From an optimization exercise on the open Yosys and OpenROAD flow, aimed at a short achievable clock period; shortcuts taken in it are not production practice.
Where RTL was checked, it was by simulation tests only, not by an equivalence proof against the original.
Some runs may be left out. An edit can pass the tests and still lose a function that they never use.
Function not checked in runs 4 to 11: the RTL went through the layout flow alone.
In runs 3 and 5 the design's own scripts or RTL, not TritonCTS, make the clock network.
No driver is modelled on the clock port, so clock power and skew are understated where the tree is cut down; a real chip needs a root buffer or a tree.
No activity file was given, so power comes from the tool's default toggle rates.

==> flow/design.v <==
module alu(OPA, OPB, CIN, INP_VALID, CLK, RST, CMD, CE, MODE, COUT, OFLOW, RES, G, E, L, ERR);
    input [7:0] OPA, OPB;
    input CLK, RST, CE, MODE, CIN;
    input [1:0] INP_VALID;
    input [3:0] CMD;
    output reg [15:0] RES;
    output reg COUT, OFLOW, G, E, L, ERR;
    wire vab = INP_VALID[0] & INP_VALID[1];
    wire va = INP_VALID[0];
    wire vb = INP_VALID[1];
    wire am = CE & MODE;
    wire lm = CE & ~MODE;
    wire d_add = am & vab & (CMD == 4'd0);
    wire d_sub = am & vab & (CMD == 4'd1);
    wire d_addc = am & vab & (CMD == 4'd2);
    wire d_subc = am & vab & (CMD == 4'd3);
    wire d_inca = am & va & (CMD == 4'd4);
    wire d_deca = am & va & (CMD == 4'd5);
    wire d_incb = am & vb & (CMD == 4'd6);
    wire d_decb = am & vb & (CMD == 4'd7);
    wire d_cmp = am & vab & (CMD == 4'd8);
    wire d_sadd = am & vab & (CMD == 4'd11);
    wire d_ssub = am & vab & (CMD == 4'd12);
    wire d_and = lm & vab & (CMD == 4'd0);
    wire d_nand = lm & vab & (CMD == 4'd1);
    wire d_or = lm & vab & (CMD == 4'd2);
    wire d_nor = lm & vab & (CMD == 4'd3);
    wire d_xor = lm & vab & (CMD == 4'd4);
    wire d_xnor = lm & vab & (CMD == 4'd5);
    wire d_nota = lm & va & (CMD == 4'd6);
    wire d_notb = lm & vb & (CMD == 4'd7);
    wire d_shra = lm & va & (CMD == 4'd8);
    wire d_shla = lm & va & (CMD == 4'd9);
    wire d_shrb = lm & vb & (CMD == 4'd10);
    wire d_shlb = lm & vb & (CMD == 4'd11);
    wire d_rol = lm & vab & (CMD == 4'd12);
    wire d_ror = lm & vab & (CMD == 4'd13);
    wire mul_en = am & vab & (CMD[3:2] == 2'b10) & (CMD[1] ^ CMD[0]);
    wire inc = CMD[0];
    wire [9:0] y = {2'b00, OPB};
    wire [9:0] x1 = inc ? {2'b00, OPA} : {1'b0, OPA, 1'b0};
    wire [9:0] x2 = inc ? {1'b0, OPA, 1'b1} : {OPA, 2'b00};
    wire b0_y0 = inc, b0_y1 = y[0], b0_y2 = y[1];
    wire one0 = b0_y1 ^ b0_y0;
    wire two0 = ((b0_y2 & ~b0_y1 & ~b0_y0) | (~b0_y2 & b0_y1 & b0_y0));
    wire neg0 = b0_y2 & ~(b0_y1 & b0_y0);
    wire pos0 = ~b0_y2 & (b0_y1 | b0_y0);
    wire [9:0] row0_d = (({10{one0}} & x1[9:0]) | ({10{two0}} & x2[9:0])) ^ {10{neg0}};
    wire cor0_d = inc ? pos0 : neg0;
    wire b1_y0 = y[1], b1_y1 = y[2], b1_y2 = y[3];
    wire one1 = b1_y1 ^ b1_y0;
    wire two1 = ((b1_y2 & ~b1_y1 & ~b1_y0) | (~b1_y2 & b1_y1 & b1_y0));
    wire neg1 = b1_y2 & ~(b1_y1 & b1_y0);
    wire pos1 = ~b1_y2 & (b1_y1 | b1_y0);
    wire [9:0] row1_d = (({10{one1}} & x1[9:0]) | ({10{two1}} & x2[9:0])) ^ {10{neg1}};
    wire cor1_d = inc ? pos1 : neg1;
    wire b2_y0 = y[3], b2_y1 = y[4], b2_y2 = y[5];
    wire one2 = b2_y1 ^ b2_y0;
    wire two2 = ((b2_y2 & ~b2_y1 & ~b2_y0) | (~b2_y2 & b2_y1 & b2_y0));
    wire neg2 = b2_y2 & ~(b2_y1 & b2_y0);
    wire pos2 = ~b2_y2 & (b2_y1 | b2_y0);
    wire [9:0] row2_d = (({10{one2}} & x1[9:0]) | ({10{two2}} & x2[9:0])) ^ {10{neg2}};
    wire cor2_d = inc ? pos2 : neg2;
    wire b3_y0 = y[5], b3_y1 = y[6], b3_y2 = y[7];
    wire one3 = b3_y1 ^ b3_y0;
    wire two3 = ((b3_y2 & ~b3_y1 & ~b3_y0) | (~b3_y2 & b3_y1 & b3_y0));
    wire neg3 = b3_y2 & ~(b3_y1 & b3_y0);
    wire pos3 = ~b3_y2 & (b3_y1 | b3_y0);
    wire [9:0] row3_d = (({10{one3}} & x1[9:0]) | ({10{two3}} & x2[9:0])) ^ {10{neg3}};
    wire cor3_d = inc ? pos3 : neg3;
    wire b4_y0 = y[7], b4_y1 = y[8], b4_y2 = y[9];
    wire one4 = b4_y1 ^ b4_y0;
    wire two4 = ((b4_y2 & ~b4_y1 & ~b4_y0) | (~b4_y2 & b4_y1 & b4_y0));
    wire neg4 = b4_y2 & ~(b4_y1 & b4_y0);
    wire pos4 = ~b4_y2 & (b4_y1 | b4_y0);
    wire [7:0] row4_d = (({8{one4}} & x1[7:0]) | ({8{two4}} & x2[7:0])) ^ {8{neg4}};
    wire cor4_d = inc ? pos4 : neg4;
    reg [9:0] row0_q;
    reg inv0_q, cor0_q;
    reg [9:0] row1_q;
    reg inv1_q, cor1_q;
    reg [9:0] row2_q;
    reg inv2_q, cor2_q;
    reg [9:0] row3_q;
    reg inv3_q, cor3_q;
    reg [7:0] row4_q;
    reg inv4_q, cor4_q;
    reg [7:0] a_q, b_q;
    reg cu_q, cv_q, bmax_cin_q, mul_q;
    reg q_add;
    reg q_sub;
    reg q_addc;
    reg q_subc;
    reg q_inca;
    reg q_deca;
    reg q_incb;
    reg q_decb;
    reg q_cmp;
    reg q_sadd;
    reg q_ssub;
    reg q_and;
    reg q_nand;
    reg q_or;
    reg q_nor;
    reg q_xor;
    reg q_xnor;
    reg q_nota;
    reg q_notb;
    reg q_shra;
    reg q_shla;
    reg q_shrb;
    reg q_shlb;
    reg q_rol;
    reg q_ror;
    always @(posedge CLK) begin
        row0_q <= row0_d;
        inv0_q <= neg0;
        cor0_q <= cor0_d;
        row1_q <= row1_d;
        inv1_q <= neg1;
        cor1_q <= cor1_d;
        row2_q <= row2_d;
        inv2_q <= neg2;
        cor2_q <= cor2_d;
        row3_q <= row3_d;
        inv3_q <= neg3;
        cor3_q <= cor3_d;
        row4_q <= row4_d;
        inv4_q <= neg4;
        cor4_q <= cor4_d;
        a_q <= OPA;
        b_q <= OPB;
        cu_q <= CIN & ~CMD[3] & CMD[1] & ~CMD[0];           
        cv_q <= ~(CIN & ~CMD[3] & CMD[1] & CMD[0]);   
        bmax_cin_q <= CIN & (&OPB);
        mul_q <= mul_en;
        q_add <= d_add;
        q_sub <= d_sub;
        q_addc <= d_addc;
        q_subc <= d_subc;
        q_inca <= d_inca;
        q_deca <= d_deca;
        q_incb <= d_incb;
        q_decb <= d_decb;
        q_cmp <= d_cmp;
        q_sadd <= d_sadd;
        q_ssub <= d_ssub;
        q_and <= d_and;
        q_nand <= d_nand;
        q_or <= d_or;
        q_nor <= d_nor;
        q_xor <= d_xor;
        q_xnor <= d_xnor;
        q_nota <= d_nota;
        q_notb <= d_notb;
        q_shra <= d_shra;
        q_shla <= d_shla;
        q_shrb <= d_shrb;
        q_shlb <= d_shlb;
        q_rol <= d_rol;
        q_ror <= d_ror;
    end
    wire u_g0 = a_q[0] & b_q[0];
    wire u_p0 = a_q[0] ^ b_q[0];
    wire u_g1 = a_q[1] & b_q[1];
    wire u_p1 = a_q[1] ^ b_q[1];
    wire u_g2 = a_q[2] & b_q[2];
    wire u_p2 = a_q[2] ^ b_q[2];
    wire u_g3 = a_q[3] & b_q[3];
    wire u_p3 = a_q[3] ^ b_q[3];
    wire u_g4 = a_q[4] & b_q[4];
    wire u_p4 = a_q[4] ^ b_q[4];
    wire u_g5 = a_q[5] & b_q[5];
    wire u_p5 = a_q[5] ^ b_q[5];
    wire u_g6 = a_q[6] & b_q[6];
    wire u_p6 = a_q[6] ^ b_q[6];
    wire u_g7 = a_q[7] & b_q[7];
    wire u_p7 = a_q[7] ^ b_q[7];
    wire u_G0c = u_g0 | (u_p0 & cu_q);
    wire u_G0_1 = u_g1 | (u_p1 & u_G0c);
    wire u_G0_2 = u_g2 | (u_p2 & u_g1);
    wire u_P0_2 = u_p2 & u_p1;
    wire u_G0_3 = u_g3 | (u_p3 & u_g2);
    wire u_P0_3 = u_p3 & u_p2;
    wire u_G0_4 = u_g4 | (u_p4 & u_g3);
    wire u_P0_4 = u_p4 & u_p3;
    wire u_G0_5 = u_g5 | (u_p5 & u_g4);
    wire u_P0_5 = u_p5 & u_p4;
    wire u_G0_6 = u_g6 | (u_p6 & u_g5);
    wire u_P0_6 = u_p6 & u_p5;
    wire u_G0_7 = u_g7 | (u_p7 & u_g6);
    wire u_P0_7 = u_p7 & u_p6;
    wire u_G1_2 = u_G0_2 | (u_P0_2 & u_G0c);
    wire u_G1_3 = u_G0_3 | (u_P0_3 & u_G0_1);
    wire u_G1_4 = u_G0_4 | (u_P0_4 & u_G0_2);
    wire u_P1_4 = u_P0_4 & u_P0_2;
    wire u_G1_5 = u_G0_5 | (u_P0_5 & u_G0_3);
    wire u_P1_5 = u_P0_5 & u_P0_3;
    wire u_G1_6 = u_G0_6 | (u_P0_6 & u_G0_4);
    wire u_P1_6 = u_P0_6 & u_P0_4;
    wire u_G1_7 = u_G0_7 | (u_P0_7 & u_G0_5);
    wire u_P1_7 = u_P0_7 & u_P0_5;
    wire u_G2_4 = u_G1_4 | (u_P1_4 & u_G0c);
    wire u_G2_5 = u_G1_5 | (u_P1_5 & u_G0_1);
    wire u_G2_6 = u_G1_6 | (u_P1_6 & u_G1_2);
    wire u_G2_7 = u_G1_7 | (u_P1_7 & u_G1_3);
    wire v_g0 = a_q[0] & ~b_q[0];
    wire v_p0 = a_q[0] ^ ~b_q[0];
    wire v_g1 = a_q[1] & ~b_q[1];
    wire v_p1 = a_q[1] ^ ~b_q[1];
    wire v_g2 = a_q[2] & ~b_q[2];
    wire v_p2 = a_q[2] ^ ~b_q[2];
    wire v_g3 = a_q[3] & ~b_q[3];
    wire v_p3 = a_q[3] ^ ~b_q[3];
    wire v_g4 = a_q[4] & ~b_q[4];
    wire v_p4 = a_q[4] ^ ~b_q[4];
    wire v_g5 = a_q[5] & ~b_q[5];
    wire v_p5 = a_q[5] ^ ~b_q[5];
    wire v_g6 = a_q[6] & ~b_q[6];
    wire v_p6 = a_q[6] ^ ~b_q[6];
    wire v_g7 = a_q[7] & ~b_q[7];
    wire v_p7 = a_q[7] ^ ~b_q[7];
    wire v_G0c = v_g0 | (v_p0 & cv_q);
    wire v_G0_1 = v_g1 | (v_p1 & v_G0c);
    wire v_G0_2 = v_g2 | (v_p2 & v_g1);
    wire v_P0_2 = v_p2 & v_p1;
    wire v_G0_3 = v_g3 | (v_p3 & v_g2);
    wire v_P0_3 = v_p3 & v_p2;
    wire v_G0_4 = v_g4 | (v_p4 & v_g3);
    wire v_P0_4 = v_p4 & v_p3;
    wire v_G0_5 = v_g5 | (v_p5 & v_g4);
    wire v_P0_5 = v_p5 & v_p4;
    wire v_G0_6 = v_g6 | (v_p6 & v_g5);
    wire v_P0_6 = v_p6 & v_p5;
    wire v_G0_7 = v_g7 | (v_p7 & v_g6);
    wire v_P0_7 = v_p7 & v_p6;
    wire v_G1_2 = v_G0_2 | (v_P0_2 & v_G0c);
    wire v_G1_3 = v_G0_3 | (v_P0_3 & v_G0_1);
    wire v_G1_4 = v_G0_4 | (v_P0_4 & v_G0_2);
    wire v_P1_4 = v_P0_4 & v_P0_2;
    wire v_G1_5 = v_G0_5 | (v_P0_5 & v_G0_3);
    wire v_P1_5 = v_P0_5 & v_P0_3;
    wire v_G1_6 = v_G0_6 | (v_P0_6 & v_G0_4);
    wire v_P1_6 = v_P0_6 & v_P0_4;
    wire v_G1_7 = v_G0_7 | (v_P0_7 & v_G0_5);
    wire v_P1_7 = v_P0_7 & v_P0_5;
    wire v_G2_4 = v_G1_4 | (v_P1_4 & v_G0c);
    wire v_G2_5 = v_G1_5 | (v_P1_5 & v_G0_1);
    wire v_G2_6 = v_G1_6 | (v_P1_6 & v_G1_2);
    wire v_G2_7 = v_G1_7 | (v_P1_7 & v_G1_3);
    wire [7:0] su = {(u_p7 ^ u_G2_6), (u_p6 ^ u_G2_5), (u_p5 ^ u_G2_4), (u_p4 ^ u_G1_3), (u_p3 ^ u_G1_2), (u_p2 ^ u_G0_1), (u_p1 ^ u_G0c), (u_p0 ^ cu_q)};
    wire cu8 = u_G2_7;
    wire [7:0] sv = {(v_p7 ^ v_G2_6), (v_p6 ^ v_G2_5), (v_p5 ^ v_G2_4), (v_p4 ^ v_G1_3), (v_p3 ^ v_G1_2), (v_p2 ^ v_G0_1), (v_p1 ^ v_G0c), (v_p0 ^ cv_q)};
    wire cv8 = v_G2_7;
    wire [7:0] ia = a_q + 8'd1;
    wire [7:0] da = a_q - 8'd1;
    wire [7:0] ib = b_q + 8'd1;
    wire [7:0] db = b_q - 8'd1;
    wire s8a = a_q[7] ^ b_q[7] ^ cu8;      
    wire s8s = a_q[7] ^ ~b_q[7] ^ cv8;     
    wire eq = (a_q == b_q);
    wire zsa = ~(|su) & ~s8a;
    wire zss = ~(|sv) & ~s8s;
    wire [15:0] rolv = {a_q, a_q} << b_q[2:0];
    wire [15:0] rorv = {a_q, a_q} >> b_q[2:0];
    wire berr = |b_q[7:3];
    wire [7:0] lo8 =
          ({8{q_add | q_addc | q_sadd}} & su)
        | ({8{q_sub | q_subc | q_ssub}} & sv)
        | ({8{q_inca}} & ia) | ({8{q_deca}} & da) | ({8{q_incb}} & ib) | ({8{q_decb}} & db)
        | ({8{q_and}} & (a_q & b_q)) | ({8{q_nand}} & ~(a_q & b_q))
        | ({8{q_or}} & (a_q | b_q)) | ({8{q_nor}} & ~(a_q | b_q))
        | ({8{q_xor}} & (a_q ^ b_q)) | ({8{q_xnor}} & ~(a_q ^ b_q))
        | ({8{q_nota}} & ~a_q) | ({8{q_notb}} & ~b_q)
        | ({8{q_shra}} & {1'b0, a_q[7:1]}) | ({8{q_shla}} & {a_q[6:0], 1'b0})
        | ({8{q_shrb}} & {1'b0, b_q[7:1]}) | ({8{q_shlb}} & {b_q[6:0], 1'b0})
        | ({8{q_rol & ~berr}} & rolv[15:8]) | ({8{q_ror & ~berr}} & rorv[7:0]);
    wire hi = (q_sadd & s8a) | (q_ssub & s8s);
    wire [15:0] other = {{8{hi}}, lo8};
    wire cout_d = ((q_add | q_addc) & cu8) | (q_sadd & s8a) | (q_ssub & s8s);
    wire oflow_d = (q_sub & ~cv8) | (q_subc & ~cv8 & ~bmax_cin_q)
        | (q_deca & (a_q == 8'd0)) | (q_decb & (b_q == 8'd0))
        | (q_sadd & (a_q[7] == b_q[7]) & (su[7] != a_q[7]))
        | (q_ssub & (a_q[7] != b_q[7]) & (sv[7] != a_q[7]));
    wire g_d = (q_cmp & cv8 & ~eq) | (q_sadd & ~s8a & ~zsa) | (q_ssub & ~s8s & ~zss);
    wire e_d = (q_cmp & eq) | (q_sadd & zsa) | (q_ssub & zss);
    wire l_d = (q_cmp & ~cv8) | (q_sadd & s8a) | (q_ssub & s8s);
    wire err_d = (q_rol | q_ror) & berr;
    wire t0s = row0_q[6] ^ row1_q[4];
    wire t0c = row0_q[6] & row1_q[4];
    wire t1s = row0_q[7] ^ row1_q[5];
    wire t1c = row0_q[7] & row1_q[5];
    wire t2s = row0_q[8] ^ row1_q[6] ^ row2_q[4];
    wire t2c = (row0_q[8] & row1_q[6]) | (row0_q[8] & row2_q[4]) | (row1_q[6] & row2_q[4]);
    wire t3s = row3_q[2] ^ row4_q[0];
    wire t3c = row3_q[2] & row4_q[0];
    wire t4s = row0_q[9] ^ row1_q[7] ^ row2_q[5];
    wire t4c = (row0_q[9] & row1_q[7]) | (row0_q[9] & row2_q[5]) | (row1_q[7] & row2_q[5]);
    wire t5s = row3_q[3] ^ row4_q[1];
    wire t5c = row3_q[3] & row4_q[1];
    wire t6s = inv0_q ^ row1_q[8] ^ row2_q[6];
    wire t6c = (inv0_q & row1_q[8]) | (inv0_q & row2_q[6]) | (row1_q[8] & row2_q[6]);
    wire t7s = row3_q[4] ^ row4_q[2];
    wire t7c = row3_q[4] & row4_q[2];
    wire t8s = inv0_q ^ row1_q[9] ^ row2_q[7];
    wire t8c = (inv0_q & row1_q[9]) | (inv0_q & row2_q[7]) | (row1_q[9] & row2_q[7]);
    wire t9s = row3_q[5] ^ row4_q[3];
    wire t9c = row3_q[5] & row4_q[3];
    wire t10s = inv0_q ^ inv1_q ^ row2_q[8];
    wire t10c = (inv0_q & inv1_q) | (inv0_q & row2_q[8]) | (inv1_q & row2_q[8]);
    wire t11s = row3_q[6] ^ row4_q[4];
    wire t11c = row3_q[6] & row4_q[4];
    wire t12s = inv0_q ^ inv1_q ^ row2_q[9];
    wire t12c = (inv0_q & inv1_q) | (inv0_q & row2_q[9]) | (inv1_q & row2_q[9]);
    wire t13s = row3_q[7] ^ row4_q[5];
    wire t13c = row3_q[7] & row4_q[5];
    wire t14s = inv0_q ^ inv1_q ^ inv2_q;
    wire t14c = (inv0_q & inv1_q) | (inv0_q & inv2_q) | (inv1_q & inv2_q);
    wire t15s = row3_q[8] ^ row4_q[6];
    wire t15c = row3_q[8] & row4_q[6];
    wire t16s = inv0_q ^ inv1_q ^ inv2_q;
    wire t16c = (inv0_q & inv1_q) | (inv0_q & inv2_q) | (inv1_q & inv2_q);
    wire t17s = row3_q[9] ^ row4_q[7];
    wire t17c = row3_q[9] & row4_q[7];
    wire t18s = row0_q[4] ^ row1_q[2];
    wire t18c = row0_q[4] & row1_q[2];
    wire t19s = row0_q[5] ^ row1_q[3];
    wire t19c = row0_q[5] & row1_q[3];
    wire t20s = t0s ^ row2_q[2] ^ row3_q[0];
    wire t20c = (t0s & row2_q[2]) | (t0s & row3_q[0]) | (row2_q[2] & row3_q[0]);
    wire t21s = t0c ^ t1s ^ row2_q[3];
    wire t21c = (t0c & t1s) | (t0c & row2_q[3]) | (t1s & row2_q[3]);
    wire t22s = t1c ^ t2s ^ t3s;
    wire t22c = (t1c & t2s) | (t1c & t3s) | (t2s & t3s);
    wire t23s = t2c ^ t3c ^ t4s;
    wire t23c = (t2c & t3c) | (t2c & t4s) | (t3c & t4s);
    wire t24s = t4c ^ t5c ^ t6s;
    wire t24c = (t4c & t5c) | (t4c & t6s) | (t5c & t6s);
    wire t25s = t6c ^ t7c ^ t8s;
    wire t25c = (t6c & t7c) | (t6c & t8s) | (t7c & t8s);
    wire t26s = t8c ^ t9c ^ t10s;
    wire t26c = (t8c & t9c) | (t8c & t10s) | (t9c & t10s);
    wire t27s = t10c ^ t11c ^ t12s;
    wire t27c = (t10c & t11c) | (t10c & t12s) | (t11c & t12s);
    wire t28s = t12c ^ t13c ^ t14s;
    wire t28c = (t12c & t13c) | (t12c & t14s) | (t13c & t14s);
    wire t29s = t14c ^ t15c ^ t16s;
    wire t29c = (t14c & t15c) | (t14c & t16s) | (t15c & t16s);
    wire t30s = row0_q[2] ^ row1_q[0];
    wire t30c = row0_q[2] & row1_q[0];
    wire t31s = row0_q[3] ^ row1_q[1];
    wire t31c = row0_q[3] & row1_q[1];
    wire t32s = t18s ^ row2_q[0] ^ cor2_q;
    wire t32c = (t18s & row2_q[0]) | (t18s & cor2_q) | (row2_q[0] & cor2_q);
    wire t33s = t18c ^ t19s ^ row2_q[1];
    wire t33c = (t18c & t19s) | (t18c & row2_q[1]) | (t19s & row2_q[1]);
    wire t34s = t19c ^ t20s ^ cor3_q;
    wire t34c = (t19c & t20s) | (t19c & cor3_q) | (t20s & cor3_q);
    wire t35s = t20c ^ t21s ^ row3_q[1];
    wire t35c = (t20c & t21s) | (t20c & row3_q[1]) | (t21s & row3_q[1]);
    wire t36s = t21c ^ t22s ^ cor4_q;
    wire t36c = (t21c & t22s) | (t21c & cor4_q) | (t22s & cor4_q);
    wire t37s = t22c ^ t23s ^ t5s;
    wire t37c = (t22c & t23s) | (t22c & t5s) | (t23s & t5s);
    wire t38s = t23c ^ t24s ^ t7s;
    wire t38c = (t23c & t24s) | (t23c & t7s) | (t24s & t7s);
    wire t39s = t24c ^ t25s ^ t9s;
    wire t39c = (t24c & t25s) | (t24c & t9s) | (t25s & t9s);
    wire t40s = t25c ^ t26s ^ t11s;
    wire t40c = (t25c & t26s) | (t25c & t11s) | (t26s & t11s);
    wire t41s = t26c ^ t27s ^ t13s;
    wire t41c = (t26c & t27s) | (t26c & t13s) | (t27s & t13s);
    wire t42s = t27c ^ t28s ^ t15s;
    wire t42c = (t27c & t28s) | (t27c & t15s) | (t28s & t15s);
    wire t43s = t28c ^ t29s ^ t17s;
    wire t43c = (t28c & t29s) | (t28c & t17s) | (t29s & t17s);
    wire f_g0 = row0_q[0] & cor0_q & mul_q;
    wire f_p0 = (row0_q[0] ^ cor0_q) & mul_q;
    wire f_g1 = row0_q[1] & 1'b0 & mul_q;
    wire f_p1 = (row0_q[1] ^ 1'b0) & mul_q;
    wire f_g2 = t30s & cor1_q & mul_q;
    wire f_p2 = (t30s ^ cor1_q) & mul_q;
    wire f_g3 = t30c & t31s & mul_q;
    wire f_p3 = (t30c ^ t31s) & mul_q;
    wire f_g4 = t31c & t32s & mul_q;
    wire f_p4 = (t31c ^ t32s) & mul_q;
    wire f_g5 = t32c & t33s & mul_q;
    wire f_p5 = (t32c ^ t33s) & mul_q;
    wire f_g6 = t33c & t34s & mul_q;
    wire f_p6 = (t33c ^ t34s) & mul_q;
    wire f_g7 = t34c & t35s & mul_q;
    wire f_p7 = (t34c ^ t35s) & mul_q;
    wire f_g8 = t35c & t36s & mul_q;
    wire f_p8 = (t35c ^ t36s) & mul_q;
    wire f_g9 = t36c & t37s & mul_q;
    wire f_p9 = (t36c ^ t37s) & mul_q;
    wire f_g10 = t37c & t38s & mul_q;
    wire f_p10 = (t37c ^ t38s) & mul_q;
    wire f_g11 = t38c & t39s & mul_q;
    wire f_p11 = (t38c ^ t39s) & mul_q;
    wire f_g12 = t39c & t40s & mul_q;
    wire f_p12 = (t39c ^ t40s) & mul_q;
    wire f_g13 = t40c & t41s & mul_q;
    wire f_p13 = (t40c ^ t41s) & mul_q;
    wire f_g14 = t41c & t42s & mul_q;
    wire f_p14 = (t41c ^ t42s) & mul_q;
    wire f_g15 = t42c & t43s & mul_q;
    wire f_p15 = (t42c ^ t43s) & mul_q;
    wire f_G0_1 = f_g1 | (f_p1 & f_g0);
    wire f_G0_2 = f_g2 | (f_p2 & f_g1);
    wire f_P0_2 = f_p2 & f_p1;
    wire f_G0_3 = f_g3 | (f_p3 & f_g2);
    wire f_P0_3 = f_p3 & f_p2;
    wire f_G0_4 = f_g4 | (f_p4 & f_g3);
    wire f_P0_4 = f_p4 & f_p3;
    wire f_G0_5 = f_g5 | (f_p5 & f_g4);
    wire f_P0_5 = f_p5 & f_p4;
    wire f_G0_6 = f_g6 | (f_p6 & f_g5);
    wire f_P0_6 = f_p6 & f_p5;
    wire f_G0_7 = f_g7 | (f_p7 & f_g6);
    wire f_P0_7 = f_p7 & f_p6;
    wire f_G0_8 = f_g8 | (f_p8 & f_g7);
    wire f_P0_8 = f_p8 & f_p7;
    wire f_G0_9 = f_g9 | (f_p9 & f_g8);
    wire f_P0_9 = f_p9 & f_p8;
    wire f_G0_10 = f_g10 | (f_p10 & f_g9);
    wire f_P0_10 = f_p10 & f_p9;
    wire f_G0_11 = f_g11 | (f_p11 & f_g10);
    wire f_P0_11 = f_p11 & f_p10;
    wire f_G0_12 = f_g12 | (f_p12 & f_g11);
    wire f_P0_12 = f_p12 & f_p11;
    wire f_G0_13 = f_g13 | (f_p13 & f_g12);
    wire f_P0_13 = f_p13 & f_p12;
    wire f_G0_14 = f_g14 | (f_p14 & f_g13);
    wire f_P0_14 = f_p14 & f_p13;
    wire f_G0_15 = f_g15 | (f_p15 & f_g14);
    wire f_P0_15 = f_p15 & f_p14;
    wire f_G1_2 = f_G0_2 | (f_P0_2 & f_g0);
    wire f_G1_3 = f_G0_3 | (f_P0_3 & f_G0_1);
    wire f_G1_4 = f_G0_4 | (f_P0_4 & f_G0_2);
    wire f_P1_4 = f_P0_4 & f_P0_2;
    wire f_G1_5 = f_G0_5 | (f_P0_5 & f_G0_3);
    wire f_P1_5 = f_P0_5 & f_P0_3;
    wire f_G1_6 = f_G0_6 | (f_P0_6 & f_G0_4);
    wire f_P1_6 = f_P0_6 & f_P0_4;
    wire f_G1_7 = f_G0_7 | (f_P0_7 & f_G0_5);
    wire f_P1_7 = f_P0_7 & f_P0_5;
    wire f_G1_8 = f_G0_8 | (f_P0_8 & f_G0_6);
    wire f_P1_8 = f_P0_8 & f_P0_6;
    wire f_G1_9 = f_G0_9 | (f_P0_9 & f_G0_7);
    wire f_P1_9 = f_P0_9 & f_P0_7;
    wire f_G1_10 = f_G0_10 | (f_P0_10 & f_G0_8);
    wire f_P1_10 = f_P0_10 & f_P0_8;
    wire f_G1_11 = f_G0_11 | (f_P0_11 & f_G0_9);
    wire f_P1_11 = f_P0_11 & f_P0_9;
    wire f_G1_12 = f_G0_12 | (f_P0_12 & f_G0_10);
    wire f_P1_12 = f_P0_12 & f_P0_10;
    wire f_G1_13 = f_G0_13 | (f_P0_13 & f_G0_11);
    wire f_P1_13 = f_P0_13 & f_P0_11;
    wire f_G1_14 = f_G0_14 | (f_P0_14 & f_G0_12);
    wire f_P1_14 = f_P0_14 & f_P0_12;
    wire f_G1_15 = f_G0_15 | (f_P0_15 & f_G0_13);
    wire f_P1_15 = f_P0_15 & f_P0_13;
    wire f_G2_4 = f_G1_4 | (f_P1_4 & f_g0);
    wire f_G2_5 = f_G1_5 | (f_P1_5 & f_G0_1);
    wire f_G2_6 = f_G1_6 | (f_P1_6 & f_G1_2);
    wire f_G2_7 = f_G1_7 | (f_P1_7 & f_G1_3);
    wire f_G2_8 = f_G1_8 | (f_P1_8 & f_G1_4);
    wire f_P2_8 = f_P1_8 & f_P1_4;
    wire f_G2_9 = f_G1_9 | (f_P1_9 & f_G1_5);
    wire f_P2_9 = f_P1_9 & f_P1_5;
    wire f_G2_10 = f_G1_10 | (f_P1_10 & f_G1_6);
    wire f_P2_10 = f_P1_10 & f_P1_6;
    wire f_G2_11 = f_G1_11 | (f_P1_11 & f_G1_7);
    wire f_P2_11 = f_P1_11 & f_P1_7;
    wire f_G2_12 = f_G1_12 | (f_P1_12 & f_G1_8);
    wire f_P2_12 = f_P1_12 & f_P1_8;
    wire f_G2_13 = f_G1_13 | (f_P1_13 & f_G1_9);
    wire f_P2_13 = f_P1_13 & f_P1_9;
    wire f_G2_14 = f_G1_14 | (f_P1_14 & f_G1_10);
    wire f_P2_14 = f_P1_14 & f_P1_10;
    wire f_G2_15 = f_G1_15 | (f_P1_15 & f_G1_11);
    wire f_P2_15 = f_P1_15 & f_P1_11;
    wire f_G3_8 = f_G2_8 | (f_P2_8 & f_g0);
    wire f_G3_9 = f_G2_9 | (f_P2_9 & f_G0_1);
    wire f_G3_10 = f_G2_10 | (f_P2_10 & f_G1_2);
    wire f_G3_11 = f_G2_11 | (f_P2_11 & f_G1_3);
    wire f_G3_12 = f_G2_12 | (f_P2_12 & f_G2_4);
    wire f_G3_13 = f_G2_13 | (f_P2_13 & f_G2_5);
    wire f_G3_14 = f_G2_14 | (f_P2_14 & f_G2_6);
    wire f_G3_15 = f_G2_15 | (f_P2_15 & f_G2_7);
    wire [15:0] res_d = {((f_p15 | other[15]) ^ f_G3_14), ((f_p14 | other[14]) ^ f_G3_13), ((f_p13 | other[13]) ^ f_G3_12), ((f_p12 | other[12]) ^ f_G3_11), ((f_p11 | other[11]) ^ f_G3_10), ((f_p10 | other[10]) ^ f_G3_9), ((f_p9 | other[9]) ^ f_G3_8), ((f_p8 | other[8]) ^ f_G2_7), ((f_p7 | other[7]) ^ f_G2_6), ((f_p6 | other[6]) ^ f_G2_5), ((f_p5 | other[5]) ^ f_G2_4), ((f_p4 | other[4]) ^ f_G1_3), ((f_p3 | other[3]) ^ f_G1_2), ((f_p2 | other[2]) ^ f_G0_1), ((f_p1 | other[1]) ^ f_g0), ((f_p0 | other[0]) ^ 1'b0)};
    always @(posedge CLK or posedge RST) begin
        if (RST) begin
            RES <= 16'd0;
            COUT <= 1'b0; OFLOW <= 1'b0; G <= 1'b0; E <= 1'b0; L <= 1'b0; ERR <= 1'b0;
        end
        else begin
            RES <= res_d;
            COUT <= cout_d; OFLOW <= oflow_d; G <= g_d; E <= e_d; L <= l_d; ERR <= err_d;
        end
    end
endmodule
==> flow/flow/run.sh <==
#!/bin/bash
# Standard ORFS flow (standard.sh) with: the standard flow's synthesis script wrapped so that
# ABC uses flow/abc_speed.script, no full-adder cell extraction, and repair_timing aiming
# well below the 8 ns constraint.
W=$(pwd)
export MY_ABC_SCRIPT=$W/flow/abc_speed.script
export FLOW_SYNTH_TCL=$W/synth_recipe.tcl
bash standard.sh SYNTH_SCRIPT=$W/flow/my_synth.tcl ADDER_MAP_FILE= ABC_CLOCK_PERIOD_IN_PS=1000 \
  SETUP_SLACK_MARGIN=5.6 finish > flow_make.log 2>&1
==> flow/flow/abc_speed.script <==
strash
&get -n
&st
&if -g -K 6
&syn2
&if -g -K 6
&put
dch -f
map {D}
buffer
upsize {D}
dnsize {D}
stime -p
==> flow/flow/my_synth.tcl <==
# The standard flow's synthesis script (synth_recipe.tcl), with Yosys's abc pass given our own ABC
# script: SOP balancing before a delay-driven standard-cell map.
proc abc {args} {
  set i [lsearch -exact $args -script]
  if {$i >= 0} { lset args [expr {$i + 1}] $::env(MY_ABC_SCRIPT) }
  yosys abc {*}$args
}
source $::env(FLOW_SYNTH_TCL)
==> flow/standard.sh <==
#!/bin/bash
# synth_recipe.tcl (not shown) runs the flow's synth.tcl, then flattens the netlist and writes it again
# the make line also repeats each setting of config.mk as NAME=value (left out here)
make -C /OpenROAD-flow-scripts/flow DESIGN_CONFIG=/design/flow/config.mk WORK_HOME=/design/flow/orfs CLKGATE_MAP_FILE= SYNTH_SCRIPT=/design/flow/synth_recipe.tcl "${@:-finish}"
==> flow/config.mk <==
export PLATFORM = sky130hd
export DESIGN_NAME = alu
export DESIGN_NICKNAME = alu
export VERILOG_FILES = /design/flow/design.v
export SDC_FILE = /design/flow/constraint.sdc
export NUM_CORES = 4
export LEC_CHECK = 0
export CAP_MARGIN = 20
export CORE_MARGIN = 2
export CORE_UTILIZATION = 40
export SLEW_MARGIN = 20
==> flow/constraint.sdc <==
create_clock -name core_clock -period 8.0 [get_ports {CLK}]
set_input_delay 1.6000 -clock core_clock [delete_from_list [all_inputs] [get_ports {CLK}]]
set_output_delay 1.6000 -clock core_clock [all_outputs]
set_load 0.01 [all_outputs]
### Met1 routing, run 1

The bar under the picture is 50 um long. Supply wires on this layer in grey.
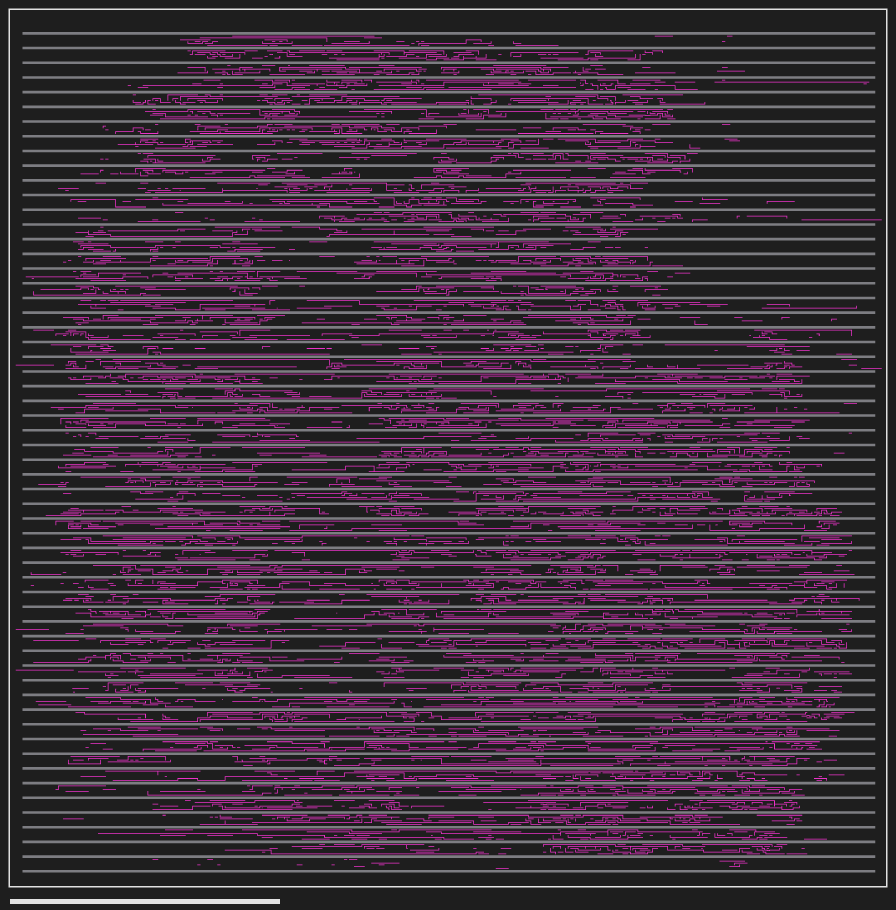
The layer carries 17600 um of wire. The wires run mostly horizontal. The layer holds 45% of the routed length.

### Met2 routing, run 1

The bar under the picture is 50 um long. Cells faint in the background.
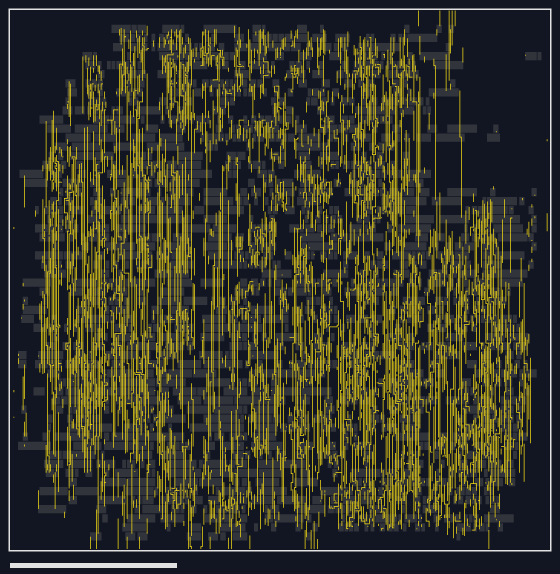
The layer carries 16700 um of wire. The layer holds 43% of the routed length. The wires run mostly vertical.
DRT Wirelength: 38630 um
Vias: 11920
GR Util met2: 42.96%

### M4 wires, run 1

The bar under the picture is 50 um long. Supply wires on this layer in grey.
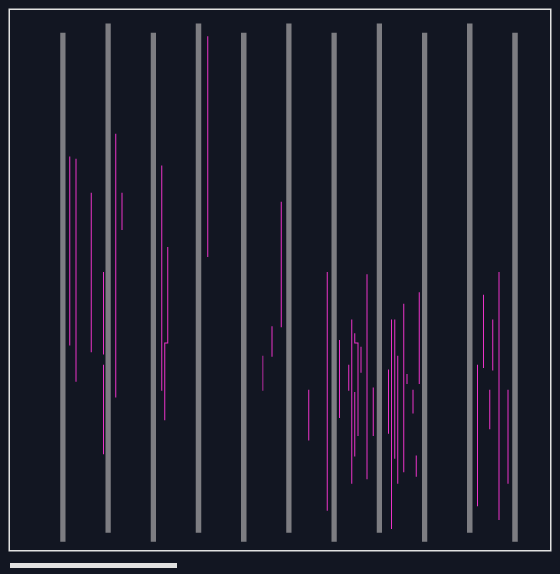
The layer carries 1300 um of wire. The layer holds 3.4% of the routed length. The wires run mostly vertical. The longest straight run is 78.9 um. 34 nets have wire on it.

==> impl_metrics.json, run 1 <==
{
  "outcome": "no timing/DRC/antenna violations",
  "hp-class": "flop to flop",
  "die_w_um": 162.1,
  "p_leak_nw": 5.528,
  "layout_common_cells": "291 x nand2_1, 150 x nor2_1, 128 x nand3_1",
  "synth_edf_count": 0,
  "place_congestion": 0.9944,
  "grt_overflow": 0,
  "hold_path_end": "ERR",
  "synth_warnings": 1,
  "synth_compound_area_share_pct": 27.49,
  "largest_reg_flops": 16,
  "grt_pass1_vias": 10670,
  "muxShareOfSynthArea_pct": 0.1001,
  "post_cts_buffers": 25,
  "setup_viol": 0,
  "met3_length_um": 3054,
  "synth_common_cells": "304 x nand2_1, 199 x nor2_1, 150 x inv_1, 136 x nand3_1, 105 x o21ai_0",
  "min_period_over_period_pct": 31.50,
  "cts.sinks": 123,
  "antenna_found_initial": 0,
  "final_hold_viol_count": 0,
  "worstSetupStartpointType": "flop",
  "fmax_ghz": 0.3969,
  "regMostFlops": "RES",
  "power.density_nw_per_um2": 178.5,
  "p_sw_share_pct": 38.05,
  "synth_top_cell_area_share_pct": 20.23,
  "p_clk_uw": 824,
  "max_cap_violations": 0,
  "cts_buffers": 17,
  "r2r-end": "RES[13]",
  "multi_input_cells": 1244,
  "grt_util_met3_pct": 4.699,
  "clockRootBuffer": "clkbuf_16",
  "drive_above_1_share_pct": 24.75,
  "start_util_pct": 40.86,
  "min_from": "q_ror",
  "drv_slew": 0,
  "crit-reg2reg-launch": "b_q[0]",
  "multi_input_area_share_pct": 57.28,
  "grt_max_degree": 37,
  "share_seq_of_total_power_pct": 30.6,
  "antenna_cells": 0,
  "crit_required_ns": 6.40,
  "nFillCells": 2463,
  "multi_input_area_um2": 7481,
  "num_io_pins": 49,
  "dp.cells": 1906,
  "nFlopsAndLatches": 123,
  "drcViolationCount": 0,
  "area_delta_synth_final_pct": 30.67,
  "clock_cell_area_share_pct": 4.780,
  "r2r_cells": 14,
  "rsz0062_at_grt": "yes",
  "post-route-min-period_ns": 2.520,
  "drt-met1-wl_um": 17560,
  "htree_levels": 4,
  "crit_end": "OFLOW",
  "power_switching_uw": 886.9,
  "layoutNonFillerInstCount": 2021,
  "seq-cell-share_pct": 20.20,
  "critPathSlowestCell": "dfrtp_1",
  "dp_slack_ns": 4.096,
  "synth_xor_area_share_pct": 2.891,
  "wl_met2_um": 16710,
  "endpoint_kind": "primary output",
  "dp_hpwl_um": 28680,
  "startpoint": "OFLOW",
  "nClkBuffers": 17,
  "worst_path_largest_cell_delay_ns": 0.37,
  "n_all_buffers": 134,
  "hold-path-cell-count": 2,
  "first_iter_violations": 1252,
  "die_h_um": 162.1,
  "utilization_pct": 53.39,
  "port_buffers": 48,
  "synth_nets": 1599,
  "gr-max-usage-layer": "met2",
  "synthDistinctLibCells": 80,
  "cp_top_family": "flip-flops",
  "grt_pass1_wl_um": 58660,
  "setup_tns_ns": 0,
  "num_rows": 57,
  "synth_largest_area_cell": "dfxtp_1",
  "yosys.area_share.adder_pct": 0,
  "synth_seq_cells": 123,
  "drtPass1Iterations": 7,
  "finalPower_mw": 2.331,
  "grt_usage_pct": 28.35,
  "grt_use_met1_pct": 40.41,
  "worstPathCellList": "buf_2",
  "regToRegSetupSlack_ns": 5.60,
  "synth_most_common_cell": "nand2_1",
  "placed_area_um2": 10870,
  "synth_cells": 1572,
  "ant_nets": 0,
  "p_comb_uw": 794,
  "core_um2": 24460,
  "peakVddDrop_mv": 0.1185,
  "internal_power_mw": 1.444,
  "taps": 324,
  "seqCellArea_um2": 2639,
  "p_seq_uw": 713,
  "power-top-group": "the clock network",
  "synth-simple-area-share_pct": 35.44,
  "combPwrFrac_pct": 34.1,
  "cp.depth": 1,
  "final_net_count": 1711,
  "fin_worst_hold_slack_ns": 0.4903,
  "slew_headroom_pct": 36.60,
  "cts_tree": "done",
  "yosysSeqAreaShare_pct": 25.74,
  "synthArstFlopShare_pct": 17.89,
  "clock_latency_ns": 0.42,
  "p_clk_share_pct": 35.4,
  "synthesis.area_um2": 9996,
  "clock_path_buffers": 2,
  "critPathKind": "flop to primary output",
  "worst-path-buf-inv": 1,
  "inverters": 164,
  "ctsHoldBuffers": 0,
  "clk_pin_slew_worst_paths_ns": 0.07,
  "synth_ff_type": "dfxtp_1",
  "wire_per_inst_um": 19.11,
  "fin_ws_ns": 5.480,
  "worst_pin_slew_ns": 0.9452,
  "finish.instance_area_um2": 13060,
  "synth_top_family_by_area": "simple AND/OR/NAND/NOR gates",
  "synthTopCellsByArea": "dfxtp_1 20%, nand2_1 11%, nor2_1 7.5%, nand3_1 6.8%, inv_1 5.6%",
  "cts_resized": 254,
  "crit_fanout": 1,
  "cp.arrival_ns": 0.92,
  "die_area_um2": 26270,
  "buf_share_pct": 9.254,
  "synth_area_per_cell_um2": 6.359,
  "top_layer_used": "met4",
  "dominant_cells": "multi-input combinational cells",
  "fin_skew_ns": 0.01419,
  "mostFrequentLayoutCell": "nand2_1",
  "viasPerCell": 5.897
}
==> run 2, diff against run 1 <==
--- a/flow/flow/run.sh
+++ b/flow/flow/run.sh
@@ -8,2 +8,2 @@
 bash standard.sh SYNTH_SCRIPT=$W/flow/my_synth.tcl ADDER_MAP_FILE= ABC_CLOCK_PERIOD_IN_PS=1000 \
-  SETUP_SLACK_MARGIN=5.6 finish > flow_make.log 2>&1
+  SETUP_SLACK_MARGIN=5.6 GPL_TIMING_DRIVEN=1 finish > flow_make.log 2>&1
### Drive-strength map, run 2

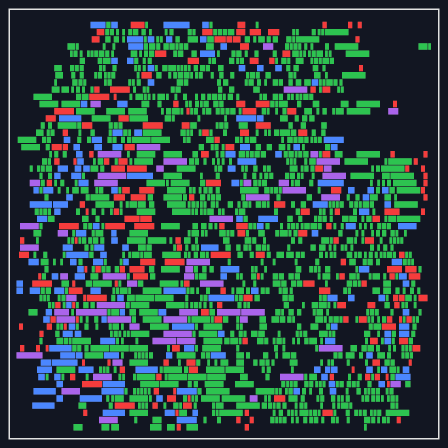
x3 and x4: drawn in blue, cells 165, most used buf_4. x6 and larger: drawn in purple, cells 55, most used clkbuf_16. x2: drawn in red, cells 200, most used nor2_2. x1 and smaller: drawn in green, cells 1277, most used nand2_1.

==> run 2 against run 1 <==
  * Still clean
  * Largest cell class unchanged
  * Wire length is the same
  * Clock-buffer cell count is the same
  * Via count is the same
==> impl_metrics.json, run 2 <==
{
  "first_iter_violations": 1252,
  "post_cts_buffers": 25,
  "synth_most_common_cell": "nand2_1",
  "finalPower_mw": 2.331,
  "p_comb_uw": 794,
  "synthesis.area_um2": 9996,
  "grt_max_degree": 37,
  "antenna_cells": 0,
  "grt_util_met3_pct": 4.699,
  "clk_pin_slew_worst_paths_ns": 0.07,
  "synth_warnings": 1,
  "place_congestion": 0.9944,
  "multi_input_area_um2": 7481,
  "totalWireLength_um": 38630,
  "worstSetupStartpointType": "flop",
  "drive_above_1_share_pct": 24.75,
  "n_all_buffers": 134,
  "synth_seq_cells": 123,
  "seqCellArea_um2": 2639,
  "worstPathCellList": "buf_2",
  "buf_share_pct": 9.254,
  "num_rows": 57,
  "crit_required_ns": 6.40,
  "nFillCells": 2463,
  "layout_common_cells": "291 x nand2_1, 150 x nor2_1, 128 x nand3_1",
  "drv_slew": 0,
  "start_util_pct": 40.86,
  "startpoint": "OFLOW",
  "setup_tns_ns": 0,
  "seq-cell-share_pct": 20.20,
  "dominant_cells": "multi-input combinational cells",
  "fin_ws_ns": 5.480,
  "cts_resized": 254,
  "critPathKind": "flop to primary output",
  "r2r-end": "RES[13]",
  "finish.instance_area_um2": 13060,
  "synth_common_cells": "304 x nand2_1, 199 x nor2_1, 150 x inv_1, 136 x nand3_1, 105 x o21ai_0",
  "final_hold_viol_count": 0,
  "endpoint_kind": "primary output",
  "dp_hpwl_um": 28680,
  "drtPass1Iterations": 7,
  "met3_length_um": 3054,
  "cp.depth": 1,
  "min_period_over_period_pct": 31.50,
  "num_io_pins": 49,
  "cts_tree": "done",
  "gr-max-usage-layer": "met2",
  "synth-simple-area-share_pct": 35.44,
  "die_w_um": 162.1,
  "p_clk_share_pct": 35.4,
  "outcome": "no timing/DRC/antenna violations",
  "min_from": "q_ror",
  "final_net_count": 1711,
  "synth_ff_type": "dfxtp_1",
  "cp.arrival_ns": 0.92,
  "hold-path-cell-count": 2,
  "slew_headroom_pct": 36.60,
  "worst_path_largest_cell_delay_ns": 0.37,
  "synth_top_family_by_area": "simple AND/OR/NAND/NOR gates",
  "rsz0062_at_grt": "yes",
  "peakVddDrop_mv": 0.1185,
  "synthArstFlopShare_pct": 17.89,
  "max_cap_violations": 0,
  "synth_xor_area_share_pct": 2.891,
  "synthTopCellsByArea": "dfxtp_1 20%, nand2_1 11%, nor2_1 7.5%, nand3_1 6.8%, inv_1 5.6%",
  "taps": 324,
  "p_clk_uw": 824,
  "grt_use_met2_pct": 42.96,
  "synth_top_cell_area_share_pct": 20.23,
  "fin_skew_ns": 0.01419,
  "multi_input_area_share_pct": 57.28,
  "grt_usage_pct": 28.35,
  "regToRegSetupSlack_ns": 5.60,
  "critPathSlowestCell": "dfrtp_1",
  "cts_buffers": 17,
  "yosys.area_share.adder_pct": 0,
  "largest_reg_flops": 16,
  "synth_largest_area_cell": "dfxtp_1",
  "combPwrFrac_pct": 34.1,
  "fmax_ghz": 0.3969,
  "dp_slack_ns": 4.096,
  "synth_compound_area_share_pct": 27.49,
  "hp-class": "flop to flop",
  "regMostFlops": "RES",
  "yosysSeqAreaShare_pct": 25.74,
  "p_leak_nw": 5.528,
  "htree_levels": 4,
  "crit_fanout": 1,
  "drcViolationCount": 0,
  "crit_end": "OFLOW",
  "clockRootBuffer": "clkbuf_16",
  "ant_nets": 0,
  "power.density_nw_per_um2": 178.5
}
### Congestion heat map, run 2

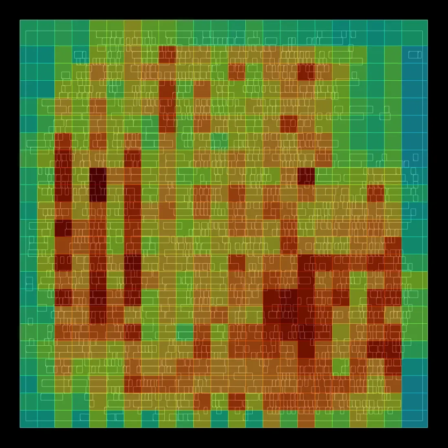
met1 usage: 40.41%
routed len/inst: 19.11 um

==> run 3, diff against run 2 <==
==> flow/flow/run.sh (replaced) <==
#!/bin/bash
# Standard ORFS flow (standard.sh) with:
#  - the standard flow's synthesis script wrapped so that ABC uses flow/abc_speed.script, and no
#    full-adder cell extraction;
#  - a one-level clock tree (flow/manual_cts.tcl) in place of TritonCTS;
#  - repair_timing aiming well below the 8 ns constraint.
W=$(pwd)
export MY_FLOW_DIR=$W/flow
export MY_ABC_SCRIPT=$W/flow/abc_speed.script
export FLOW_SYNTH_TCL=$W/synth_recipe.tcl
bash standard.sh SYNTH_SCRIPT=$W/flow/my_synth.tcl ADDER_MAP_FILE= ABC_CLOCK_PERIOD_IN_PS=1000 \
  PRE_CTS_TCL=$W/flow/pre_cts.tcl SETUP_SLACK_MARGIN=${MY_MARGIN:-5.8} ${MY_EXTRA:-} finish > flow_make.log 2>&1
==> flow/flow/manual_cts.tcl (new file) <==
# One-level clock tree: the clock port drives NBUF clkbuf_16 buffers, each driving the
# flip-flops of one placement region (balanced split by x, then by y).
proc mcts_split {items key} {
  # items: list of {iterm x y}; returns two halves sorted by key index
  set s [lsort -real -index $key $items]
  set n [llength $s]
  set h [expr {$n / 2}]
  return [list [lrange $s 0 [expr {$h - 1}]] [lrange $s $h end]]
}
proc manual_cts {args} {
  set nbuf [expr {[info exists ::env(MCTS_NBUF)] ? $::env(MCTS_NBUF) : 4}]
  set bufm [expr {[info exists ::env(MCTS_BUF)] ? $::env(MCTS_BUF) : "sky130_fd_sc_hd__clkbuf_16"}]
  set block [ord::get_db_block]
  set clknet [[$block findBTerm CLK] getNet]
  set items {}
  foreach it [$clknet getITerms] {
    set b [[$it getInst] getBBox]
    lappend items [list $it [expr {([$b xMin] + [$b xMax]) / 2}] [expr {([$b yMin] + [$b yMax]) / 2}]]
  }
  puts "manual_cts: [llength $items] sinks, $nbuf buffers"
  set groups [list $items]
  # split until nbuf groups: alternate x / y
  set key 1
  while {[llength $groups] < $nbuf} {
    set ng {}
    foreach g $groups { lappend ng {*}[mcts_split $g $key] }
    set groups $ng
    set key [expr {$key == 1 ? 2 : 1}]
  }
  set master [[ord::get_db] findMaster $bufm]
  set k 0
  foreach g $groups {
    set sx 0; set sy 0
    foreach e $g { set sx [expr {$sx + [lindex $e 1]}]; set sy [expr {$sy + [lindex $e 2]}] }
    set cx [expr {int($sx / [llength $g])}]; set cy [expr {int($sy / [llength $g])}]
    set inst [odb::dbInst_create $block $master "clkbuf_m_$k"]
    set net [odb::dbNet_create $block "clknet_m_$k"]
    $net setSigType CLOCK
    [$inst findITerm A] connect $clknet
    [$inst findITerm X] connect $net
    foreach e $g { set it [lindex $e 0]; $it disconnect; $it connect $net }
    $inst setLocation $cx $cy
    $inst setPlacementStatus PLACED
    puts "manual_cts: buffer $k at ($cx, $cy) drives [llength $g] sinks"
    incr k
  }
}
==> flow/flow/pre_cts.tcl (new file) <==
# Replace TritonCTS by a one-level clock tree (see manual_cts.tcl): the rest of ORFS's
# CTS step (legalization, timing repair) runs unchanged.
source $::env(MY_FLOW_DIR)/manual_cts.tcl
rename clock_tree_synthesis tritoncts_clock_tree_synthesis
proc clock_tree_synthesis {args} { manual_cts }
### Met1 routing, run 3

The bar under the picture is 50 um long. Supply wires on this layer in grey.
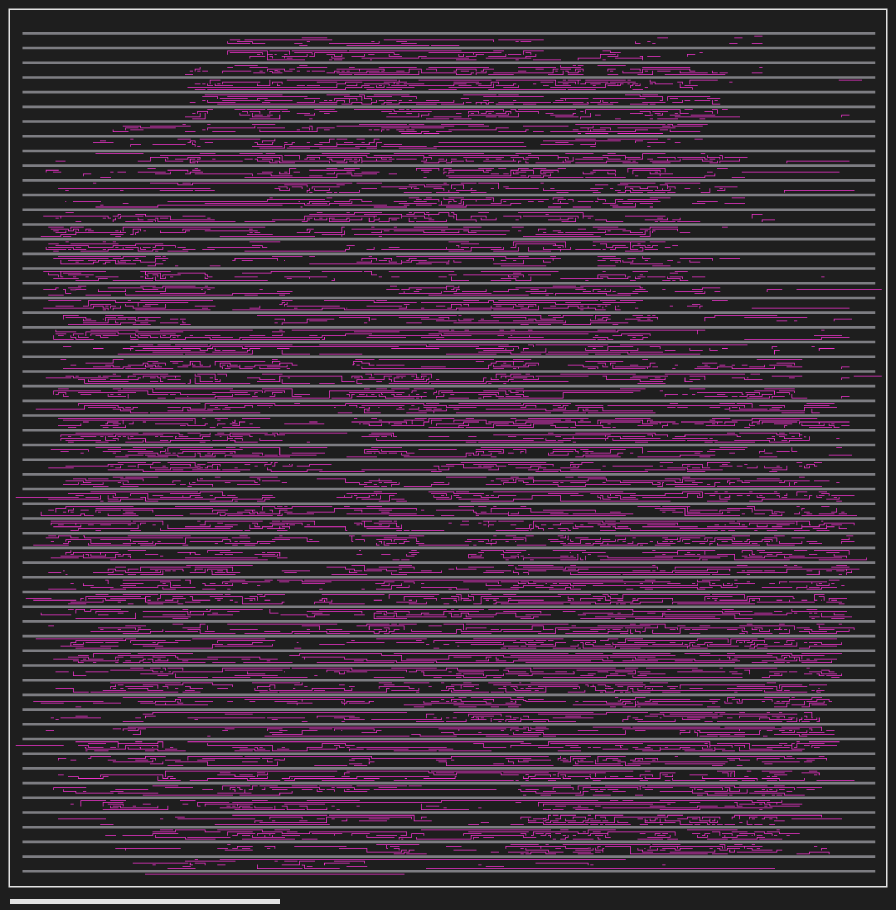
The wires run mostly horizontal. The longest straight run is 75.0 um. 1733 nets have wire on it. The layer holds 43% of the routed length.

==> run 3 against run 2 <==
  * First-iteration DRC count increased by 4.8%
  * Total power is 16% lower
  * Setup slack got worse by 0.22 ns
  * Global-route usage is 2.6 points higher
  * Clock power shrank 69%
  * Cell area grew 15%
  * Register-to-register slack got worse by 0.05 ns
  * Critical path depth rose by 8
  * Critical endpoint is now row0_q[5]
  * Largest power group is now combinational cells
  * Highest routed layer unchanged
==> impl_metrics.json, run 3 <==
{
  "outcome": "no timing/DRC/antenna violations",
  "place_congestion": 1.002,
  "hold_path_end": "ERR",
  "num_rows": 57,
  "cts_resized": 493,
  "dominant_cells": "multi-input combinational cells",
  "regToRegSetupSlack_ns": 5.55,
  "worstPathCellList": "buf_8, buf_12, buf_8, o21ai_4, clkinv_4, buf_4, nand2_1, nand3_1, o211ai_1",
  "final_hold_viol_count": 0,
  "critPathSlowestCell": "o21ai_4",
  "combPwrFrac_pct": 50.5,
  "startpoint": "CMD[0]",
  "seq-cell-share_pct": 17.64,
  "antenna_cells": 1,
  "cp_top_family": "buffers and inverters",
  "post-route-min-period_ns": 2.743,
  "port_buffers": 48,
  "nFillCells": 2161,
  "fmax_ghz": 0.3645,
  "grt_use_met2_pct": 47.93,
  "mostFrequentLayoutCell": "nand2_1",
  "worst_path_largest_cell_delay_ns": 0.22,
  "crit_required_ns": 8.09,
  "drt-met1-wl_um": 18720,
  "cp.depth": 9,
  "top_layer_used": "met4",
  "min_from": "q_ror",
  "regMostFlops": "RES",
  "crit-reg2reg-launch": "inv0_q",
  "internal_power_mw": 1.138,
  "setup_tns_ns": 0,
  "r2r-end": "RES[13]",
  "synth_area_per_cell_um2": 6.359,
  "setup_viol": 0,
  "synthDistinctLibCells": 80,
  "dp.cells": 1906,
  "yosys.area_share.adder_pct": 0,
  "synth-simple-area-share_pct": 35.44,
  "worst-path-buf-inv": 5,
  "peakVddDrop_mv": 0.1310,
  "synth_common_cells": "304 x nand2_1, 199 x nor2_1, 150 x inv_1, 136 x nand3_1, 105 x o21ai_0",
  "layoutNonFillerInstCount": 2126,
  "p_comb_uw": 991,
  "synth_most_common_cell": "nand2_1",
  "viasPerCell": 6.073,
  "grt_pass1_vias": 11500,
  "p_clk_share_pct": 13.1,
  "die_area_um2": 26270,
  "via_count": 12910,
  "p_clk_uw": 258,
  "cp.arrival_ns": 2.83,
  "first_iter_violations": 1312,
  "inverters": 166,
  "drive_above_1_share_pct": 39.37,
  "fin_skew_ns": 0.01834,
  "synth_xor_area_share_pct": 2.891,
  "synthTopCellsByArea": "dfxtp_1 20%, nand2_1 11%, nor2_1 7.5%, nand3_1 6.8%, inv_1 5.6%",
  "seqCellArea_um2": 2660,
  "synth_edf_count": 0,
  "wire_per_inst_um": 20.62,
  "synth_top_family_by_area": "simple AND/OR/NAND/NOR gates",
  "synth_ff_type": "dfxtp_1",
  "dp_hpwl_um": 29040,
  "post_cts_buffers": 132,
  "synth_warnings": 1,
  "drtPass1Iterations": 5,
  "grt_overflow": 0,
  "met3_length_um": 3978,
  "num_io_pins": 49,
  "p_leak_nw": 6.244,
  "power_switching_uw": 824.7,
  "p_seq_uw": 714,
  "yosysSeqAreaShare_pct": 25.74,
  "slew_headroom_pct": 57.67,
  "layout_common_cells": "256 x nand2_1, 144 x buf_4, 111 x nor2_1",
  "synth_cells": 1572,
  "hold-path-cell-count": 2,
  "power.density_nw_per_um2": 130.2,
  "antenna_found_initial": 1,
  "die_w_um": 162.1,
  "grt_util_met3_pct": 4.392,
  "crit_end": "row0_q[5]",
  "synth_compound_area_share_pct": 27.49,
  "nFlopsAndLatches": 123,
  "synth_seq_cells": 123,
  "die_h_um": 162.1,
  "multi_input_area_share_pct": 56.03,
  "ctsHoldBuffers": 0,
  "ant_nets": 0,
  "crit_fanout": 10,
  "grt_pass1_wl_um": 64740,
  "wl_met2_um": 19150,
  "max_cap_violations": 0,
  "r2r_cells": 13,
  "dp_slack_ns": 4.220,
  "clock_latency_ns": 0.18,
  "p_sw_share_pct": 42.02,
  "muxShareOfSynthArea_pct": 0.1001,
  "totalWireLength_um": 43850,
  "drcViolationCount": 0,
  "fin_worst_hold_slack_ns": 0.4576,
  "drv_slew": 0,
  "endpoint_kind": "flop",
  "grt_max_degree": 32,
  "taps": 324,
  "worst_pin_slew_ns": 0.6325,
  "min_period_over_period_pct": 34.29,
  "fin_ws_ns": 5.257,
  "placed_area_um2": 11020,
  "largest_reg_flops": 16,
  "multi_input_cells": 1244,
  "start_util_pct": 40.86,
  "clk_pin_slew_worst_paths_ns": 0.12,
  "synthesis.area_um2": 9996
}
### Congestion heat map, run 3

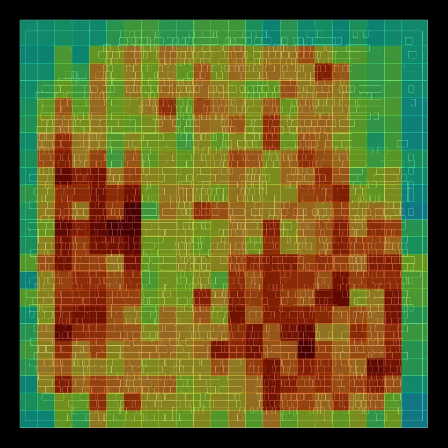
post-layout utilization of the core: 61.63%
total track usage: 30.98%
grt peak-use layer: met2

==> run 4, diff against run 3 <==
--- a/flow/design.v
+++ b/flow/design.v
@@ -43,36 +43,36 @@
     wire b0_y0 = inc, b0_y1 = y[0], b0_y2 = y[1];
-    wire one0 = b0_y1 ^ b0_y0;
-    wire two0 = ((b0_y2 & ~b0_y1 & ~b0_y0) | (~b0_y2 & b0_y1 & b0_y0));
-    wire neg0 = b0_y2 & ~(b0_y1 & b0_y0);
+    wire one0 = b0_y1 ^ b0_y0;               
+    wire e0 = b0_y2 ^ b0_y1;                 
     wire pos0 = ~b0_y2 & (b0_y1 | b0_y0);
-    wire [9:0] row0_d = (({10{one0}} & x1[9:0]) | ({10{two0}} & x2[9:0])) ^ {10{neg0}};
-    wire cor0_d = inc ? pos0 : neg0;
+    wire zm0 = b0_y2 & b0_y1 & b0_y0;
+    wire [9:0] row0_d = {10{b0_y2}} ^ (one0 ? x1[9:0] : ({10{e0}} & x2[9:0]));
+    wire cor0_d = inc ? (pos0 | zm0) : b0_y2;
     wire b1_y0 = y[1], b1_y1 = y[2], b1_y2 = y[3];
-    wire one1 = b1_y1 ^ b1_y0;
-    wire two1 = ((b1_y2 & ~b1_y1 & ~b1_y0) | (~b1_y2 & b1_y1 & b1_y0));
-    wire neg1 = b1_y2 & ~(b1_y1 & b1_y0);
+    wire one1 = b1_y1 ^ b1_y0;               
+    wire e1 = b1_y2 ^ b1_y1;                 
     wire pos1 = ~b1_y2 & (b1_y1 | b1_y0);
-    wire [9:0] row1_d = (({10{one1}} & x1[9:0]) | ({10{two1}} & x2[9:0])) ^ {10{neg1}};
-    wire cor1_d = inc ? pos1 : neg1;
+    wire zm1 = b1_y2 & b1_y1 & b1_y0;
+    wire [9:0] row1_d = {10{b1_y2}} ^ (one1 ? x1[9:0] : ({10{e1}} & x2[9:0]));
+    wire cor1_d = inc ? (pos1 | zm1) : b1_y2;
     wire b2_y0 = y[3], b2_y1 = y[4], b2_y2 = y[5];
-    wire one2 = b2_y1 ^ b2_y0;
-    wire two2 = ((b2_y2 & ~b2_y1 & ~b2_y0) | (~b2_y2 & b2_y1 & b2_y0));
-    wire neg2 = b2_y2 & ~(b2_y1 & b2_y0);
+    wire one2 = b2_y1 ^ b2_y0;               
+    wire e2 = b2_y2 ^ b2_y1;                 
     wire pos2 = ~b2_y2 & (b2_y1 | b2_y0);
-    wire [9:0] row2_d = (({10{one2}} & x1[9:0]) | ({10{two2}} & x2[9:0])) ^ {10{neg2}};
-    wire cor2_d = inc ? pos2 : neg2;
+    wire zm2 = b2_y2 & b2_y1 & b2_y0;
+    wire [9:0] row2_d = {10{b2_y2}} ^ (one2 ? x1[9:0] : ({10{e2}} & x2[9:0]));
+    wire cor2_d = inc ? (pos2 | zm2) : b2_y2;
     wire b3_y0 = y[5], b3_y1 = y[6], b3_y2 = y[7];
-    wire one3 = b3_y1 ^ b3_y0;
-    wire two3 = ((b3_y2 & ~b3_y1 & ~b3_y0) | (~b3_y2 & b3_y1 & b3_y0));
-    wire neg3 = b3_y2 & ~(b3_y1 & b3_y0);
+    wire one3 = b3_y1 ^ b3_y0;               
+    wire e3 = b3_y2 ^ b3_y1;                 
     wire pos3 = ~b3_y2 & (b3_y1 | b3_y0);
-    wire [9:0] row3_d = (({10{one3}} & x1[9:0]) | ({10{two3}} & x2[9:0])) ^ {10{neg3}};
-    wire cor3_d = inc ? pos3 : neg3;
+    wire zm3 = b3_y2 & b3_y1 & b3_y0;
+    wire [9:0] row3_d = {10{b3_y2}} ^ (one3 ? x1[9:0] : ({10{e3}} & x2[9:0]));
+    wire cor3_d = inc ? (pos3 | zm3) : b3_y2;
     wire b4_y0 = y[7], b4_y1 = y[8], b4_y2 = y[9];
-    wire one4 = b4_y1 ^ b4_y0;
-    wire two4 = ((b4_y2 & ~b4_y1 & ~b4_y0) | (~b4_y2 & b4_y1 & b4_y0));
-    wire neg4 = b4_y2 & ~(b4_y1 & b4_y0);
+    wire one4 = b4_y1 ^ b4_y0;               
+    wire e4 = b4_y2 ^ b4_y1;                 
     wire pos4 = ~b4_y2 & (b4_y1 | b4_y0);
-    wire [7:0] row4_d = (({8{one4}} & x1[7:0]) | ({8{two4}} & x2[7:0])) ^ {8{neg4}};
-    wire cor4_d = inc ? pos4 : neg4;
+    wire zm4 = b4_y2 & b4_y1 & b4_y0;
+    wire [7:0] row4_d = {8{b4_y2}} ^ (one4 ? x1[7:0] : ({8{e4}} & x2[7:0]));
+    wire cor4_d = inc ? (pos4 | zm4) : b4_y2;
     reg [9:0] row0_q;
@@ -116,15 +116,15 @@
         row0_q <= row0_d;
-        inv0_q <= neg0;
+        inv0_q <= b0_y2;
         cor0_q <= cor0_d;
         row1_q <= row1_d;
-        inv1_q <= neg1;
+        inv1_q <= b1_y2;
         cor1_q <= cor1_d;
         row2_q <= row2_d;
-        inv2_q <= neg2;
+        inv2_q <= b2_y2;
         cor2_q <= cor2_d;
         row3_q <= row3_d;
-        inv3_q <= neg3;
+        inv3_q <= b3_y2;
         cor3_q <= cor3_d;
         row4_q <= row4_d;
-        inv4_q <= neg4;
+        inv4_q <= b4_y2;
         cor4_q <= cor4_d;
--- a/flow/flow/run.sh
+++ b/flow/flow/run.sh
@@ -11,2 +11,2 @@
 bash standard.sh SYNTH_SCRIPT=$W/flow/my_synth.tcl ADDER_MAP_FILE= ABC_CLOCK_PERIOD_IN_PS=1000 \
-  PRE_CTS_TCL=$W/flow/pre_cts.tcl SETUP_SLACK_MARGIN=${MY_MARGIN:-5.8} ${MY_EXTRA:-} finish > flow_make.log 2>&1
+  PRE_CTS_TCL=$W/flow/pre_cts.tcl SETUP_SLACK_MARGIN=5.8 CORE_UTILIZATION=65 finish > flow_make.log 2>&1
==> run 4 against run 3 <==
  * The run now fails in 5_1_grt
  * Synthesized area increased by 0.68%
  * Synthesized cell count decreased by 0.25%
==> impl_metrics.json, run 4 <==
{
  "num_rows": 45,
  "post_cts_buffers": 120,
  "yosysSeqAreaShare_pct": 24.97,
  "port_buffers": 48,
  "synth_seq_cells": 120,
  "synthTopCellsByArea": "dfxtp_1 19%, nand2_1 12%, nand3_1 7.5%, nor2_1 6.1%, dfrtp_1 5.5%",
  "synth_largest_area_cell": "dfxtp_1",
  "ctsHoldBuffers": 0,
  "stop_stage": "5_1_grt",
  "die_h_um": 128.4,
  "dp_slack_ns": 4.232,
  "synth_ff_type": "dfxtp_1",
  "muxShareOfSynthArea_pct": 0.2984,
  "die_w_um": 128.4,
  "placed_area_um2": 10780,
  "place_congestion": 1.130,
  "synth_top_cell_area_share_pct": 19.50,
  "cts_resized": 581,
  "synth_most_common_cell": "nand2_1",
  "synth_compound_area_share_pct": 25.13,
  "yosys.area_share.adder_pct": 0,
  "synth_cells": 1568,
  "num_io_pins": 49,
  "start_util_pct": 66.44,
  "synth_xor_area_share_pct": 2.959,
  "synth_edf_count": 0,
  "synthDistinctLibCells": 76,
  "synth_warnings": 1,
  "dp_hpwl_um": 26530,
  "grt-worst-endpoint": "row3_q[7]$_DFF_P_/D",
  "worst_path_end_type": "sequential cell input",
  "synthesis.area_um2": 10060,
  "synth-simple-area-share_pct": 38.26,
  "toolErrorMsg": "[ERROR DPL-0038] Utilization greater than 100%, impossible to legalize",
  "synth_area_per_cell_um2": 6.418,
  "synth_top_family_by_area": "simple AND/OR/NAND/NOR gates",
  "synth_common_cells": "328 x nand2_1, 163 x nor2_1, 150 x nand3_1, 141 x inv_1, 99 x o21ai_0",
  "dp.cells": 1760,
  "synth_nets": 1595,
  "outcome": "stopped before the end",
  "grt_max_degree": 31,
  "synthArstFlopShare_pct": 18.33
}
==> run 5, diff against run 4 <==
--- a/flow/flow/run.sh
+++ b/flow/flow/run.sh
@@ -11,2 +11,2 @@
 bash standard.sh SYNTH_SCRIPT=$W/flow/my_synth.tcl ADDER_MAP_FILE= ABC_CLOCK_PERIOD_IN_PS=1000 \
-  PRE_CTS_TCL=$W/flow/pre_cts.tcl SETUP_SLACK_MARGIN=5.8 CORE_UTILIZATION=65 finish > flow_make.log 2>&1
+  PRE_CTS_TCL=$W/flow/pre_cts.tcl SETUP_SLACK_MARGIN=${MY_MARGIN:-5.8} ${MY_EXTRA:-} finish > flow_make.log 2>&1
### Drive-strength map, run 5

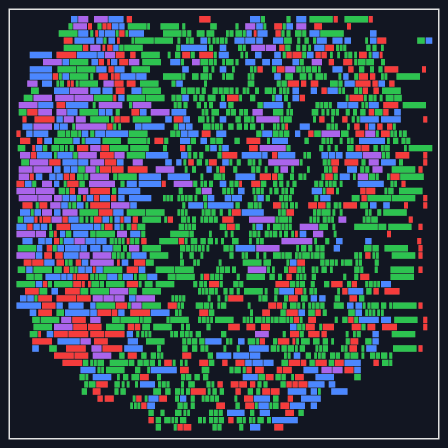
worst setup margin: 5.238 ns
Finished Cell Area: 15160 um2
Layout area overhead: 50.63%

==> run 5 against run 4 <==
  * Now clean on timing, DRC and antenna
  * Synthesized area did not move
  * Synthesized cell count did not move
==> impl_metrics.json, run 5 <==
{
  "outcome": "no timing/DRC/antenna violations",
  "die_h_um": 162.6,
  "hold_path_end": "G",
  "multi_input_cells": 1246,
  "met3_length_um": 4646,
  "crit_required_ns": 8.13,
  "final_net_count": 1807,
  "worstPathCellList": "buf_8, buf_12, inv_8, o21ai_4, clkinvlp_4, buf_6, buf_12, nor2_4",
  "p_sw_share_pct": 43.21,
  "regMostFlops": "RES",
  "endpoint_kind": "flop",
  "ctsHoldBuffers": 0,
  "placed_area_um2": 10960,
  "fin_skew_ns": 0.02098,
  "antenna_cells": 0,
  "synthTopCellsByArea": "dfxtp_1 19%, nand2_1 12%, nand3_1 7.5%, nor2_1 6.1%, dfrtp_1 5.5%",
  "yosys.area_share.adder_pct": 0,
  "critPathKind": "input port to flop",
  "min_period_over_period_pct": 34.53,
  "grt_pass1_vias": 11810,
  "drv_slew": 0,
  "antenna_found_initial": 0,
  "place_congestion": 1.040,
  "cp_top_family": "buffers and inverters",
  "critPathSlowestCell": "clkinvlp_4",
  "die_w_um": 162.6,
  "synth_compound_area_share_pct": 25.13,
  "via_count": 13080,
  "seqCellArea_um2": 2582,
  "cp.arrival_ns": 2.89,
  "taps": 330,
  "layout_common_cells": "272 x nand2_1, 127 x buf_4, 113 x nand3_1",
  "worst_path_largest_cell_delay_ns": 0.32,
  "dp_slack_ns": 4.273,
  "slew_headroom_pct": 64.29,
  "p_seq_uw": 708,
  "combPwrFrac_pct": 52.5,
  "post-route-min-period_ns": 2.762,
  "power-top-group": "combinational cells",
  "drcViolationCount": 0,
  "muxShareOfSynthArea_pct": 0.2984,
  "worst_pin_slew_ns": 0.5307,
  "cts_resized": 588,
  "power_switching_uw": 878.1,
  "synth_area_per_cell_um2": 6.418,
  "setup_viol": 0,
  "max_cap_violations": 0,
  "inverters": 161,
  "rsz0062_at_grt": "yes",
  "synth_largest_area_cell": "dfxtp_1",
  "setup_tns_ns": 0,
  "regToRegSetupSlack_ns": 5.55,
  "clk_pin_slew_worst_paths_ns": 0.13,
  "post_cts_buffers": 131,
  "layoutNonFillerInstCount": 2108,
  "grt_overflow": 0,
  "peakVddDrop_mv": 0.1144,
  "cp.depth": 8,
  "dominant_cells": "multi-input combinational cells",
  "synth_top_cell_area_share_pct": 19.50,
  "grt_max_degree": 31,
  "gr-max-usage-layer": "met2",
  "num_rows": 58,
  "grt_pass1_wl_um": 65380,
  "worst-path-buf-inv": 6,
  "drtPass1Iterations": 8,
  "p_clk_share_pct": 12.7,
  "power.density_nw_per_um2": 134.0,
  "r2r-end": "RES[13]",
  "synth_cells": 1568,
  "yosysSeqAreaShare_pct": 24.97,
  "min_from": "q_cmp",
  "nFillCells": 2161,
  "synth_nets": 1595,
  "synth_common_cells": "328 x nand2_1, 163 x nor2_1, 150 x nand3_1, 141 x inv_1, 99 x o21ai_0"
}
### Congestion heat map, run 5

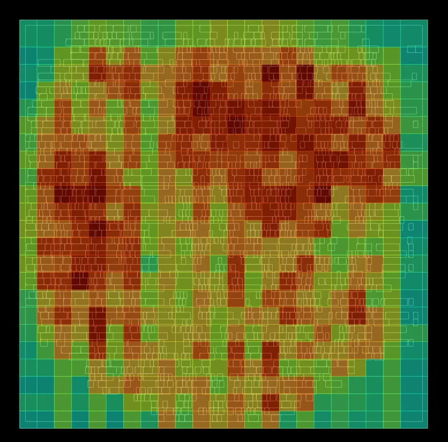
M3 GR Usage: 3.947%
total track usage: 31.08%
met1 usage: 43.85%

==> run 6, diff against run 5 <==
==> flow/flow/run.sh (replaced) <==
#!/bin/bash
# Standard ORFS flow (standard.sh) with: the standard flow's synthesis script wrapped so that
# ABC uses flow/abc_speed.script, no full-adder cell extraction, and repair_timing aiming
# well below the 8 ns constraint.
W=$(pwd)
export MY_ABC_SCRIPT=$W/flow/abc_speed.script
export FLOW_SYNTH_TCL=$W/synth_recipe.tcl
bash standard.sh SYNTH_SCRIPT=$W/flow/my_synth.tcl ADDER_MAP_FILE= ABC_CLOCK_PERIOD_IN_PS=1000 \
  SETUP_SLACK_MARGIN=5.6 finish > flow_make.log 2>&1
removed: flow/flow/manual_cts.tcl
removed: flow/flow/pre_cts.tcl
### Met2 routing, run 6

The bar under the picture is 50 um long. Cells faint in the background.
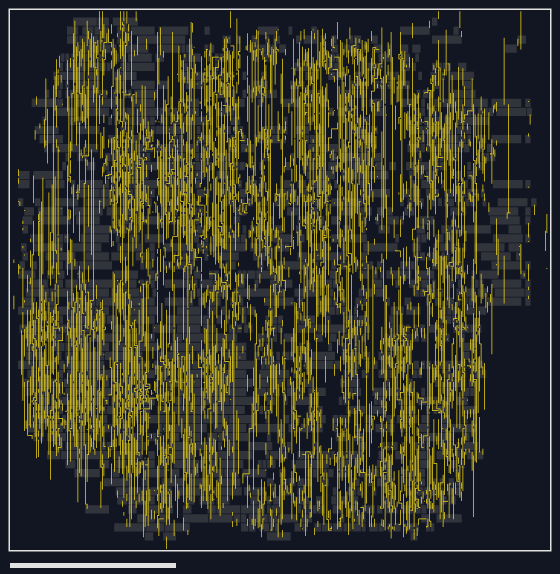
DRT Wirelength: 42420 um
GR Util met2: 45.88%
Vias: 12340

==> run 6 against run 5 <==
  * Maximum frequency up 7.0%
  * Sequential share of layout area grew 2.1 points
  * Synthesized cell count unchanged
  * Cell area down 11%
  * First-iteration DRC count is 3.6% higher
  * Critical path type unchanged
  * Largest power group unchanged
  * Critical path depth is 2 higher
  * Synthesized area did not move
==> impl_metrics.json, run 6 <==
{
  "outcome": "no timing/DRC/antenna violations",
  "wl_met2_um": 18110,
  "crit-reg2reg-launch": "b_q[1]",
  "worst-path-buf-inv": 7,
  "dominant_cells": "multi-input combinational cells",
  "drtPass1Iterations": 8,
  "critPathKind": "input port to flop",
  "grt_usage_pct": 30.64,
  "crit_required_ns": 8.33,
  "critPathSlowestCell": "clkbuf_4",
  "grt_overflow": 0,
  "clk_pin_slew_worst_paths_ns": 0.06,
  "p_clk_share_pct": 34.9,
  "die_w_um": 162.6,
  "setup_viol": 0,
  "cp.arrival_ns": 2.91,
  "yosysSeqAreaShare_pct": 24.97,
  "synthesis.area_um2": 10060,
  "drive_above_1_share_pct": 26.35,
  "critPathMostFrequentCell": "buf_12",
  "gr-max-usage-layer": "met2",
  "place_congestion": 0.9863,
  "synth_top_cell_area_share_pct": 19.50,
  "worst_pin_slew_ns": 0.6128,
  "hold_path_end": "L",
  "seqCellArea_um2": 2566,
  "rsz0062_at_grt": "yes",
  "wire_per_inst_um": 20.82,
  "synth_warnings": 1,
  "combPwrFrac_pct": 35.6,
  "final_hold_viol_count": 0,
  "p_sw_share_pct": 39.10,
  "synthDistinctLibCells": 76,
  "power.density_nw_per_um2": 178.9,
  "endpoint_kind": "flop",
  "met3_length_um": 4440,
  "clockRootBuffer": "clkbuf_16",
  "post_cts_buffers": 49,
  "clock_cell_area_share_pct": 4.608,
  "p_seq_uw": 707,
  "r2r-end": "RES[13]",
  "synth_largest_area_cell": "dfxtp_1",
  "synth_xor_area_share_pct": 2.959,
  "hold-path-cell-count": 2,
  "max_cap_violations": 0,
  "synth_cells": 1568,
  "ctsHoldBuffers": 0,
  "dp.cells": 1906,
  "seq-cell-share_pct": 19.09,
  "p_leak_nw": 5.660,
  "crit_end": "row2_q[5]",
  "top_layer_used": "met4",
  "power_switching_uw": 940.3,
  "dp_hpwl_um": 29540,
  "clock_latency_ns": 0.43,
  "num_rows": 58,
  "viasPerCell": 6.054,
  "slew_headroom_pct": 58.71,
  "peakVddDrop_mv": 0.1174,
  "fmax_ghz": 0.3874,
  "nFlopsAndLatches": 120,
  "layoutNonFillerInstCount": 2038,
  "synth_nets": 1595,
  "synth_seq_cells": 120,
  "hp-class": "flop to flop",
  "core_um2": 24960,
  "yosys.area_share.adder_pct": 0,
  "muxShareOfSynthArea_pct": 0.2984,
  "synth_most_common_cell": "nand2_1",
  "first_iter_violations": 1317,
  "n_all_buffers": 151,
  "power-top-group": "combinational cells",
  "grt_pass1_vias": 11070,
  "taps": 330,
  "min_from": "q_cmp",
  "die_h_um": 162.6,
  "nFillCells": 2401,
  "synth-simple-area-share_pct": 38.26,
  "fin_ws_ns": 5.419,
  "utilization_pct": 53.84,
  "crit_fanout": 6,
  "final_net_count": 1722,
  "grt_util_met3_pct": 7.207,
  "multi_input_cells": 1246,
  "num_io_pins": 49,
  "buf_share_pct": 10.86,
  "layout_common_cells": "309 x nand2_1, 137 x nand3_1, 118 x nor2_1",
  "worstPathCellList": "buf_8, buf_12, inv_16, buf_12, nor2_4, a21oi_4, clkinv_4, clkbuf_4, buf_4, o221ai_1",
  "area_delta_synth_final_pct": 33.57,
  "ant_nets": 0,
  "fin_skew_ns": 0.01668,
  "htree_levels": 4,
  "nClkBuffers": 20,
  "p_comb_uw": 857,
  "regToRegSetupSlack_ns": 5.58,
  "inverters": 159,
  "p_clk_uw": 840,
  "drv_slew": 0,
  "cts.sinks": 120,
  "synth_top_family_by_area": "simple AND/OR/NAND/NOR gates",
  "r2r_cells": 14,
  "placed_area_um2": 10910,
  "worst_path_largest_cell_delay_ns": 0.20,
  "cts_buffers": 17,
  "drcViolationCount": 0,
  "finalPower_mw": 2.405,
  "multi_input_area_um2": 7645,
  "setup_tns_ns": 0,
  "cp_top_family": "buffers and inverters",
  "grt_pass1_wl_um": 62420,
  "cts_resized": 282,
  "antenna_cells": 0,
  "synthTopCellsByArea": "dfxtp_1 19%, nand2_1 12%, nand3_1 7.5%, nor2_1 6.1%, dfrtp_1 5.5%",
  "multi_input_area_share_pct": 56.87,
  "clock_path_buffers": 2,
  "grt_use_met1_pct": 42.49,
  "dp_slack_ns": 4.359,
  "fin_worst_hold_slack_ns": 0.4922,
  "cp.depth": 10,
  "internal_power_mw": 1.465,
  "regMostFlops": "RES",
  "antenna_found_initial": 0,
  "start_util_pct": 40.31,
  "port_buffers": 48,
  "worstSetupStartpointType": "input port",
  "mostFrequentLayoutCell": "nand2_1",
  "die_area_um2": 26440,
  "startpoint": "CMD[0]",
  "synth_common_cells": "328 x nand2_1, 163 x nor2_1, 150 x nand3_1, 141 x inv_1, 99 x o21ai_0",
  "synth_ff_type": "dfxtp_1",
  "synth_area_per_cell_um2": 6.418,
  "largest_reg_flops": 16,
  "min_period_over_period_pct": 32.27,
  "drt-met1-wl_um": 18420,
  "post-route-min-period_ns": 2.581,
  "synth_edf_count": 0,
  "finish.instance_area_um2": 13440,
  "synth_compound_area_share_pct": 25.13,
  "share_seq_of_total_power_pct": 29.4,
  "grt_max_degree": 35,
  "synthArstFlopShare_pct": 18.33,
  "cts_tree": "done"
}
### M4 wires, run 6

The bar under the picture is 50 um long. Supply wires on this layer in grey.
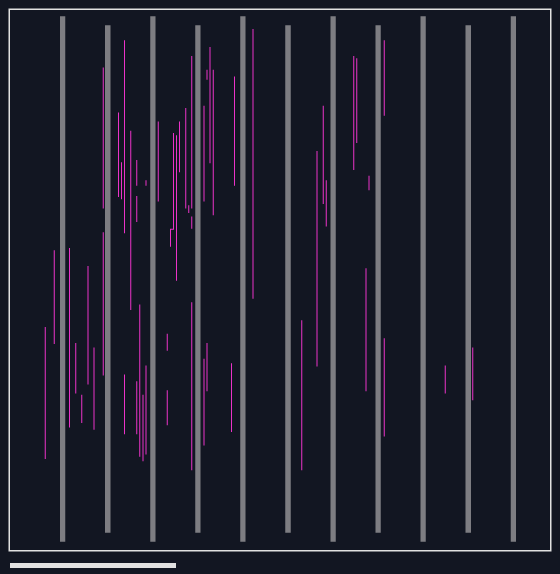
The wires run mostly vertical. The layer holds 3.4% of the routed length. The longest straight run is 80.9 um. 46 nets have wire on it.

==> run 7, diff against run 6 <==
--- a/flow/design.v
+++ b/flow/design.v
@@ -43,36 +43,36 @@
     wire b0_y0 = inc, b0_y1 = y[0], b0_y2 = y[1];
-    wire one0 = b0_y1 ^ b0_y0;               
-    wire e0 = b0_y2 ^ b0_y1;                 
-    wire pos0 = ~b0_y2 & (b0_y1 | b0_y0);
-    wire zm0 = b0_y2 & b0_y1 & b0_y0;
-    wire [9:0] row0_d = {10{b0_y2}} ^ (one0 ? x1[9:0] : ({10{e0}} & x2[9:0]));
-    wire cor0_d = inc ? (pos0 | zm0) : b0_y2;
+    wire one0 = mul_en & (b0_y1 ^ b0_y0);
+    wire two0 = mul_en & ((b0_y2 & ~b0_y1 & ~b0_y0) | (~b0_y2 & b0_y1 & b0_y0));
+    wire neg0 = mul_en & b0_y2 & ~(b0_y1 & b0_y0);
+    wire pos0 = mul_en & ~b0_y2 & (b0_y1 | b0_y0);
+    wire [9:0] row0_d = (({10{one0}} & x1[9:0]) | ({10{two0}} & x2[9:0])) ^ {10{neg0}};
+    wire cor0_d = inc ? pos0 : neg0;
     wire b1_y0 = y[1], b1_y1 = y[2], b1_y2 = y[3];
-    wire one1 = b1_y1 ^ b1_y0;               
-    wire e1 = b1_y2 ^ b1_y1;                 
-    wire pos1 = ~b1_y2 & (b1_y1 | b1_y0);
-    wire zm1 = b1_y2 & b1_y1 & b1_y0;
-    wire [9:0] row1_d = {10{b1_y2}} ^ (one1 ? x1[9:0] : ({10{e1}} & x2[9:0]));
-    wire cor1_d = inc ? (pos1 | zm1) : b1_y2;
+    wire one1 = mul_en & (b1_y1 ^ b1_y0);
+    wire two1 = mul_en & ((b1_y2 & ~b1_y1 & ~b1_y0) | (~b1_y2 & b1_y1 & b1_y0));
+    wire neg1 = mul_en & b1_y2 & ~(b1_y1 & b1_y0);
+    wire pos1 = mul_en & ~b1_y2 & (b1_y1 | b1_y0);
+    wire [9:0] row1_d = (({10{one1}} & x1[9:0]) | ({10{two1}} & x2[9:0])) ^ {10{neg1}};
+    wire cor1_d = inc ? pos1 : neg1;
     wire b2_y0 = y[3], b2_y1 = y[4], b2_y2 = y[5];
-    wire one2 = b2_y1 ^ b2_y0;               
-    wire e2 = b2_y2 ^ b2_y1;                 
-    wire pos2 = ~b2_y2 & (b2_y1 | b2_y0);
-    wire zm2 = b2_y2 & b2_y1 & b2_y0;
-    wire [9:0] row2_d = {10{b2_y2}} ^ (one2 ? x1[9:0] : ({10{e2}} & x2[9:0]));
-    wire cor2_d = inc ? (pos2 | zm2) : b2_y2;
+    wire one2 = mul_en & (b2_y1 ^ b2_y0);
+    wire two2 = mul_en & ((b2_y2 & ~b2_y1 & ~b2_y0) | (~b2_y2 & b2_y1 & b2_y0));
+    wire neg2 = mul_en & b2_y2 & ~(b2_y1 & b2_y0);
+    wire pos2 = mul_en & ~b2_y2 & (b2_y1 | b2_y0);
+    wire [9:0] row2_d = (({10{one2}} & x1[9:0]) | ({10{two2}} & x2[9:0])) ^ {10{neg2}};
+    wire cor2_d = inc ? pos2 : neg2;
     wire b3_y0 = y[5], b3_y1 = y[6], b3_y2 = y[7];
-    wire one3 = b3_y1 ^ b3_y0;               
-    wire e3 = b3_y2 ^ b3_y1;                 
-    wire pos3 = ~b3_y2 & (b3_y1 | b3_y0);
-    wire zm3 = b3_y2 & b3_y1 & b3_y0;
-    wire [9:0] row3_d = {10{b3_y2}} ^ (one3 ? x1[9:0] : ({10{e3}} & x2[9:0]));
-    wire cor3_d = inc ? (pos3 | zm3) : b3_y2;
+    wire one3 = mul_en & (b3_y1 ^ b3_y0);
+    wire two3 = mul_en & ((b3_y2 & ~b3_y1 & ~b3_y0) | (~b3_y2 & b3_y1 & b3_y0));
+    wire neg3 = mul_en & b3_y2 & ~(b3_y1 & b3_y0);
+    wire pos3 = mul_en & ~b3_y2 & (b3_y1 | b3_y0);
+    wire [9:0] row3_d = (({10{one3}} & x1[9:0]) | ({10{two3}} & x2[9:0])) ^ {10{neg3}};
+    wire cor3_d = inc ? pos3 : neg3;
     wire b4_y0 = y[7], b4_y1 = y[8], b4_y2 = y[9];
-    wire one4 = b4_y1 ^ b4_y0;               
-    wire e4 = b4_y2 ^ b4_y1;                 
-    wire pos4 = ~b4_y2 & (b4_y1 | b4_y0);
-    wire zm4 = b4_y2 & b4_y1 & b4_y0;
-    wire [7:0] row4_d = {8{b4_y2}} ^ (one4 ? x1[7:0] : ({8{e4}} & x2[7:0]));
-    wire cor4_d = inc ? (pos4 | zm4) : b4_y2;
+    wire one4 = mul_en & (b4_y1 ^ b4_y0);
+    wire two4 = mul_en & ((b4_y2 & ~b4_y1 & ~b4_y0) | (~b4_y2 & b4_y1 & b4_y0));
+    wire neg4 = mul_en & b4_y2 & ~(b4_y1 & b4_y0);
+    wire pos4 = mul_en & ~b4_y2 & (b4_y1 | b4_y0);
+    wire [7:0] row4_d = (({8{one4}} & x1[7:0]) | ({8{two4}} & x2[7:0])) ^ {8{neg4}};
+    wire cor4_d = inc ? pos4 : neg4;
     reg [9:0] row0_q;
@@ -88,3 +88,3 @@
     reg [7:0] a_q, b_q;
-    reg cu_q, cv_q, bmax_cin_q, mul_q;
+    reg cu_q, cv_q, bmax_cin_q;
     reg q_add;
@@ -116,15 +116,15 @@
         row0_q <= row0_d;
-        inv0_q <= b0_y2;
+        inv0_q <= neg0;
         cor0_q <= cor0_d;
         row1_q <= row1_d;
-        inv1_q <= b1_y2;
+        inv1_q <= neg1;
         cor1_q <= cor1_d;
         row2_q <= row2_d;
-        inv2_q <= b2_y2;
+        inv2_q <= neg2;
         cor2_q <= cor2_d;
         row3_q <= row3_d;
-        inv3_q <= b3_y2;
+        inv3_q <= neg3;
         cor3_q <= cor3_d;
         row4_q <= row4_d;
-        inv4_q <= b4_y2;
+        inv4_q <= neg4;
         cor4_q <= cor4_d;
@@ -135,3 +135,2 @@
         bmax_cin_q <= CIN & (&OPB);
-        mul_q <= mul_en;
         q_add <= d_add;
@@ -376,34 +375,34 @@
     wire t43c = (t28c & t29s) | (t28c & t17s) | (t29s & t17s);
-    wire f_g0 = row0_q[0] & cor0_q & mul_q;
-    wire f_p0 = (row0_q[0] ^ cor0_q) & mul_q;
-    wire f_g1 = row0_q[1] & 1'b0 & mul_q;
-    wire f_p1 = (row0_q[1] ^ 1'b0) & mul_q;
-    wire f_g2 = t30s & cor1_q & mul_q;
-    wire f_p2 = (t30s ^ cor1_q) & mul_q;
-    wire f_g3 = t30c & t31s & mul_q;
-    wire f_p3 = (t30c ^ t31s) & mul_q;
-    wire f_g4 = t31c & t32s & mul_q;
-    wire f_p4 = (t31c ^ t32s) & mul_q;
-    wire f_g5 = t32c & t33s & mul_q;
-    wire f_p5 = (t32c ^ t33s) & mul_q;
-    wire f_g6 = t33c & t34s & mul_q;
-    wire f_p6 = (t33c ^ t34s) & mul_q;
-    wire f_g7 = t34c & t35s & mul_q;
-    wire f_p7 = (t34c ^ t35s) & mul_q;
-    wire f_g8 = t35c & t36s & mul_q;
-    wire f_p8 = (t35c ^ t36s) & mul_q;
-    wire f_g9 = t36c & t37s & mul_q;
-    wire f_p9 = (t36c ^ t37s) & mul_q;
-    wire f_g10 = t37c & t38s & mul_q;
-    wire f_p10 = (t37c ^ t38s) & mul_q;
-    wire f_g11 = t38c & t39s & mul_q;
-    wire f_p11 = (t38c ^ t39s) & mul_q;
-    wire f_g12 = t39c & t40s & mul_q;
-    wire f_p12 = (t39c ^ t40s) & mul_q;
-    wire f_g13 = t40c & t41s & mul_q;
-    wire f_p13 = (t40c ^ t41s) & mul_q;
-    wire f_g14 = t41c & t42s & mul_q;
-    wire f_p14 = (t41c ^ t42s) & mul_q;
-    wire f_g15 = t42c & t43s & mul_q;
-    wire f_p15 = (t42c ^ t43s) & mul_q;
+    wire f_g0 = row0_q[0] & cor0_q;
+    wire f_p0 = row0_q[0] ^ cor0_q;
+    wire f_g1 = row0_q[1] & 1'b0;
+    wire f_p1 = row0_q[1] ^ 1'b0;
+    wire f_g2 = t30s & cor1_q;
+    wire f_p2 = t30s ^ cor1_q;
+    wire f_g3 = t30c & t31s;
+    wire f_p3 = t30c ^ t31s;
+    wire f_g4 = t31c & t32s;
+    wire f_p4 = t31c ^ t32s;
+    wire f_g5 = t32c & t33s;
+    wire f_p5 = t32c ^ t33s;
+    wire f_g6 = t33c & t34s;
+    wire f_p6 = t33c ^ t34s;
+    wire f_g7 = t34c & t35s;
+    wire f_p7 = t34c ^ t35s;
+    wire f_g8 = t35c & t36s;
+    wire f_p8 = t35c ^ t36s;
+    wire f_g9 = t36c & t37s;
+    wire f_p9 = t36c ^ t37s;
+    wire f_g10 = t37c & t38s;
+    wire f_p10 = t37c ^ t38s;
+    wire f_g11 = t38c & t39s;
+    wire f_p11 = t38c ^ t39s;
+    wire f_g12 = t39c & t40s;
+    wire f_p12 = t39c ^ t40s;
+    wire f_g13 = t40c & t41s;
+    wire f_p13 = t40c ^ t41s;
+    wire f_g14 = t41c & t42s;
+    wire f_p14 = t41c ^ t42s;
+    wire f_g15 = t42c & t43s;
+    wire f_p15 = t42c ^ t43s;
     wire f_G0_1 = f_g1 | (f_p1 & f_g0);
==> flow/run.sh (new file) <==
#!/bin/bash
# synth_recipe.tcl (not shown) runs the flow's synth.tcl, then flattens the netlist and writes it again
# the make line also repeats each setting of config.mk as NAME=value (left out here)
make -C /OpenROAD-flow-scripts/flow DESIGN_CONFIG=/design/flow/config.mk WORK_HOME=/design/flow/orfs CLKGATE_MAP_FILE= SYNTH_SCRIPT=/design/flow/synth_recipe.tcl finish
--- a/flow/config.mk
+++ b/flow/config.mk
@@ -7,2 +7,3 @@
 export LEC_CHECK = 0
+export ABC_CLOCK_PERIOD_IN_PS = 2500
 export CAP_MARGIN = 20
@@ -10,2 +11,3 @@
 export CORE_UTILIZATION = 40
+export SETUP_SLACK_MARGIN = 5
 export SLEW_MARGIN = 20
removed: flow/flow/run.sh
removed: flow/flow/abc_speed.script
removed: flow/flow/my_synth.tcl
removed: flow/standard.sh
### Met1 routing, run 7

The bar under the picture is 50 um long. Supply wires on this layer in grey.
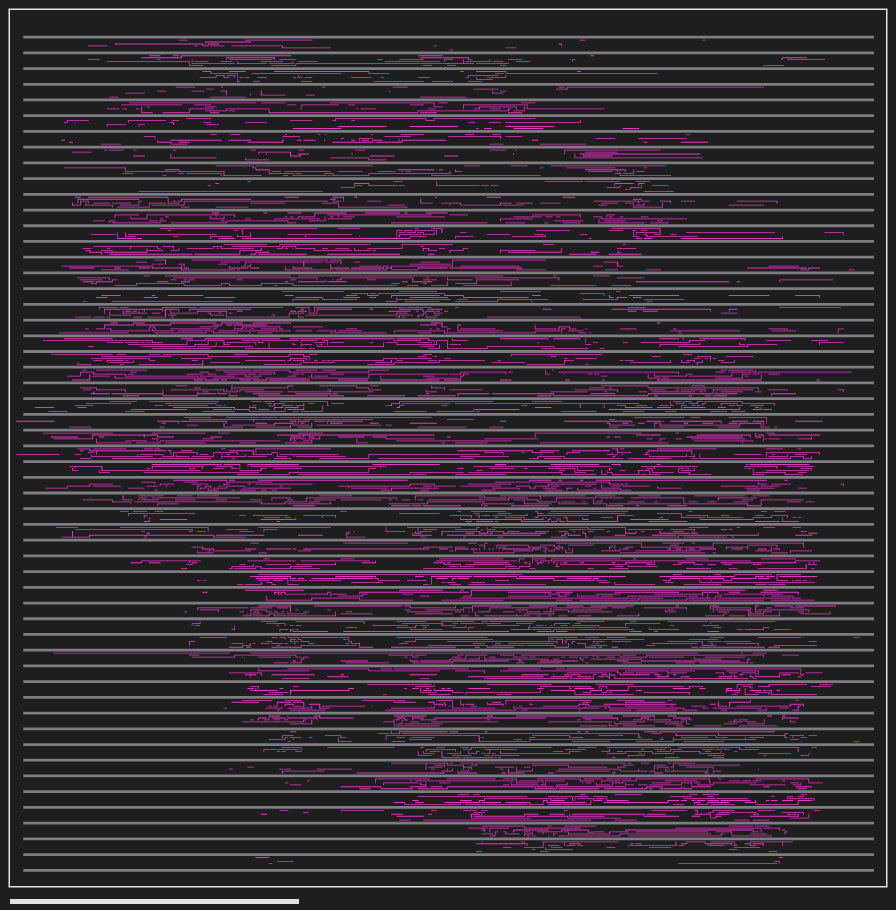
The layer carries 12300 um of wire. 1051 nets have wire on it. The longest straight run is 77.3 um. The wires run mostly horizontal. The layer holds 45% of the routed length.
met1 usage: 34.12%
DRT Wirelength: 27410 um
Vias: 7618

==> run 7 against run 6 <==
  * Utilization is 3.0 points lower
  * Final cell count fell by 35%
  * Sequential share of layout area is 4.8 points higher
  * Synthesized area fell by 13%
  * Global-route usage fell by 6.1 points
  * Synthesized cell count decreased by 38%
  * Register-to-register slack worse by 0.87 ns
  * Maximum frequency down 22%
  * Setup slack worse by 0.71 ns
  * Non-clock buffer count fell by 71
==> impl_metrics.json, run 7 <==
{
  "mostFrequentLayoutCell": "inv_1",
  "multi_input_area_share_pct": 55.64,
  "drcViolationCount": 0,
  "synth_warnings": 1,
  "power-top-group": "the clock network",
  "drt-met1-wl_um": 12310,
  "worst-path-buf-inv": 2,
  "dp_hpwl_um": 19520,
  "largest_reg_flops": 16,
  "die_w_um": 151.6,
  "worst_pin_slew_ns": 0.8985,
  "power_switching_uw": 489.2,
  "synth_nets": 1102,
  "crit-reg2reg-launch": "inv1_q",
  "multi_input_cells": 700,
  "clk_pin_slew_worst_paths_ns": 0.06,
  "num_rows": 53,
  "htree_levels": 4,
  "cts_buffers": 17,
  "crit_required_ns": 8.31,
  "setup_tns_ns": 0,
  "endpoint_kind": "flop",
  "layout_common_cells": "97 x inv_1, 86 x dfxtp_1, 65 x nor2_1",
  "num_io_pins": 49,
  "cp.arrival_ns": 3.60,
  "min_from": "q_rol",
  "yosysSeqAreaShare_pct": 29.30,
  "die_h_um": 151.6,
  "placed_area_um2": 9519,
  "ant_nets": 0,
  "synth_compound_area_share_pct": 15.91,
  "clock_latency_ns": 0.43,
  "synthArstFlopShare_pct": 18.03,
  "crit_fanout": 3,
  "synth_seq_cells": 122,
  "min_period_over_period_pct": 41.14,
  "critPathSlowestCell": "fa_1",
  "regToRegSetupSlack_ns": 4.71,
  "synth_top_family_by_area": "adder cells",
  "muxShareOfSynthArea_pct": 6.851,
  "p_clk_uw": 784,
  "cp.depth": 10,
  "drtPass1Iterations": 8,
  "setup_viol": 0,
  "place_congestion": 0.9347,
  "synth_ff_type": "dfxtp_1",
  "dp_slack_ns": 3.705,
  "final_net_count": 1156,
  "wire_per_inst_um": 20.76,
  "synth_cells": 978,
  "clock_cell_area_share_pct": 5.543,
  "gr-max-usage-layer": "met2",
  "synth_largest_area_cell": "dfxtp_1",
  "critPathKind": "flop to flop",
  "drive_above_1_share_pct": 18.56,
  "startpoint": "inv1_q",
  "hold_path_end": "ERR",
  "grt_pass1_wl_um": 42340,
  "taps": 275,
  "buf_share_pct": 7.653,
  "synth_most_common_cell": "inv_1",
  "utilization_pct": 50.85,
  "synthesis.area_um2": 8711,
  "cts_tree": "done",
  "cp_top_family": "adder cells",
  "core_um2": 21220,
  "dominant_cells": "multi-input combinational cells",
  "p_clk_share_pct": 46.3,
  "hold-path-cell-count": 1,
  "n_all_buffers": 80,
  "clock_path_buffers": 2,
  "viasPerCell": 5.771,
  "area_delta_synth_final_pct": 23.87,
  "top_layer_used": "met4",
  "r2r_cells": 10,
  "synth_common_cells": "110 x inv_1, 100 x dfxtp_1, 67 x nor2_1, 66 x ha_1, 63 x xnor2_1",
  "r2r-end": "RES[15]",
  "peakVddDrop_mv": 0.1343,
  "synthDistinctLibCells": 73,
  "first_iter_violations": 867,
  "wl_met2_um": 11920,
  "met3_length_um": 2296,
  "port_buffers": 48,
  "start_util_pct": 41.05,
  "finish.instance_area_um2": 10790,
  "critPathMostFrequentCell": "fa_1",
  "nFillCells": 1964,
  "synth_edf_count": 0,
  "grt_util_met3_pct": 6.856,
  "fmax_ghz": 0.3038,
  "crit_end": "RES[15]",
  "drv_slew": 0,
  "seq-cell-share_pct": 23.93,
  "die_area_um2": 22970,
  "hp-class": "flop to flop",
  "yosys.area_share.adder_pct": 16.60,
  "nClkBuffers": 18,
  "synthTopCellsByArea": "dfxtp_1 23%, ha_1 9.5%, fa_1 7.1%, xnor2_1 6.3%, dfrtp_1 6.3%",
  "cts.sinks": 122,
  "nFlopsAndLatches": 122,
  "post-route-min-period_ns": 3.291,
  "antenna_cells": 0,
  "dp.cells": 1263,
  "max_cap_violations": 0,
  "combPwrFrac_pct": 16.2,
  "rsz0062_at_grt": "yes",
  "fin_worst_hold_slack_ns": 0.4764,
  "grt_overflow": 0,
  "power.density_nw_per_um2": 156.9,
  "outcome": "no timing/DRC/antenna violations",
  "share_seq_of_total_power_pct": 37.5,
  "worstPathCellList": "inv_1, fa_1, fa_1, fa_1, inv_1, ha_1, a21o_1, a41o_4, a31o_4, xnor2_2",
  "antenna_found_initial": 0,
  "p_leak_nw": 4.461,
  "ctsHoldBuffers": 0,
  "grt_pass1_vias": 7339,
  "cts_resized": 89,
  "final_hold_viol_count": 0,
  "seqCellArea_um2": 2582,
  "p_sw_share_pct": 28.90,
  "worst_path_largest_cell_delay_ns": 0.52,
  "slew_headroom_pct": 39.64,
  "multi_input_area_um2": 6003,
  "inverters": 111,
  "synth_xor_area_share_pct": 8.446,
  "finalPower_mw": 1.693,
  "synth_top_cell_area_share_pct": 22.98,
  "p_comb_uw": 274,
  "post_cts_buffers": 17,
  "grt_max_degree": 33,
  "layoutNonFillerInstCount": 1320,
  "fin_skew_ns": 0.01392,
  "p_seq_uw": 636,
  "worstSetupStartpointType": "flop",
  "internal_power_mw": 1.204,
  "regMostFlops": "RES",
  "clockRootBuffer": "clkbuf_16",
  "fin_ws_ns": 4.709,
  "synth_area_per_cell_um2": 8.907,
  "synth-simple-area-share_pct": 15.43
}
### Congestion heat map, run 7

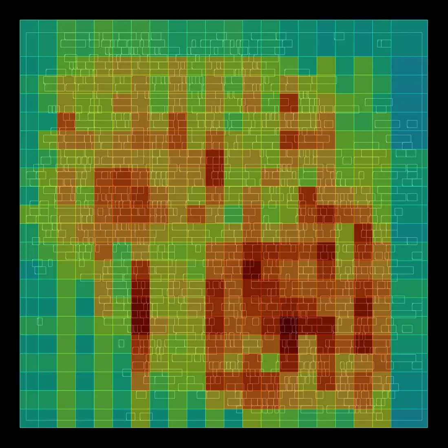
GR Util met2: 36.00%
total track usage: 24.50%

==> run 8, diff against run 7 <==
==> flow/flow/run.sh (new file) <==
#!/bin/bash
# Standard ORFS flow with full-adder extraction off, a tight ABC delay target and
# repair_timing aiming well below the 8 ns constraint.
bash standard.sh ADDER_MAP_FILE= ABC_CLOCK_PERIOD_IN_PS=1000 SETUP_SLACK_MARGIN=5.6 finish > flow_make.log 2>&1
==> flow/standard.sh (new file) <==
#!/bin/bash
# synth_recipe.tcl (not shown) runs the flow's synth.tcl, then flattens the netlist and writes it again
# the make line also repeats each setting of config.mk as NAME=value (left out here)
make -C /OpenROAD-flow-scripts/flow DESIGN_CONFIG=/design/flow/config.mk WORK_HOME=/design/flow/orfs CLKGATE_MAP_FILE= SYNTH_SCRIPT=/design/flow/synth_recipe.tcl "${@:-finish}"
--- a/flow/config.mk
+++ b/flow/config.mk
@@ -7,3 +7,2 @@
 export LEC_CHECK = 0
-export ABC_CLOCK_PERIOD_IN_PS = 2500
 export CAP_MARGIN = 20
@@ -11,3 +10,2 @@
 export CORE_UTILIZATION = 40
-export SETUP_SLACK_MARGIN = 5
 export SLEW_MARGIN = 20
removed: flow/run.sh
### Met1 routing, run 8

The bar under the picture is 50 um long. Supply wires on this layer in grey.
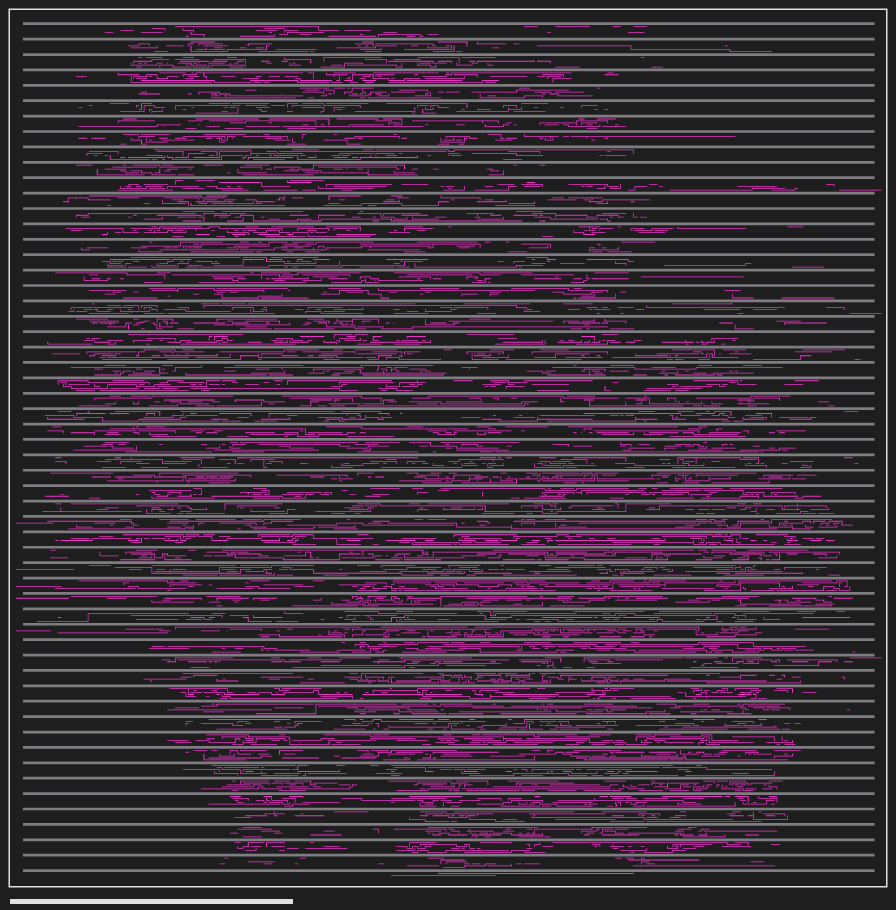
1266 nets have wire on it. The wires run mostly horizontal.

==> run 8 against run 7 <==
  * Non-clock buffer count is 127 higher
  * Sequential cell count unchanged
  * Hold slack improved by 0.078 ns
  * Combinational power increased by 78%
  * Cell area rose by 24%
  * Total power up 13%
  * Clock-buffer cell count stayed put
  * Final cell count rose by 23%
  * First-iteration DRC count grew 47%
  * Clock skew down 0.0026 ns
  * Maximum frequency increased by 9.5%
  * Register-to-register slack improved by 0.28 ns
  * Critical path type unchanged
  * Critical endpoint is now G
  * Largest power group unchanged
==> impl_metrics.json, run 8 <==
{
  "final_hold_viol_count": 0,
  "dp_slack_ns": 3.858,
  "p_comb_uw": 488,
  "ant_nets": 0,
  "worst_pin_slew_ns": 0.7898,
  "port_buffers": 48,
  "internal_power_mw": 1.287,
  "cp.arrival_ns": 3.31,
  "fin_skew_ns": 0.01128,
  "antenna_cells": 0,
  "critPathSlowestCell": "dfxtp_4",
  "crit_end": "G",
  "ctsHoldBuffers": 0,
  "mostFrequentLayoutCell": "nor2_1",
  "p_clk_share_pct": 41.1,
  "synth_ff_type": "dfxtp_1",
  "grt_usage_pct": 28.95,
  "max_cap_violations": 0,
  "buf_share_pct": 15.97,
  "fin_worst_hold_slack_ns": 0.5544,
  "die_area_um2": 23950,
  "hold_path_end": "ERR",
  "grt_pass1_wl_um": 53560,
  "fin_ws_ns": 4.993,
  "taps": 285,
  "first_iter_violations": 1275,
  "grt_pass1_vias": 9210,
  "layout_common_cells": "138 x nor2_1, 93 x nand2_1, 93 x buf_4",
  "wl_met2_um": 16850,
  "crit_required_ns": 8.30,
  "outcome": "no timing/DRC/antenna violations",
  "synth_area_per_cell_um2": 7.677,
  "start_util_pct": 40.39,
  "nFlopsAndLatches": 122,
  "clockRootBuffer": "clkbuf_16",
  "yosys.area_share.adder_pct": 3.028,
  "num_rows": 55,
  "clock_latency_ns": 0.43,
  "cts.sinks": 122,
  "regMostFlops": "RES",
  "combPwrFrac_pct": 25.6,
  "drt-met1-wl_um": 15180,
  "num_io_pins": 49,
  "power-top-group": "the clock network",
  "synth_top_family_by_area": "compound AO/OA/AOI/OAI gates",
  "synth_compound_area_share_pct": 24.07,
  "post_cts_buffers": 105,
  "crit-reg2reg-launch": "b_q[0]",
  "multi_input_area_share_pct": 56.57,
  "viasPerCell": 6.258,
  "synth_seq_cells": 122,
  "top_layer_used": "met4",
  "hold-path-cell-count": 2,
  "worstPathCellList": "buf_12, maj3_2, maj3_2, o221a_4, o31ai_4, buf_4, nand2_2, maj3_2, nor4_2, a21oi_1, o21ai_1, nand2_1, a311o_1",
  "placed_area_um2": 9928,
  "drtPass1Iterations": 7,
  "synth_most_common_cell": "nor2_1",
  "worst_path_largest_cell_delay_ns": 0.35,
  "grt_util_met3_pct": 5.408,
  "seqCellArea_um2": 2586,
  "worst-path-buf-inv": 2,
  "synth_warnings": 1,
  "p_seq_uw": 637,
  "fmax_ghz": 0.3326,
  "synth_common_cells": "170 x nor2_1, 101 x nand2_1, 100 x dfxtp_1, 90 x xnor2_1, 78 x a21oi_1",
  "synth_cells": 1184,
  "synthesis.area_um2": 9090,
  "core_um2": 22500,
  "setup_viol": 0
}
### Congestion heat map, run 8

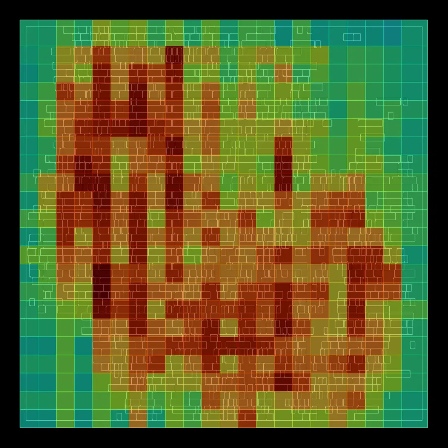
post-layout utilization of the core: 59.65%
routed len/inst: 23.10 um
met1 usage: 39.87%
GR Util met2: 45.07%

## Run 9: large edit since run 8, in outline
flow/design.v: 502 -> 269 lines; modules unchanged: 0
  alu: edited, 502 -> 269 lines
==> flow/run.sh (new file) <==
#!/bin/bash
# synth_recipe.tcl (not shown) runs the flow's synth.tcl, then flattens the netlist and writes it again
# the make line also repeats each setting of config.mk as NAME=value (left out here)
make -C /OpenROAD-flow-scripts/flow DESIGN_CONFIG=/design/flow/config.mk WORK_HOME=/design/flow/orfs CLKGATE_MAP_FILE= SYNTH_SCRIPT=/design/flow/synth_recipe.tcl finish
removed: flow/flow/run.sh
removed: flow/standard.sh
### Met2 routing, run 9

The bar under the picture is 50 um long. Cells faint in the background.
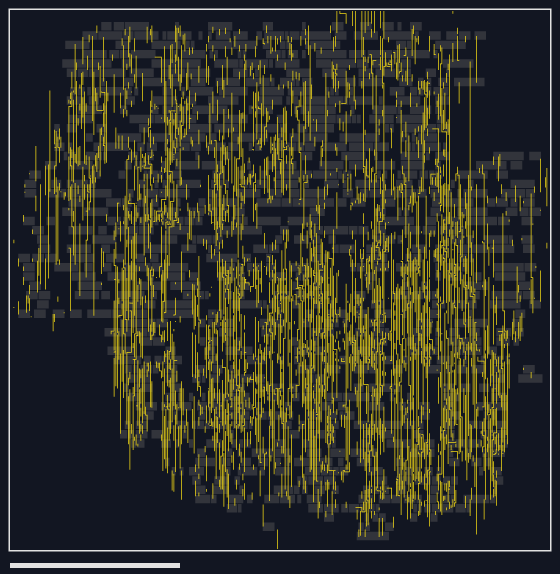
The wires run mostly vertical. The layer carries 12700 um of wire. The layer holds 42% of the routed length. 1019 nets have wire on it.

==> run 9 against run 8 <==
  * Still clean
  * Wire length down 19%
  * Combinational power down 21%
  * Via count down 14%
  * Critical endpoint is now row2_q[6]
==> impl_metrics.json, run 9 <==
{
  "worst_pin_slew_ns": 1.052,
  "setup_tns_ns": 0,
  "muxShareOfSynthArea_pct": 4.929,
  "min_from": "row0_q[0]",
  "hold-path-cell-count": 2,
  "yosysSeqAreaShare_pct": 22.76,
  "hp-class": "flop to flop",
  "synth_xor_area_share_pct": 10.38,
  "synth_nets": 1279,
  "p_comb_uw": 387,
  "rsz0062_at_grt": "no",
  "wl_met2_um": 12680,
  "placed_area_um2": 10260,
  "max_cap_violations": 0,
  "startpoint": "CMD[0]",
  "layoutNonFillerInstCount": 1474,
  "worstPathCellList": "clkdlybuf4s50_1, buf_4, xnor2_1, or4_1, nor2_1, xor2_1",
  "synthesis.area_um2": 9544,
  "p_seq_uw": 542,
  "finish.instance_area_um2": 10570,
  "cp.depth": 6,
  "cts.sinks": 103,
  "hold_path_end": "RES[0]",
  "synth_edf_count": 0,
  "synth_seq_cells": 103,
  "drive_above_1_share_pct": 5.974,
  "slew_headroom_pct": 27.87,
  "dp.cells": 1458,
  "synth_most_common_cell": "nor2_1",
  "p_clk_share_pct": 32.6,
  "outcome": "no timing/DRC/antenna violations",
  "finalPower_mw": 1.379,
  "synth_ff_type": "dfxtp_1",
  "grt_use_met2_pct": 35.96,
  "grt_pass1_vias": 8152,
  "drtPass1Iterations": 7,
  "endpoint_kind": "flop",
  "critPathKind": "input port to flop",
  "wire_per_inst_um": 20.62,
  "ant_nets": 0,
  "clock_path_buffers": 2,
  "multi_input_cells": 882,
  "post_cts_buffers": 0,
  "post-route-min-period_ns": 4.057,
  "critPathSlowestCell": "nor2_1",
  "synth_top_family_by_area": "compound AO/OA/AOI/OAI gates",
  "cts_buffers": 9,
  "met3_length_um": 2873,
  "power.density_nw_per_um2": 130.4,
  "regMostFlops": "RES",
  "yosys.area_share.adder_pct": 16.83,
  "power-top-group": "sequential cells",
  "inverters": 88,
  "first_iter_violations": 756,
  "peakVddDrop_mv": 0.09023,
  "taps": 319,
  "synth_cells": 1141,
  "seq-cell-share_pct": 20.54,
  "crit_fanout": 32,
  "viasPerCell": 5.923,
  "p_clk_uw": 450,
  "worstSetupStartpointType": "input port",
  "dp_slack_ns": 3.601,
  "clock_latency_ns": 0.36,
  "synth_top_cell_area_share_pct": 16.99,
  "via_count": 8730,
  "drcViolationCount": 0,
  "cts_resized": 0,
  "nClkBuffers": 10,
  "start_util_pct": 40.66
}
### Congestion heat map, run 9

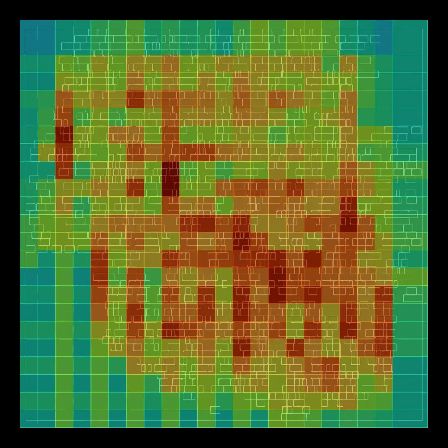
met1 usage: 36.59%
grt peak-use layer: met1

==> run 10, diff against run 9 <==
--- a/flow/config.mk
+++ b/flow/config.mk
@@ -7,2 +7,3 @@
 export LEC_CHECK = 0
+export ABC_CLOCK_PERIOD_IN_PS = 2500
 export CAP_MARGIN = 20
@@ -10,2 +11,3 @@
 export CORE_UTILIZATION = 40
+export SETUP_SLACK_MARGIN = 5
 export SLEW_MARGIN = 20
### M4 wires, run 10

The bar under the picture is 50 um long. Supply wires on this layer in grey.
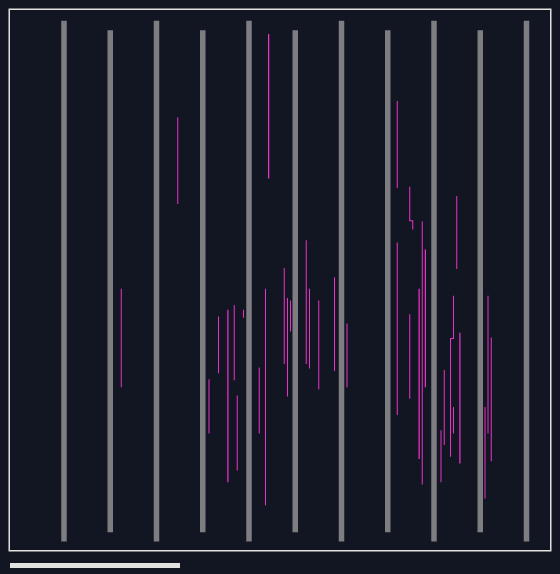
The longest straight run is 76.8 um. 32 nets have wire on it. The wires run mostly vertical.
Vias: 9181
DRT Wirelength: 33730 um

==> run 10 against run 9 <==
  * Sequential share of layout area decreased by 2.5 points
  * Wire length is 11% higher
  * Clock-buffer cell count down 1
  * Utilization increased by 7.0 points
  * Critical path type is now flop to flop
  * Highest routed layer unchanged
==> impl_metrics.json, run 10 <==
{
  "min_from": "cor0_q",
  "seqCellArea_um2": 2205,
  "antenna_cells": 0,
  "endpoint_kind": "flop",
  "clock_path_buffers": 2,
  "multi_input_cells": 882,
  "cp_top_family": "adder cells",
  "hold-path-cell-count": 2,
  "place_congestion": 0.9709,
  "post_cts_buffers": 45,
  "regToRegSetupSlack_ns": 4.48,
  "power_switching_uw": 525.1,
  "grt_pass1_vias": 8520,
  "r2r_cells": 14,
  "combPwrFrac_pct": 32.8,
  "outcome": "no timing/DRC/antenna violations",
  "met3_length_um": 3086,
  "dp_hpwl_um": 23130,
  "buf_share_pct": 12.56,
  "synth_most_common_cell": "nor2_1",
  "die_area_um2": 25110,
  "setup_viol": 0,
  "nFlopsAndLatches": 103,
  "top_layer_used": "met4",
  "n_all_buffers": 147,
  "mostFrequentLayoutCell": "nor2_1",
  "synth_area_per_cell_um2": 8.365,
  "internal_power_uw": 970.4,
  "crit_required_ns": 8.23,
  "antenna_found_initial": 0,
  "synthDistinctLibCells": 88,
  "dp_slack_ns": 3.854,
  "drt-met1-wl_um": 14920,
  "setup_tns_ns": 0,
  "synth_compound_area_share_pct": 21.07,
  "peakVddDrop_mv": 0.09725,
  "htree_levels": 3,
  "hold_path_end": "RES[0]",
  "synthesis.area_um2": 9544,
  "synth_ff_type": "dfxtp_1",
  "synth_largest_area_cell": "dfxtp_1",
  "die_h_um": 158.5,
  "finish.instance_area_um2": 12210,
  "grt_use_met2_pct": 39.11,
  "num_rows": 56,
  "largest_reg_flops": 16,
  "regMostFlops": "RES",
  "synth_edf_count": 0,
  "grt_pass1_wl_um": 49730,
  "die_w_um": 158.5,
  "clock_cell_area_share_pct": 2.571,
  "power-top-group": "sequential cells",
  "p_clk_share_pct": 30.7,
  "post-route-min-period_ns": 3.523,
  "crit_fanout": 5,
  "area_delta_synth_final_pct": 27.96,
  "synth_common_cells": "85 x nor2_1, 83 x inv_1, 82 x ha_1, 81 x dfxtp_1, 71 x nand2_1",
  "cts.sinks": 103,
  "grt_max_degree": 40,
  "synth_cells": 1141,
  "muxShareOfSynthArea_pct": 4.929,
  "nClkBuffers": 9,
  "synth_xor_area_share_pct": 10.38,
  "inverters": 88,
  "synth_top_family_by_area": "compound AO/OA/AOI/OAI gates",
  "utilization_pct": 52.03,
  "cp.arrival_ns": 3.75,
  "yosysSeqAreaShare_pct": 22.76,
  "p_leak_nw": 5.278,
  "multi_input_area_share_pct": 60.59,
  "synthTopCellsByArea": "dfxtp_1 17%, ha_1 11%, fa_1 6.1%, dfrtp_1 5.8%, xnor2_1 5.0%",
  "start_util_pct": 40.66,
  "final_hold_viol_count": 0,
  "clock_latency_ns": 0.36,
  "drv_slew": 0,
  "p_comb_uw": 491,
  "startpoint": "row0_q[6]",
  "grt_overflow": 0,
  "yosys.area_share.adder_pct": 16.83,
  "synth_seq_cells": 103,
  "nFillCells": 2145,
  "synth_top_cell_area_share_pct": 16.99,
  "taps": 319,
  "viasPerCell": 5.904,
  "cts_buffers": 9,
  "clockRootBuffer": "clkbuf_16",
  "fin_ws_ns": 4.477,
  "dominant_cells": "multi-input combinational cells"
}
### Congestion heat map, run 10

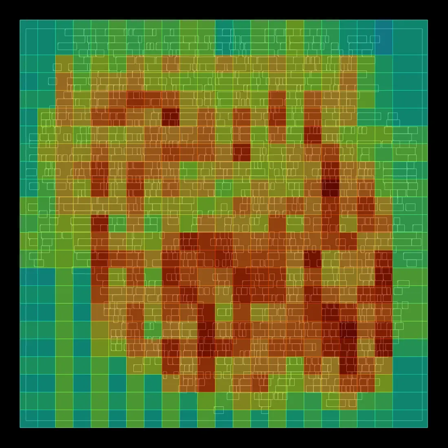
routed len/inst: 21.69 um
met1 usage: 36.71%
M3 GR Usage: 6.696%

==> run 11, diff against run 10 <==
==> flow/flow/run.sh (new file) <==
#!/bin/bash
# Standard ORFS flow with full-adder extraction off, a tight ABC delay target and
# repair_timing aiming well below the 8 ns constraint.
bash standard.sh ADDER_MAP_FILE= ABC_CLOCK_PERIOD_IN_PS=1000 SETUP_SLACK_MARGIN=5.6 finish > flow_make.log 2>&1
==> flow/standard.sh (new file) <==
#!/bin/bash
# synth_recipe.tcl (not shown) runs the flow's synth.tcl, then flattens the netlist and writes it again
# the make line also repeats each setting of config.mk as NAME=value (left out here)
make -C /OpenROAD-flow-scripts/flow DESIGN_CONFIG=/design/flow/config.mk WORK_HOME=/design/flow/orfs CLKGATE_MAP_FILE= SYNTH_SCRIPT=/design/flow/synth_recipe.tcl "${@:-finish}"
--- a/flow/config.mk
+++ b/flow/config.mk
@@ -7,3 +7,2 @@
 export LEC_CHECK = 0
-export ABC_CLOCK_PERIOD_IN_PS = 2500
 export CAP_MARGIN = 20
@@ -11,3 +10,2 @@
 export CORE_UTILIZATION = 40
-export SETUP_SLACK_MARGIN = 5
 export SLEW_MARGIN = 20
removed: flow/run.sh
### Met2 routing, run 11

The bar under the picture is 50 um long. Cells faint in the background.
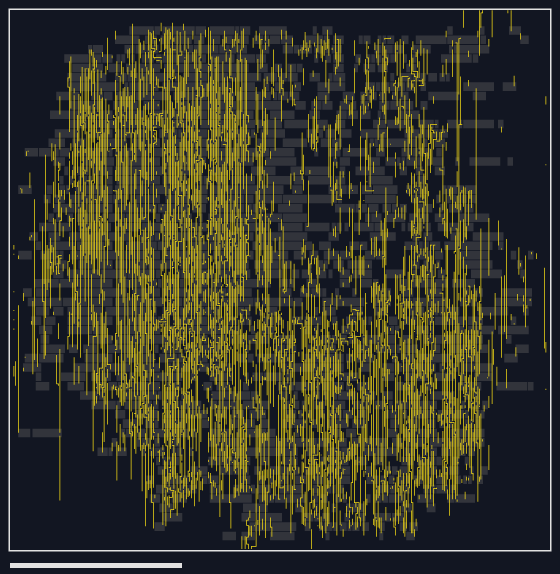
DRT Wirelength: 36470 um
Vias: 10640

==> run 11 against run 10 <==
  * Still clean
  * Sequential cell count is the same
  * Via count grew 16%
  * Utilization grew 5.6 points
  * Maximum frequency shrank 0.73%
  * Clock power grew 4%
  * Critical path type unchanged
==> impl_metrics.json, run 11 <==
{
  "outcome": "no timing/DRC/antenna violations",
  "power_switching_uw": 583.5,
  "worst-path-buf-inv": 3,
  "first_iter_violations": 1337,
  "crit_fanout": 6,
  "finish.instance_area_um2": 13120,
  "yosysSeqAreaShare_pct": 23.22,
  "grt_use_met2_pct": 42.48,
  "min_from": "ce_q",
  "synthTopCellsByArea": "dfxtp_1 17%, xnor2_1 11%, nor2_1 7.1%, dfrtp_1 5.9%, a21oi_1 5.4%",
  "p_seq_uw": 550,
  "core_um2": 22780,
  "synth_compound_area_share_pct": 26.02,
  "clk_pin_slew_worst_paths_ns": 0.09,
  "fin_worst_hold_slack_ns": 0.6039,
  "multi_input_cells": 1068,
  "worstSetupStartpointType": "flop",
  "final_net_count": 1413,
  "fin_skew_ns": 0.01596,
  "layoutNonFillerInstCount": 1704,
  "port_buffers": 48,
  "synthArstFlopShare_pct": 21.36,
  "num_rows": 55,
  "synth_xor_area_share_pct": 15.85,
  "hold-path-cell-count": 2,
  "final_hold_viol_count": 0,
  "max_cap_violations": 0,
  "cp.depth": 14,
  "antenna_cells": 0,
  "grt_pass1_vias": 9508,
  "synth_most_common_cell": "nor2_1",
  "grt_usage_pct": 27.76,
  "multi_input_area_share_pct": 63.15,
  "ant_nets": 0,
  "met3_length_um": 3388,
  "buf_share_pct": 13.60,
  "synth_warnings": 1,
  "endpoint_kind": "flop",
  "combPwrFrac_pct": 35.4,
  "power-top-group": "combinational cells",
  "cts_resized": 376,
  "worst_path_largest_cell_delay_ns": 0.42,
  "grt_pass1_wl_um": 53510,
  "post_cts_buffers": 69,
  "setup_viol": 0,
  "synth_top_cell_area_share_pct": 17.34,
  "drive_above_1_share_pct": 30.98,
  "cts_tree": "done",
  "yosys.area_share.adder_pct": 4.281,
  "cts_buffers": 9,
  "post-route-min-period_ns": 3.549,
  "synthDistinctLibCells": 71,
  "place_congestion": 0.9117,
  "placed_area_um2": 10130,
  "ctsHoldBuffers": 0,
  "crit_required_ns": 8.26,
  "die_area_um2": 24620,
  "nFlopsAndLatches": 103,
  "hold_path_end": "RES[0]",
  "antenna_found_initial": 2
}
### Congestion heat map, run 11

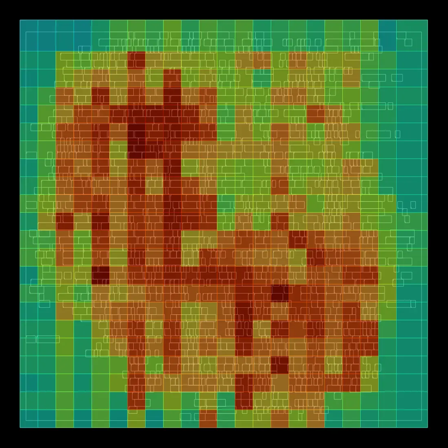
routed len/inst: 21.40 um
post-layout utilization of the core: 57.61%
grt peak-use layer: met2
met1 usage: 38.48%


## Gallery

Met1 routing.
The bar under the picture is 50 um long. Supply wires on this layer in grey.
(a)
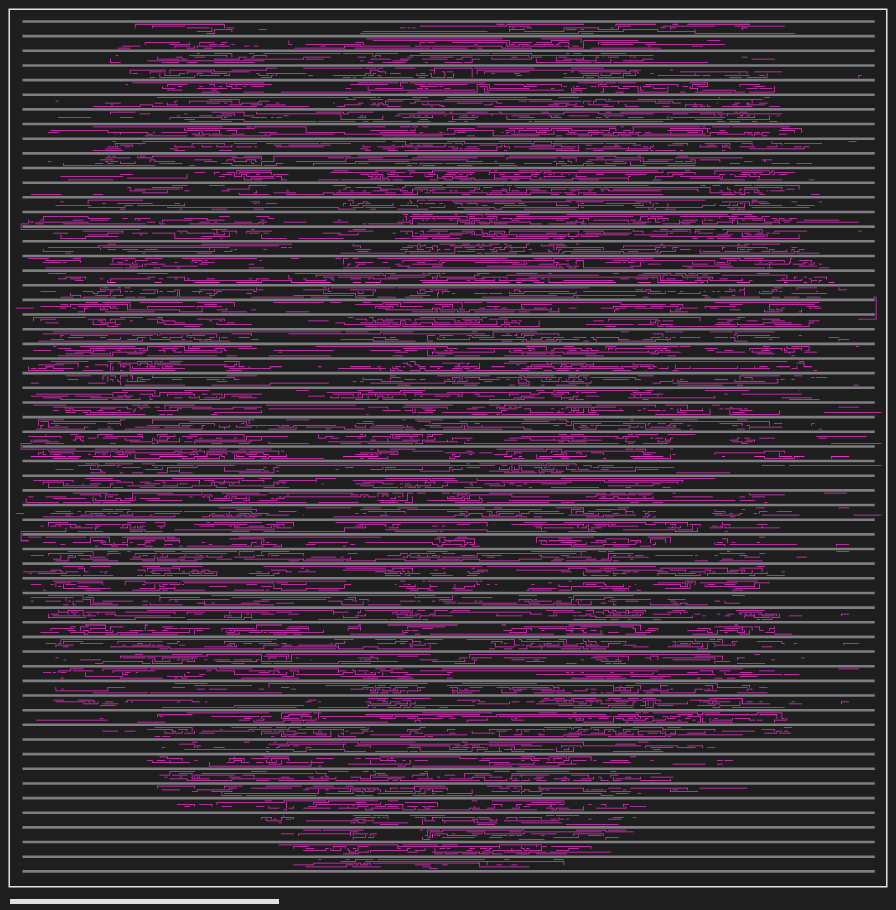
(b)
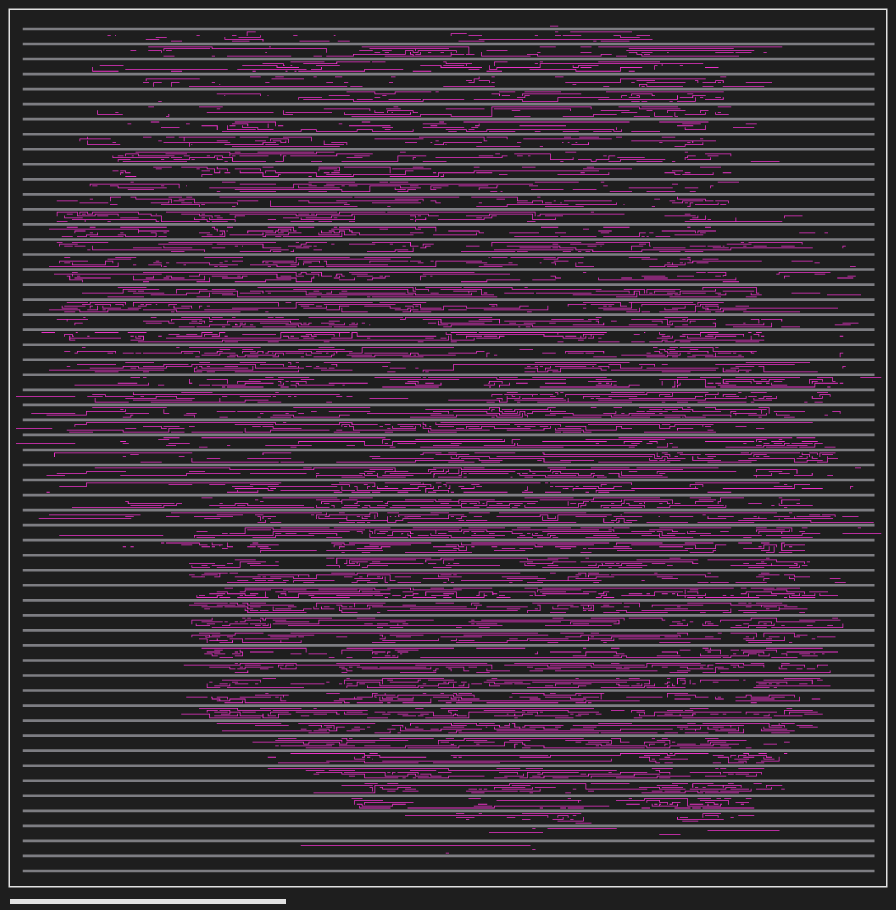
(c)
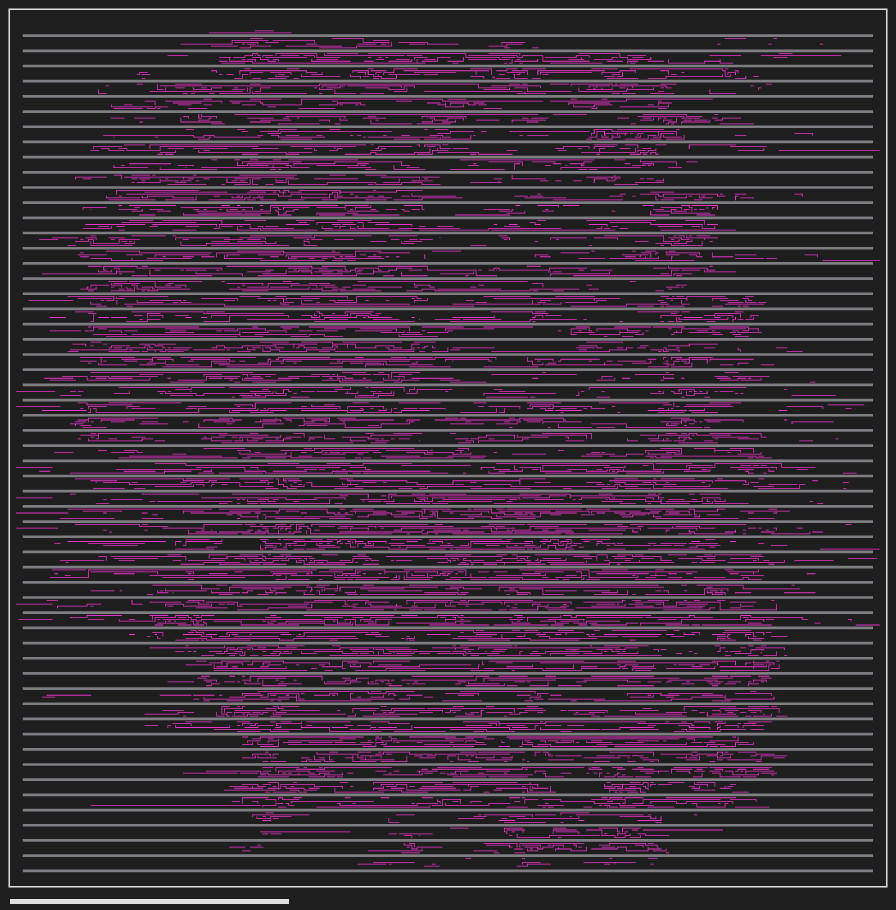
(d)
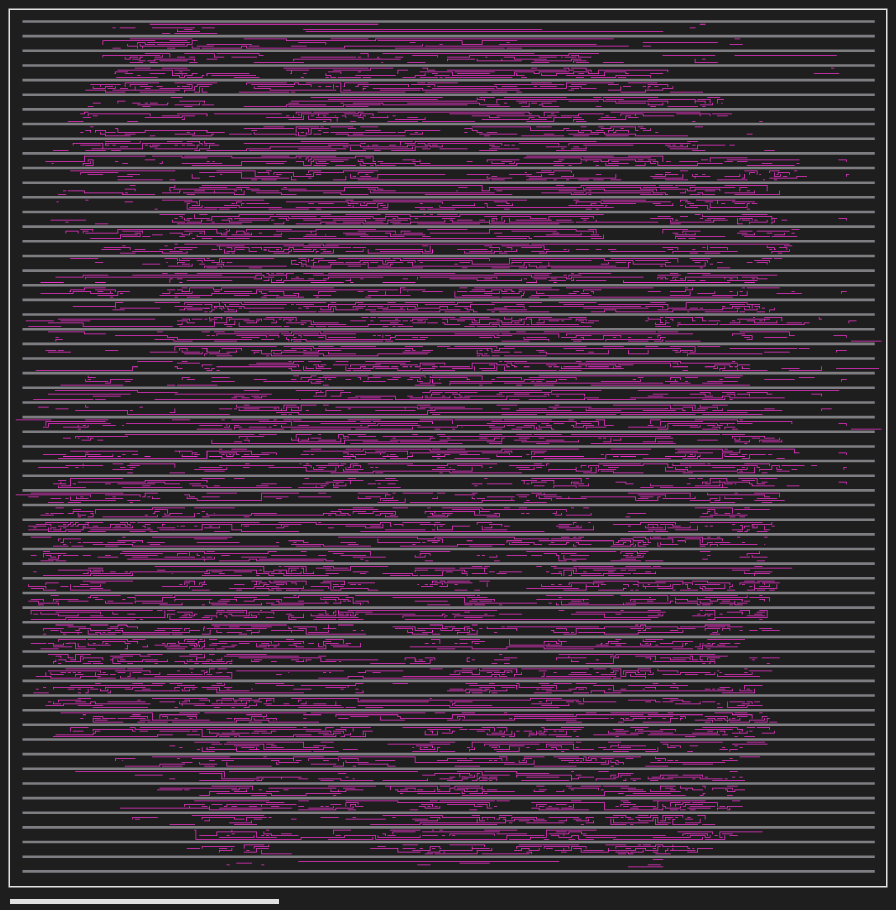
run 11: (c)
run 6: (d)
run 5: (a)
run 10: (b)

Key to (b):
1251 nets have wire on it. The layer holds 44% of the routed length. The longest straight run is 67.2 um.


==> notes/layouts.md <==
Pictures saved along the way, in no particular order.

M4 wires.
The bar under the picture is 50 um long. Supply wires on this layer in grey.
picture 1
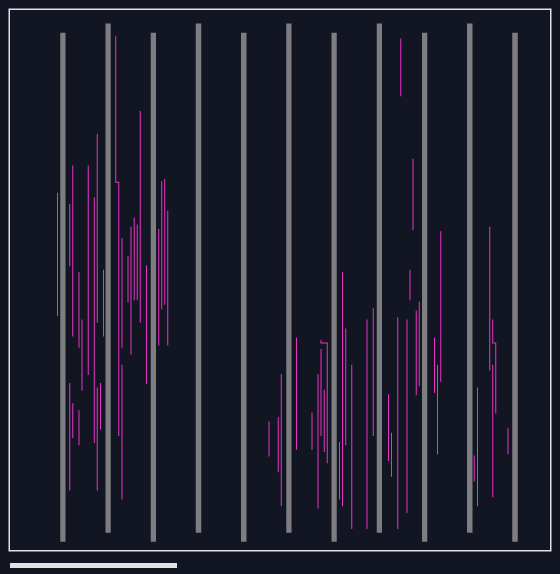
picture 2
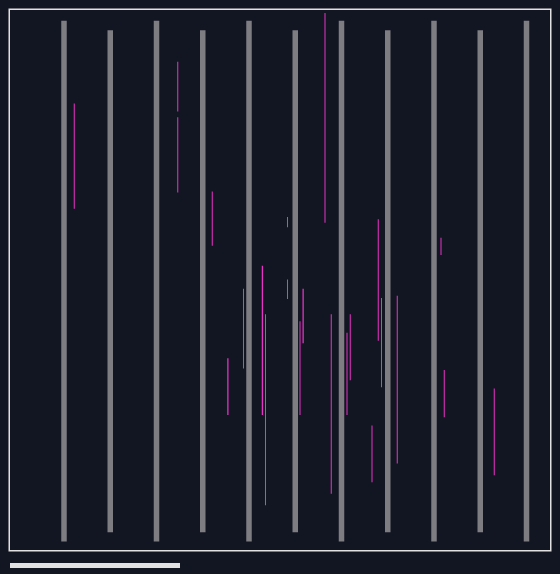
picture 3
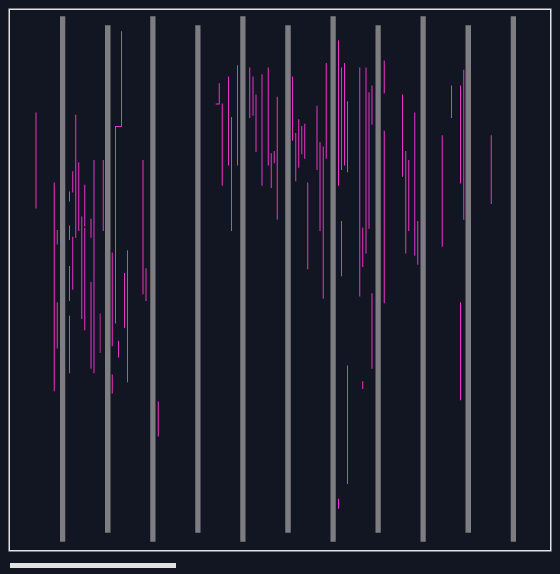
| from | picture |
|---|---|
| run 9 | picture 2 |
| run 3 | picture 1 |
| run 5 | picture 3 |

Key to picture 3:
The wires run mostly vertical. The longest straight run is 68.7 um.

Check on run 11: ideal ports give 4.451 ns setup slack; a clkbuf_16 on the clock port and buf_2 on the inputs give 4.451 ns; moving port delays by the midpoint clock arrival (0.414 ns) as well gives 4.451 ns.
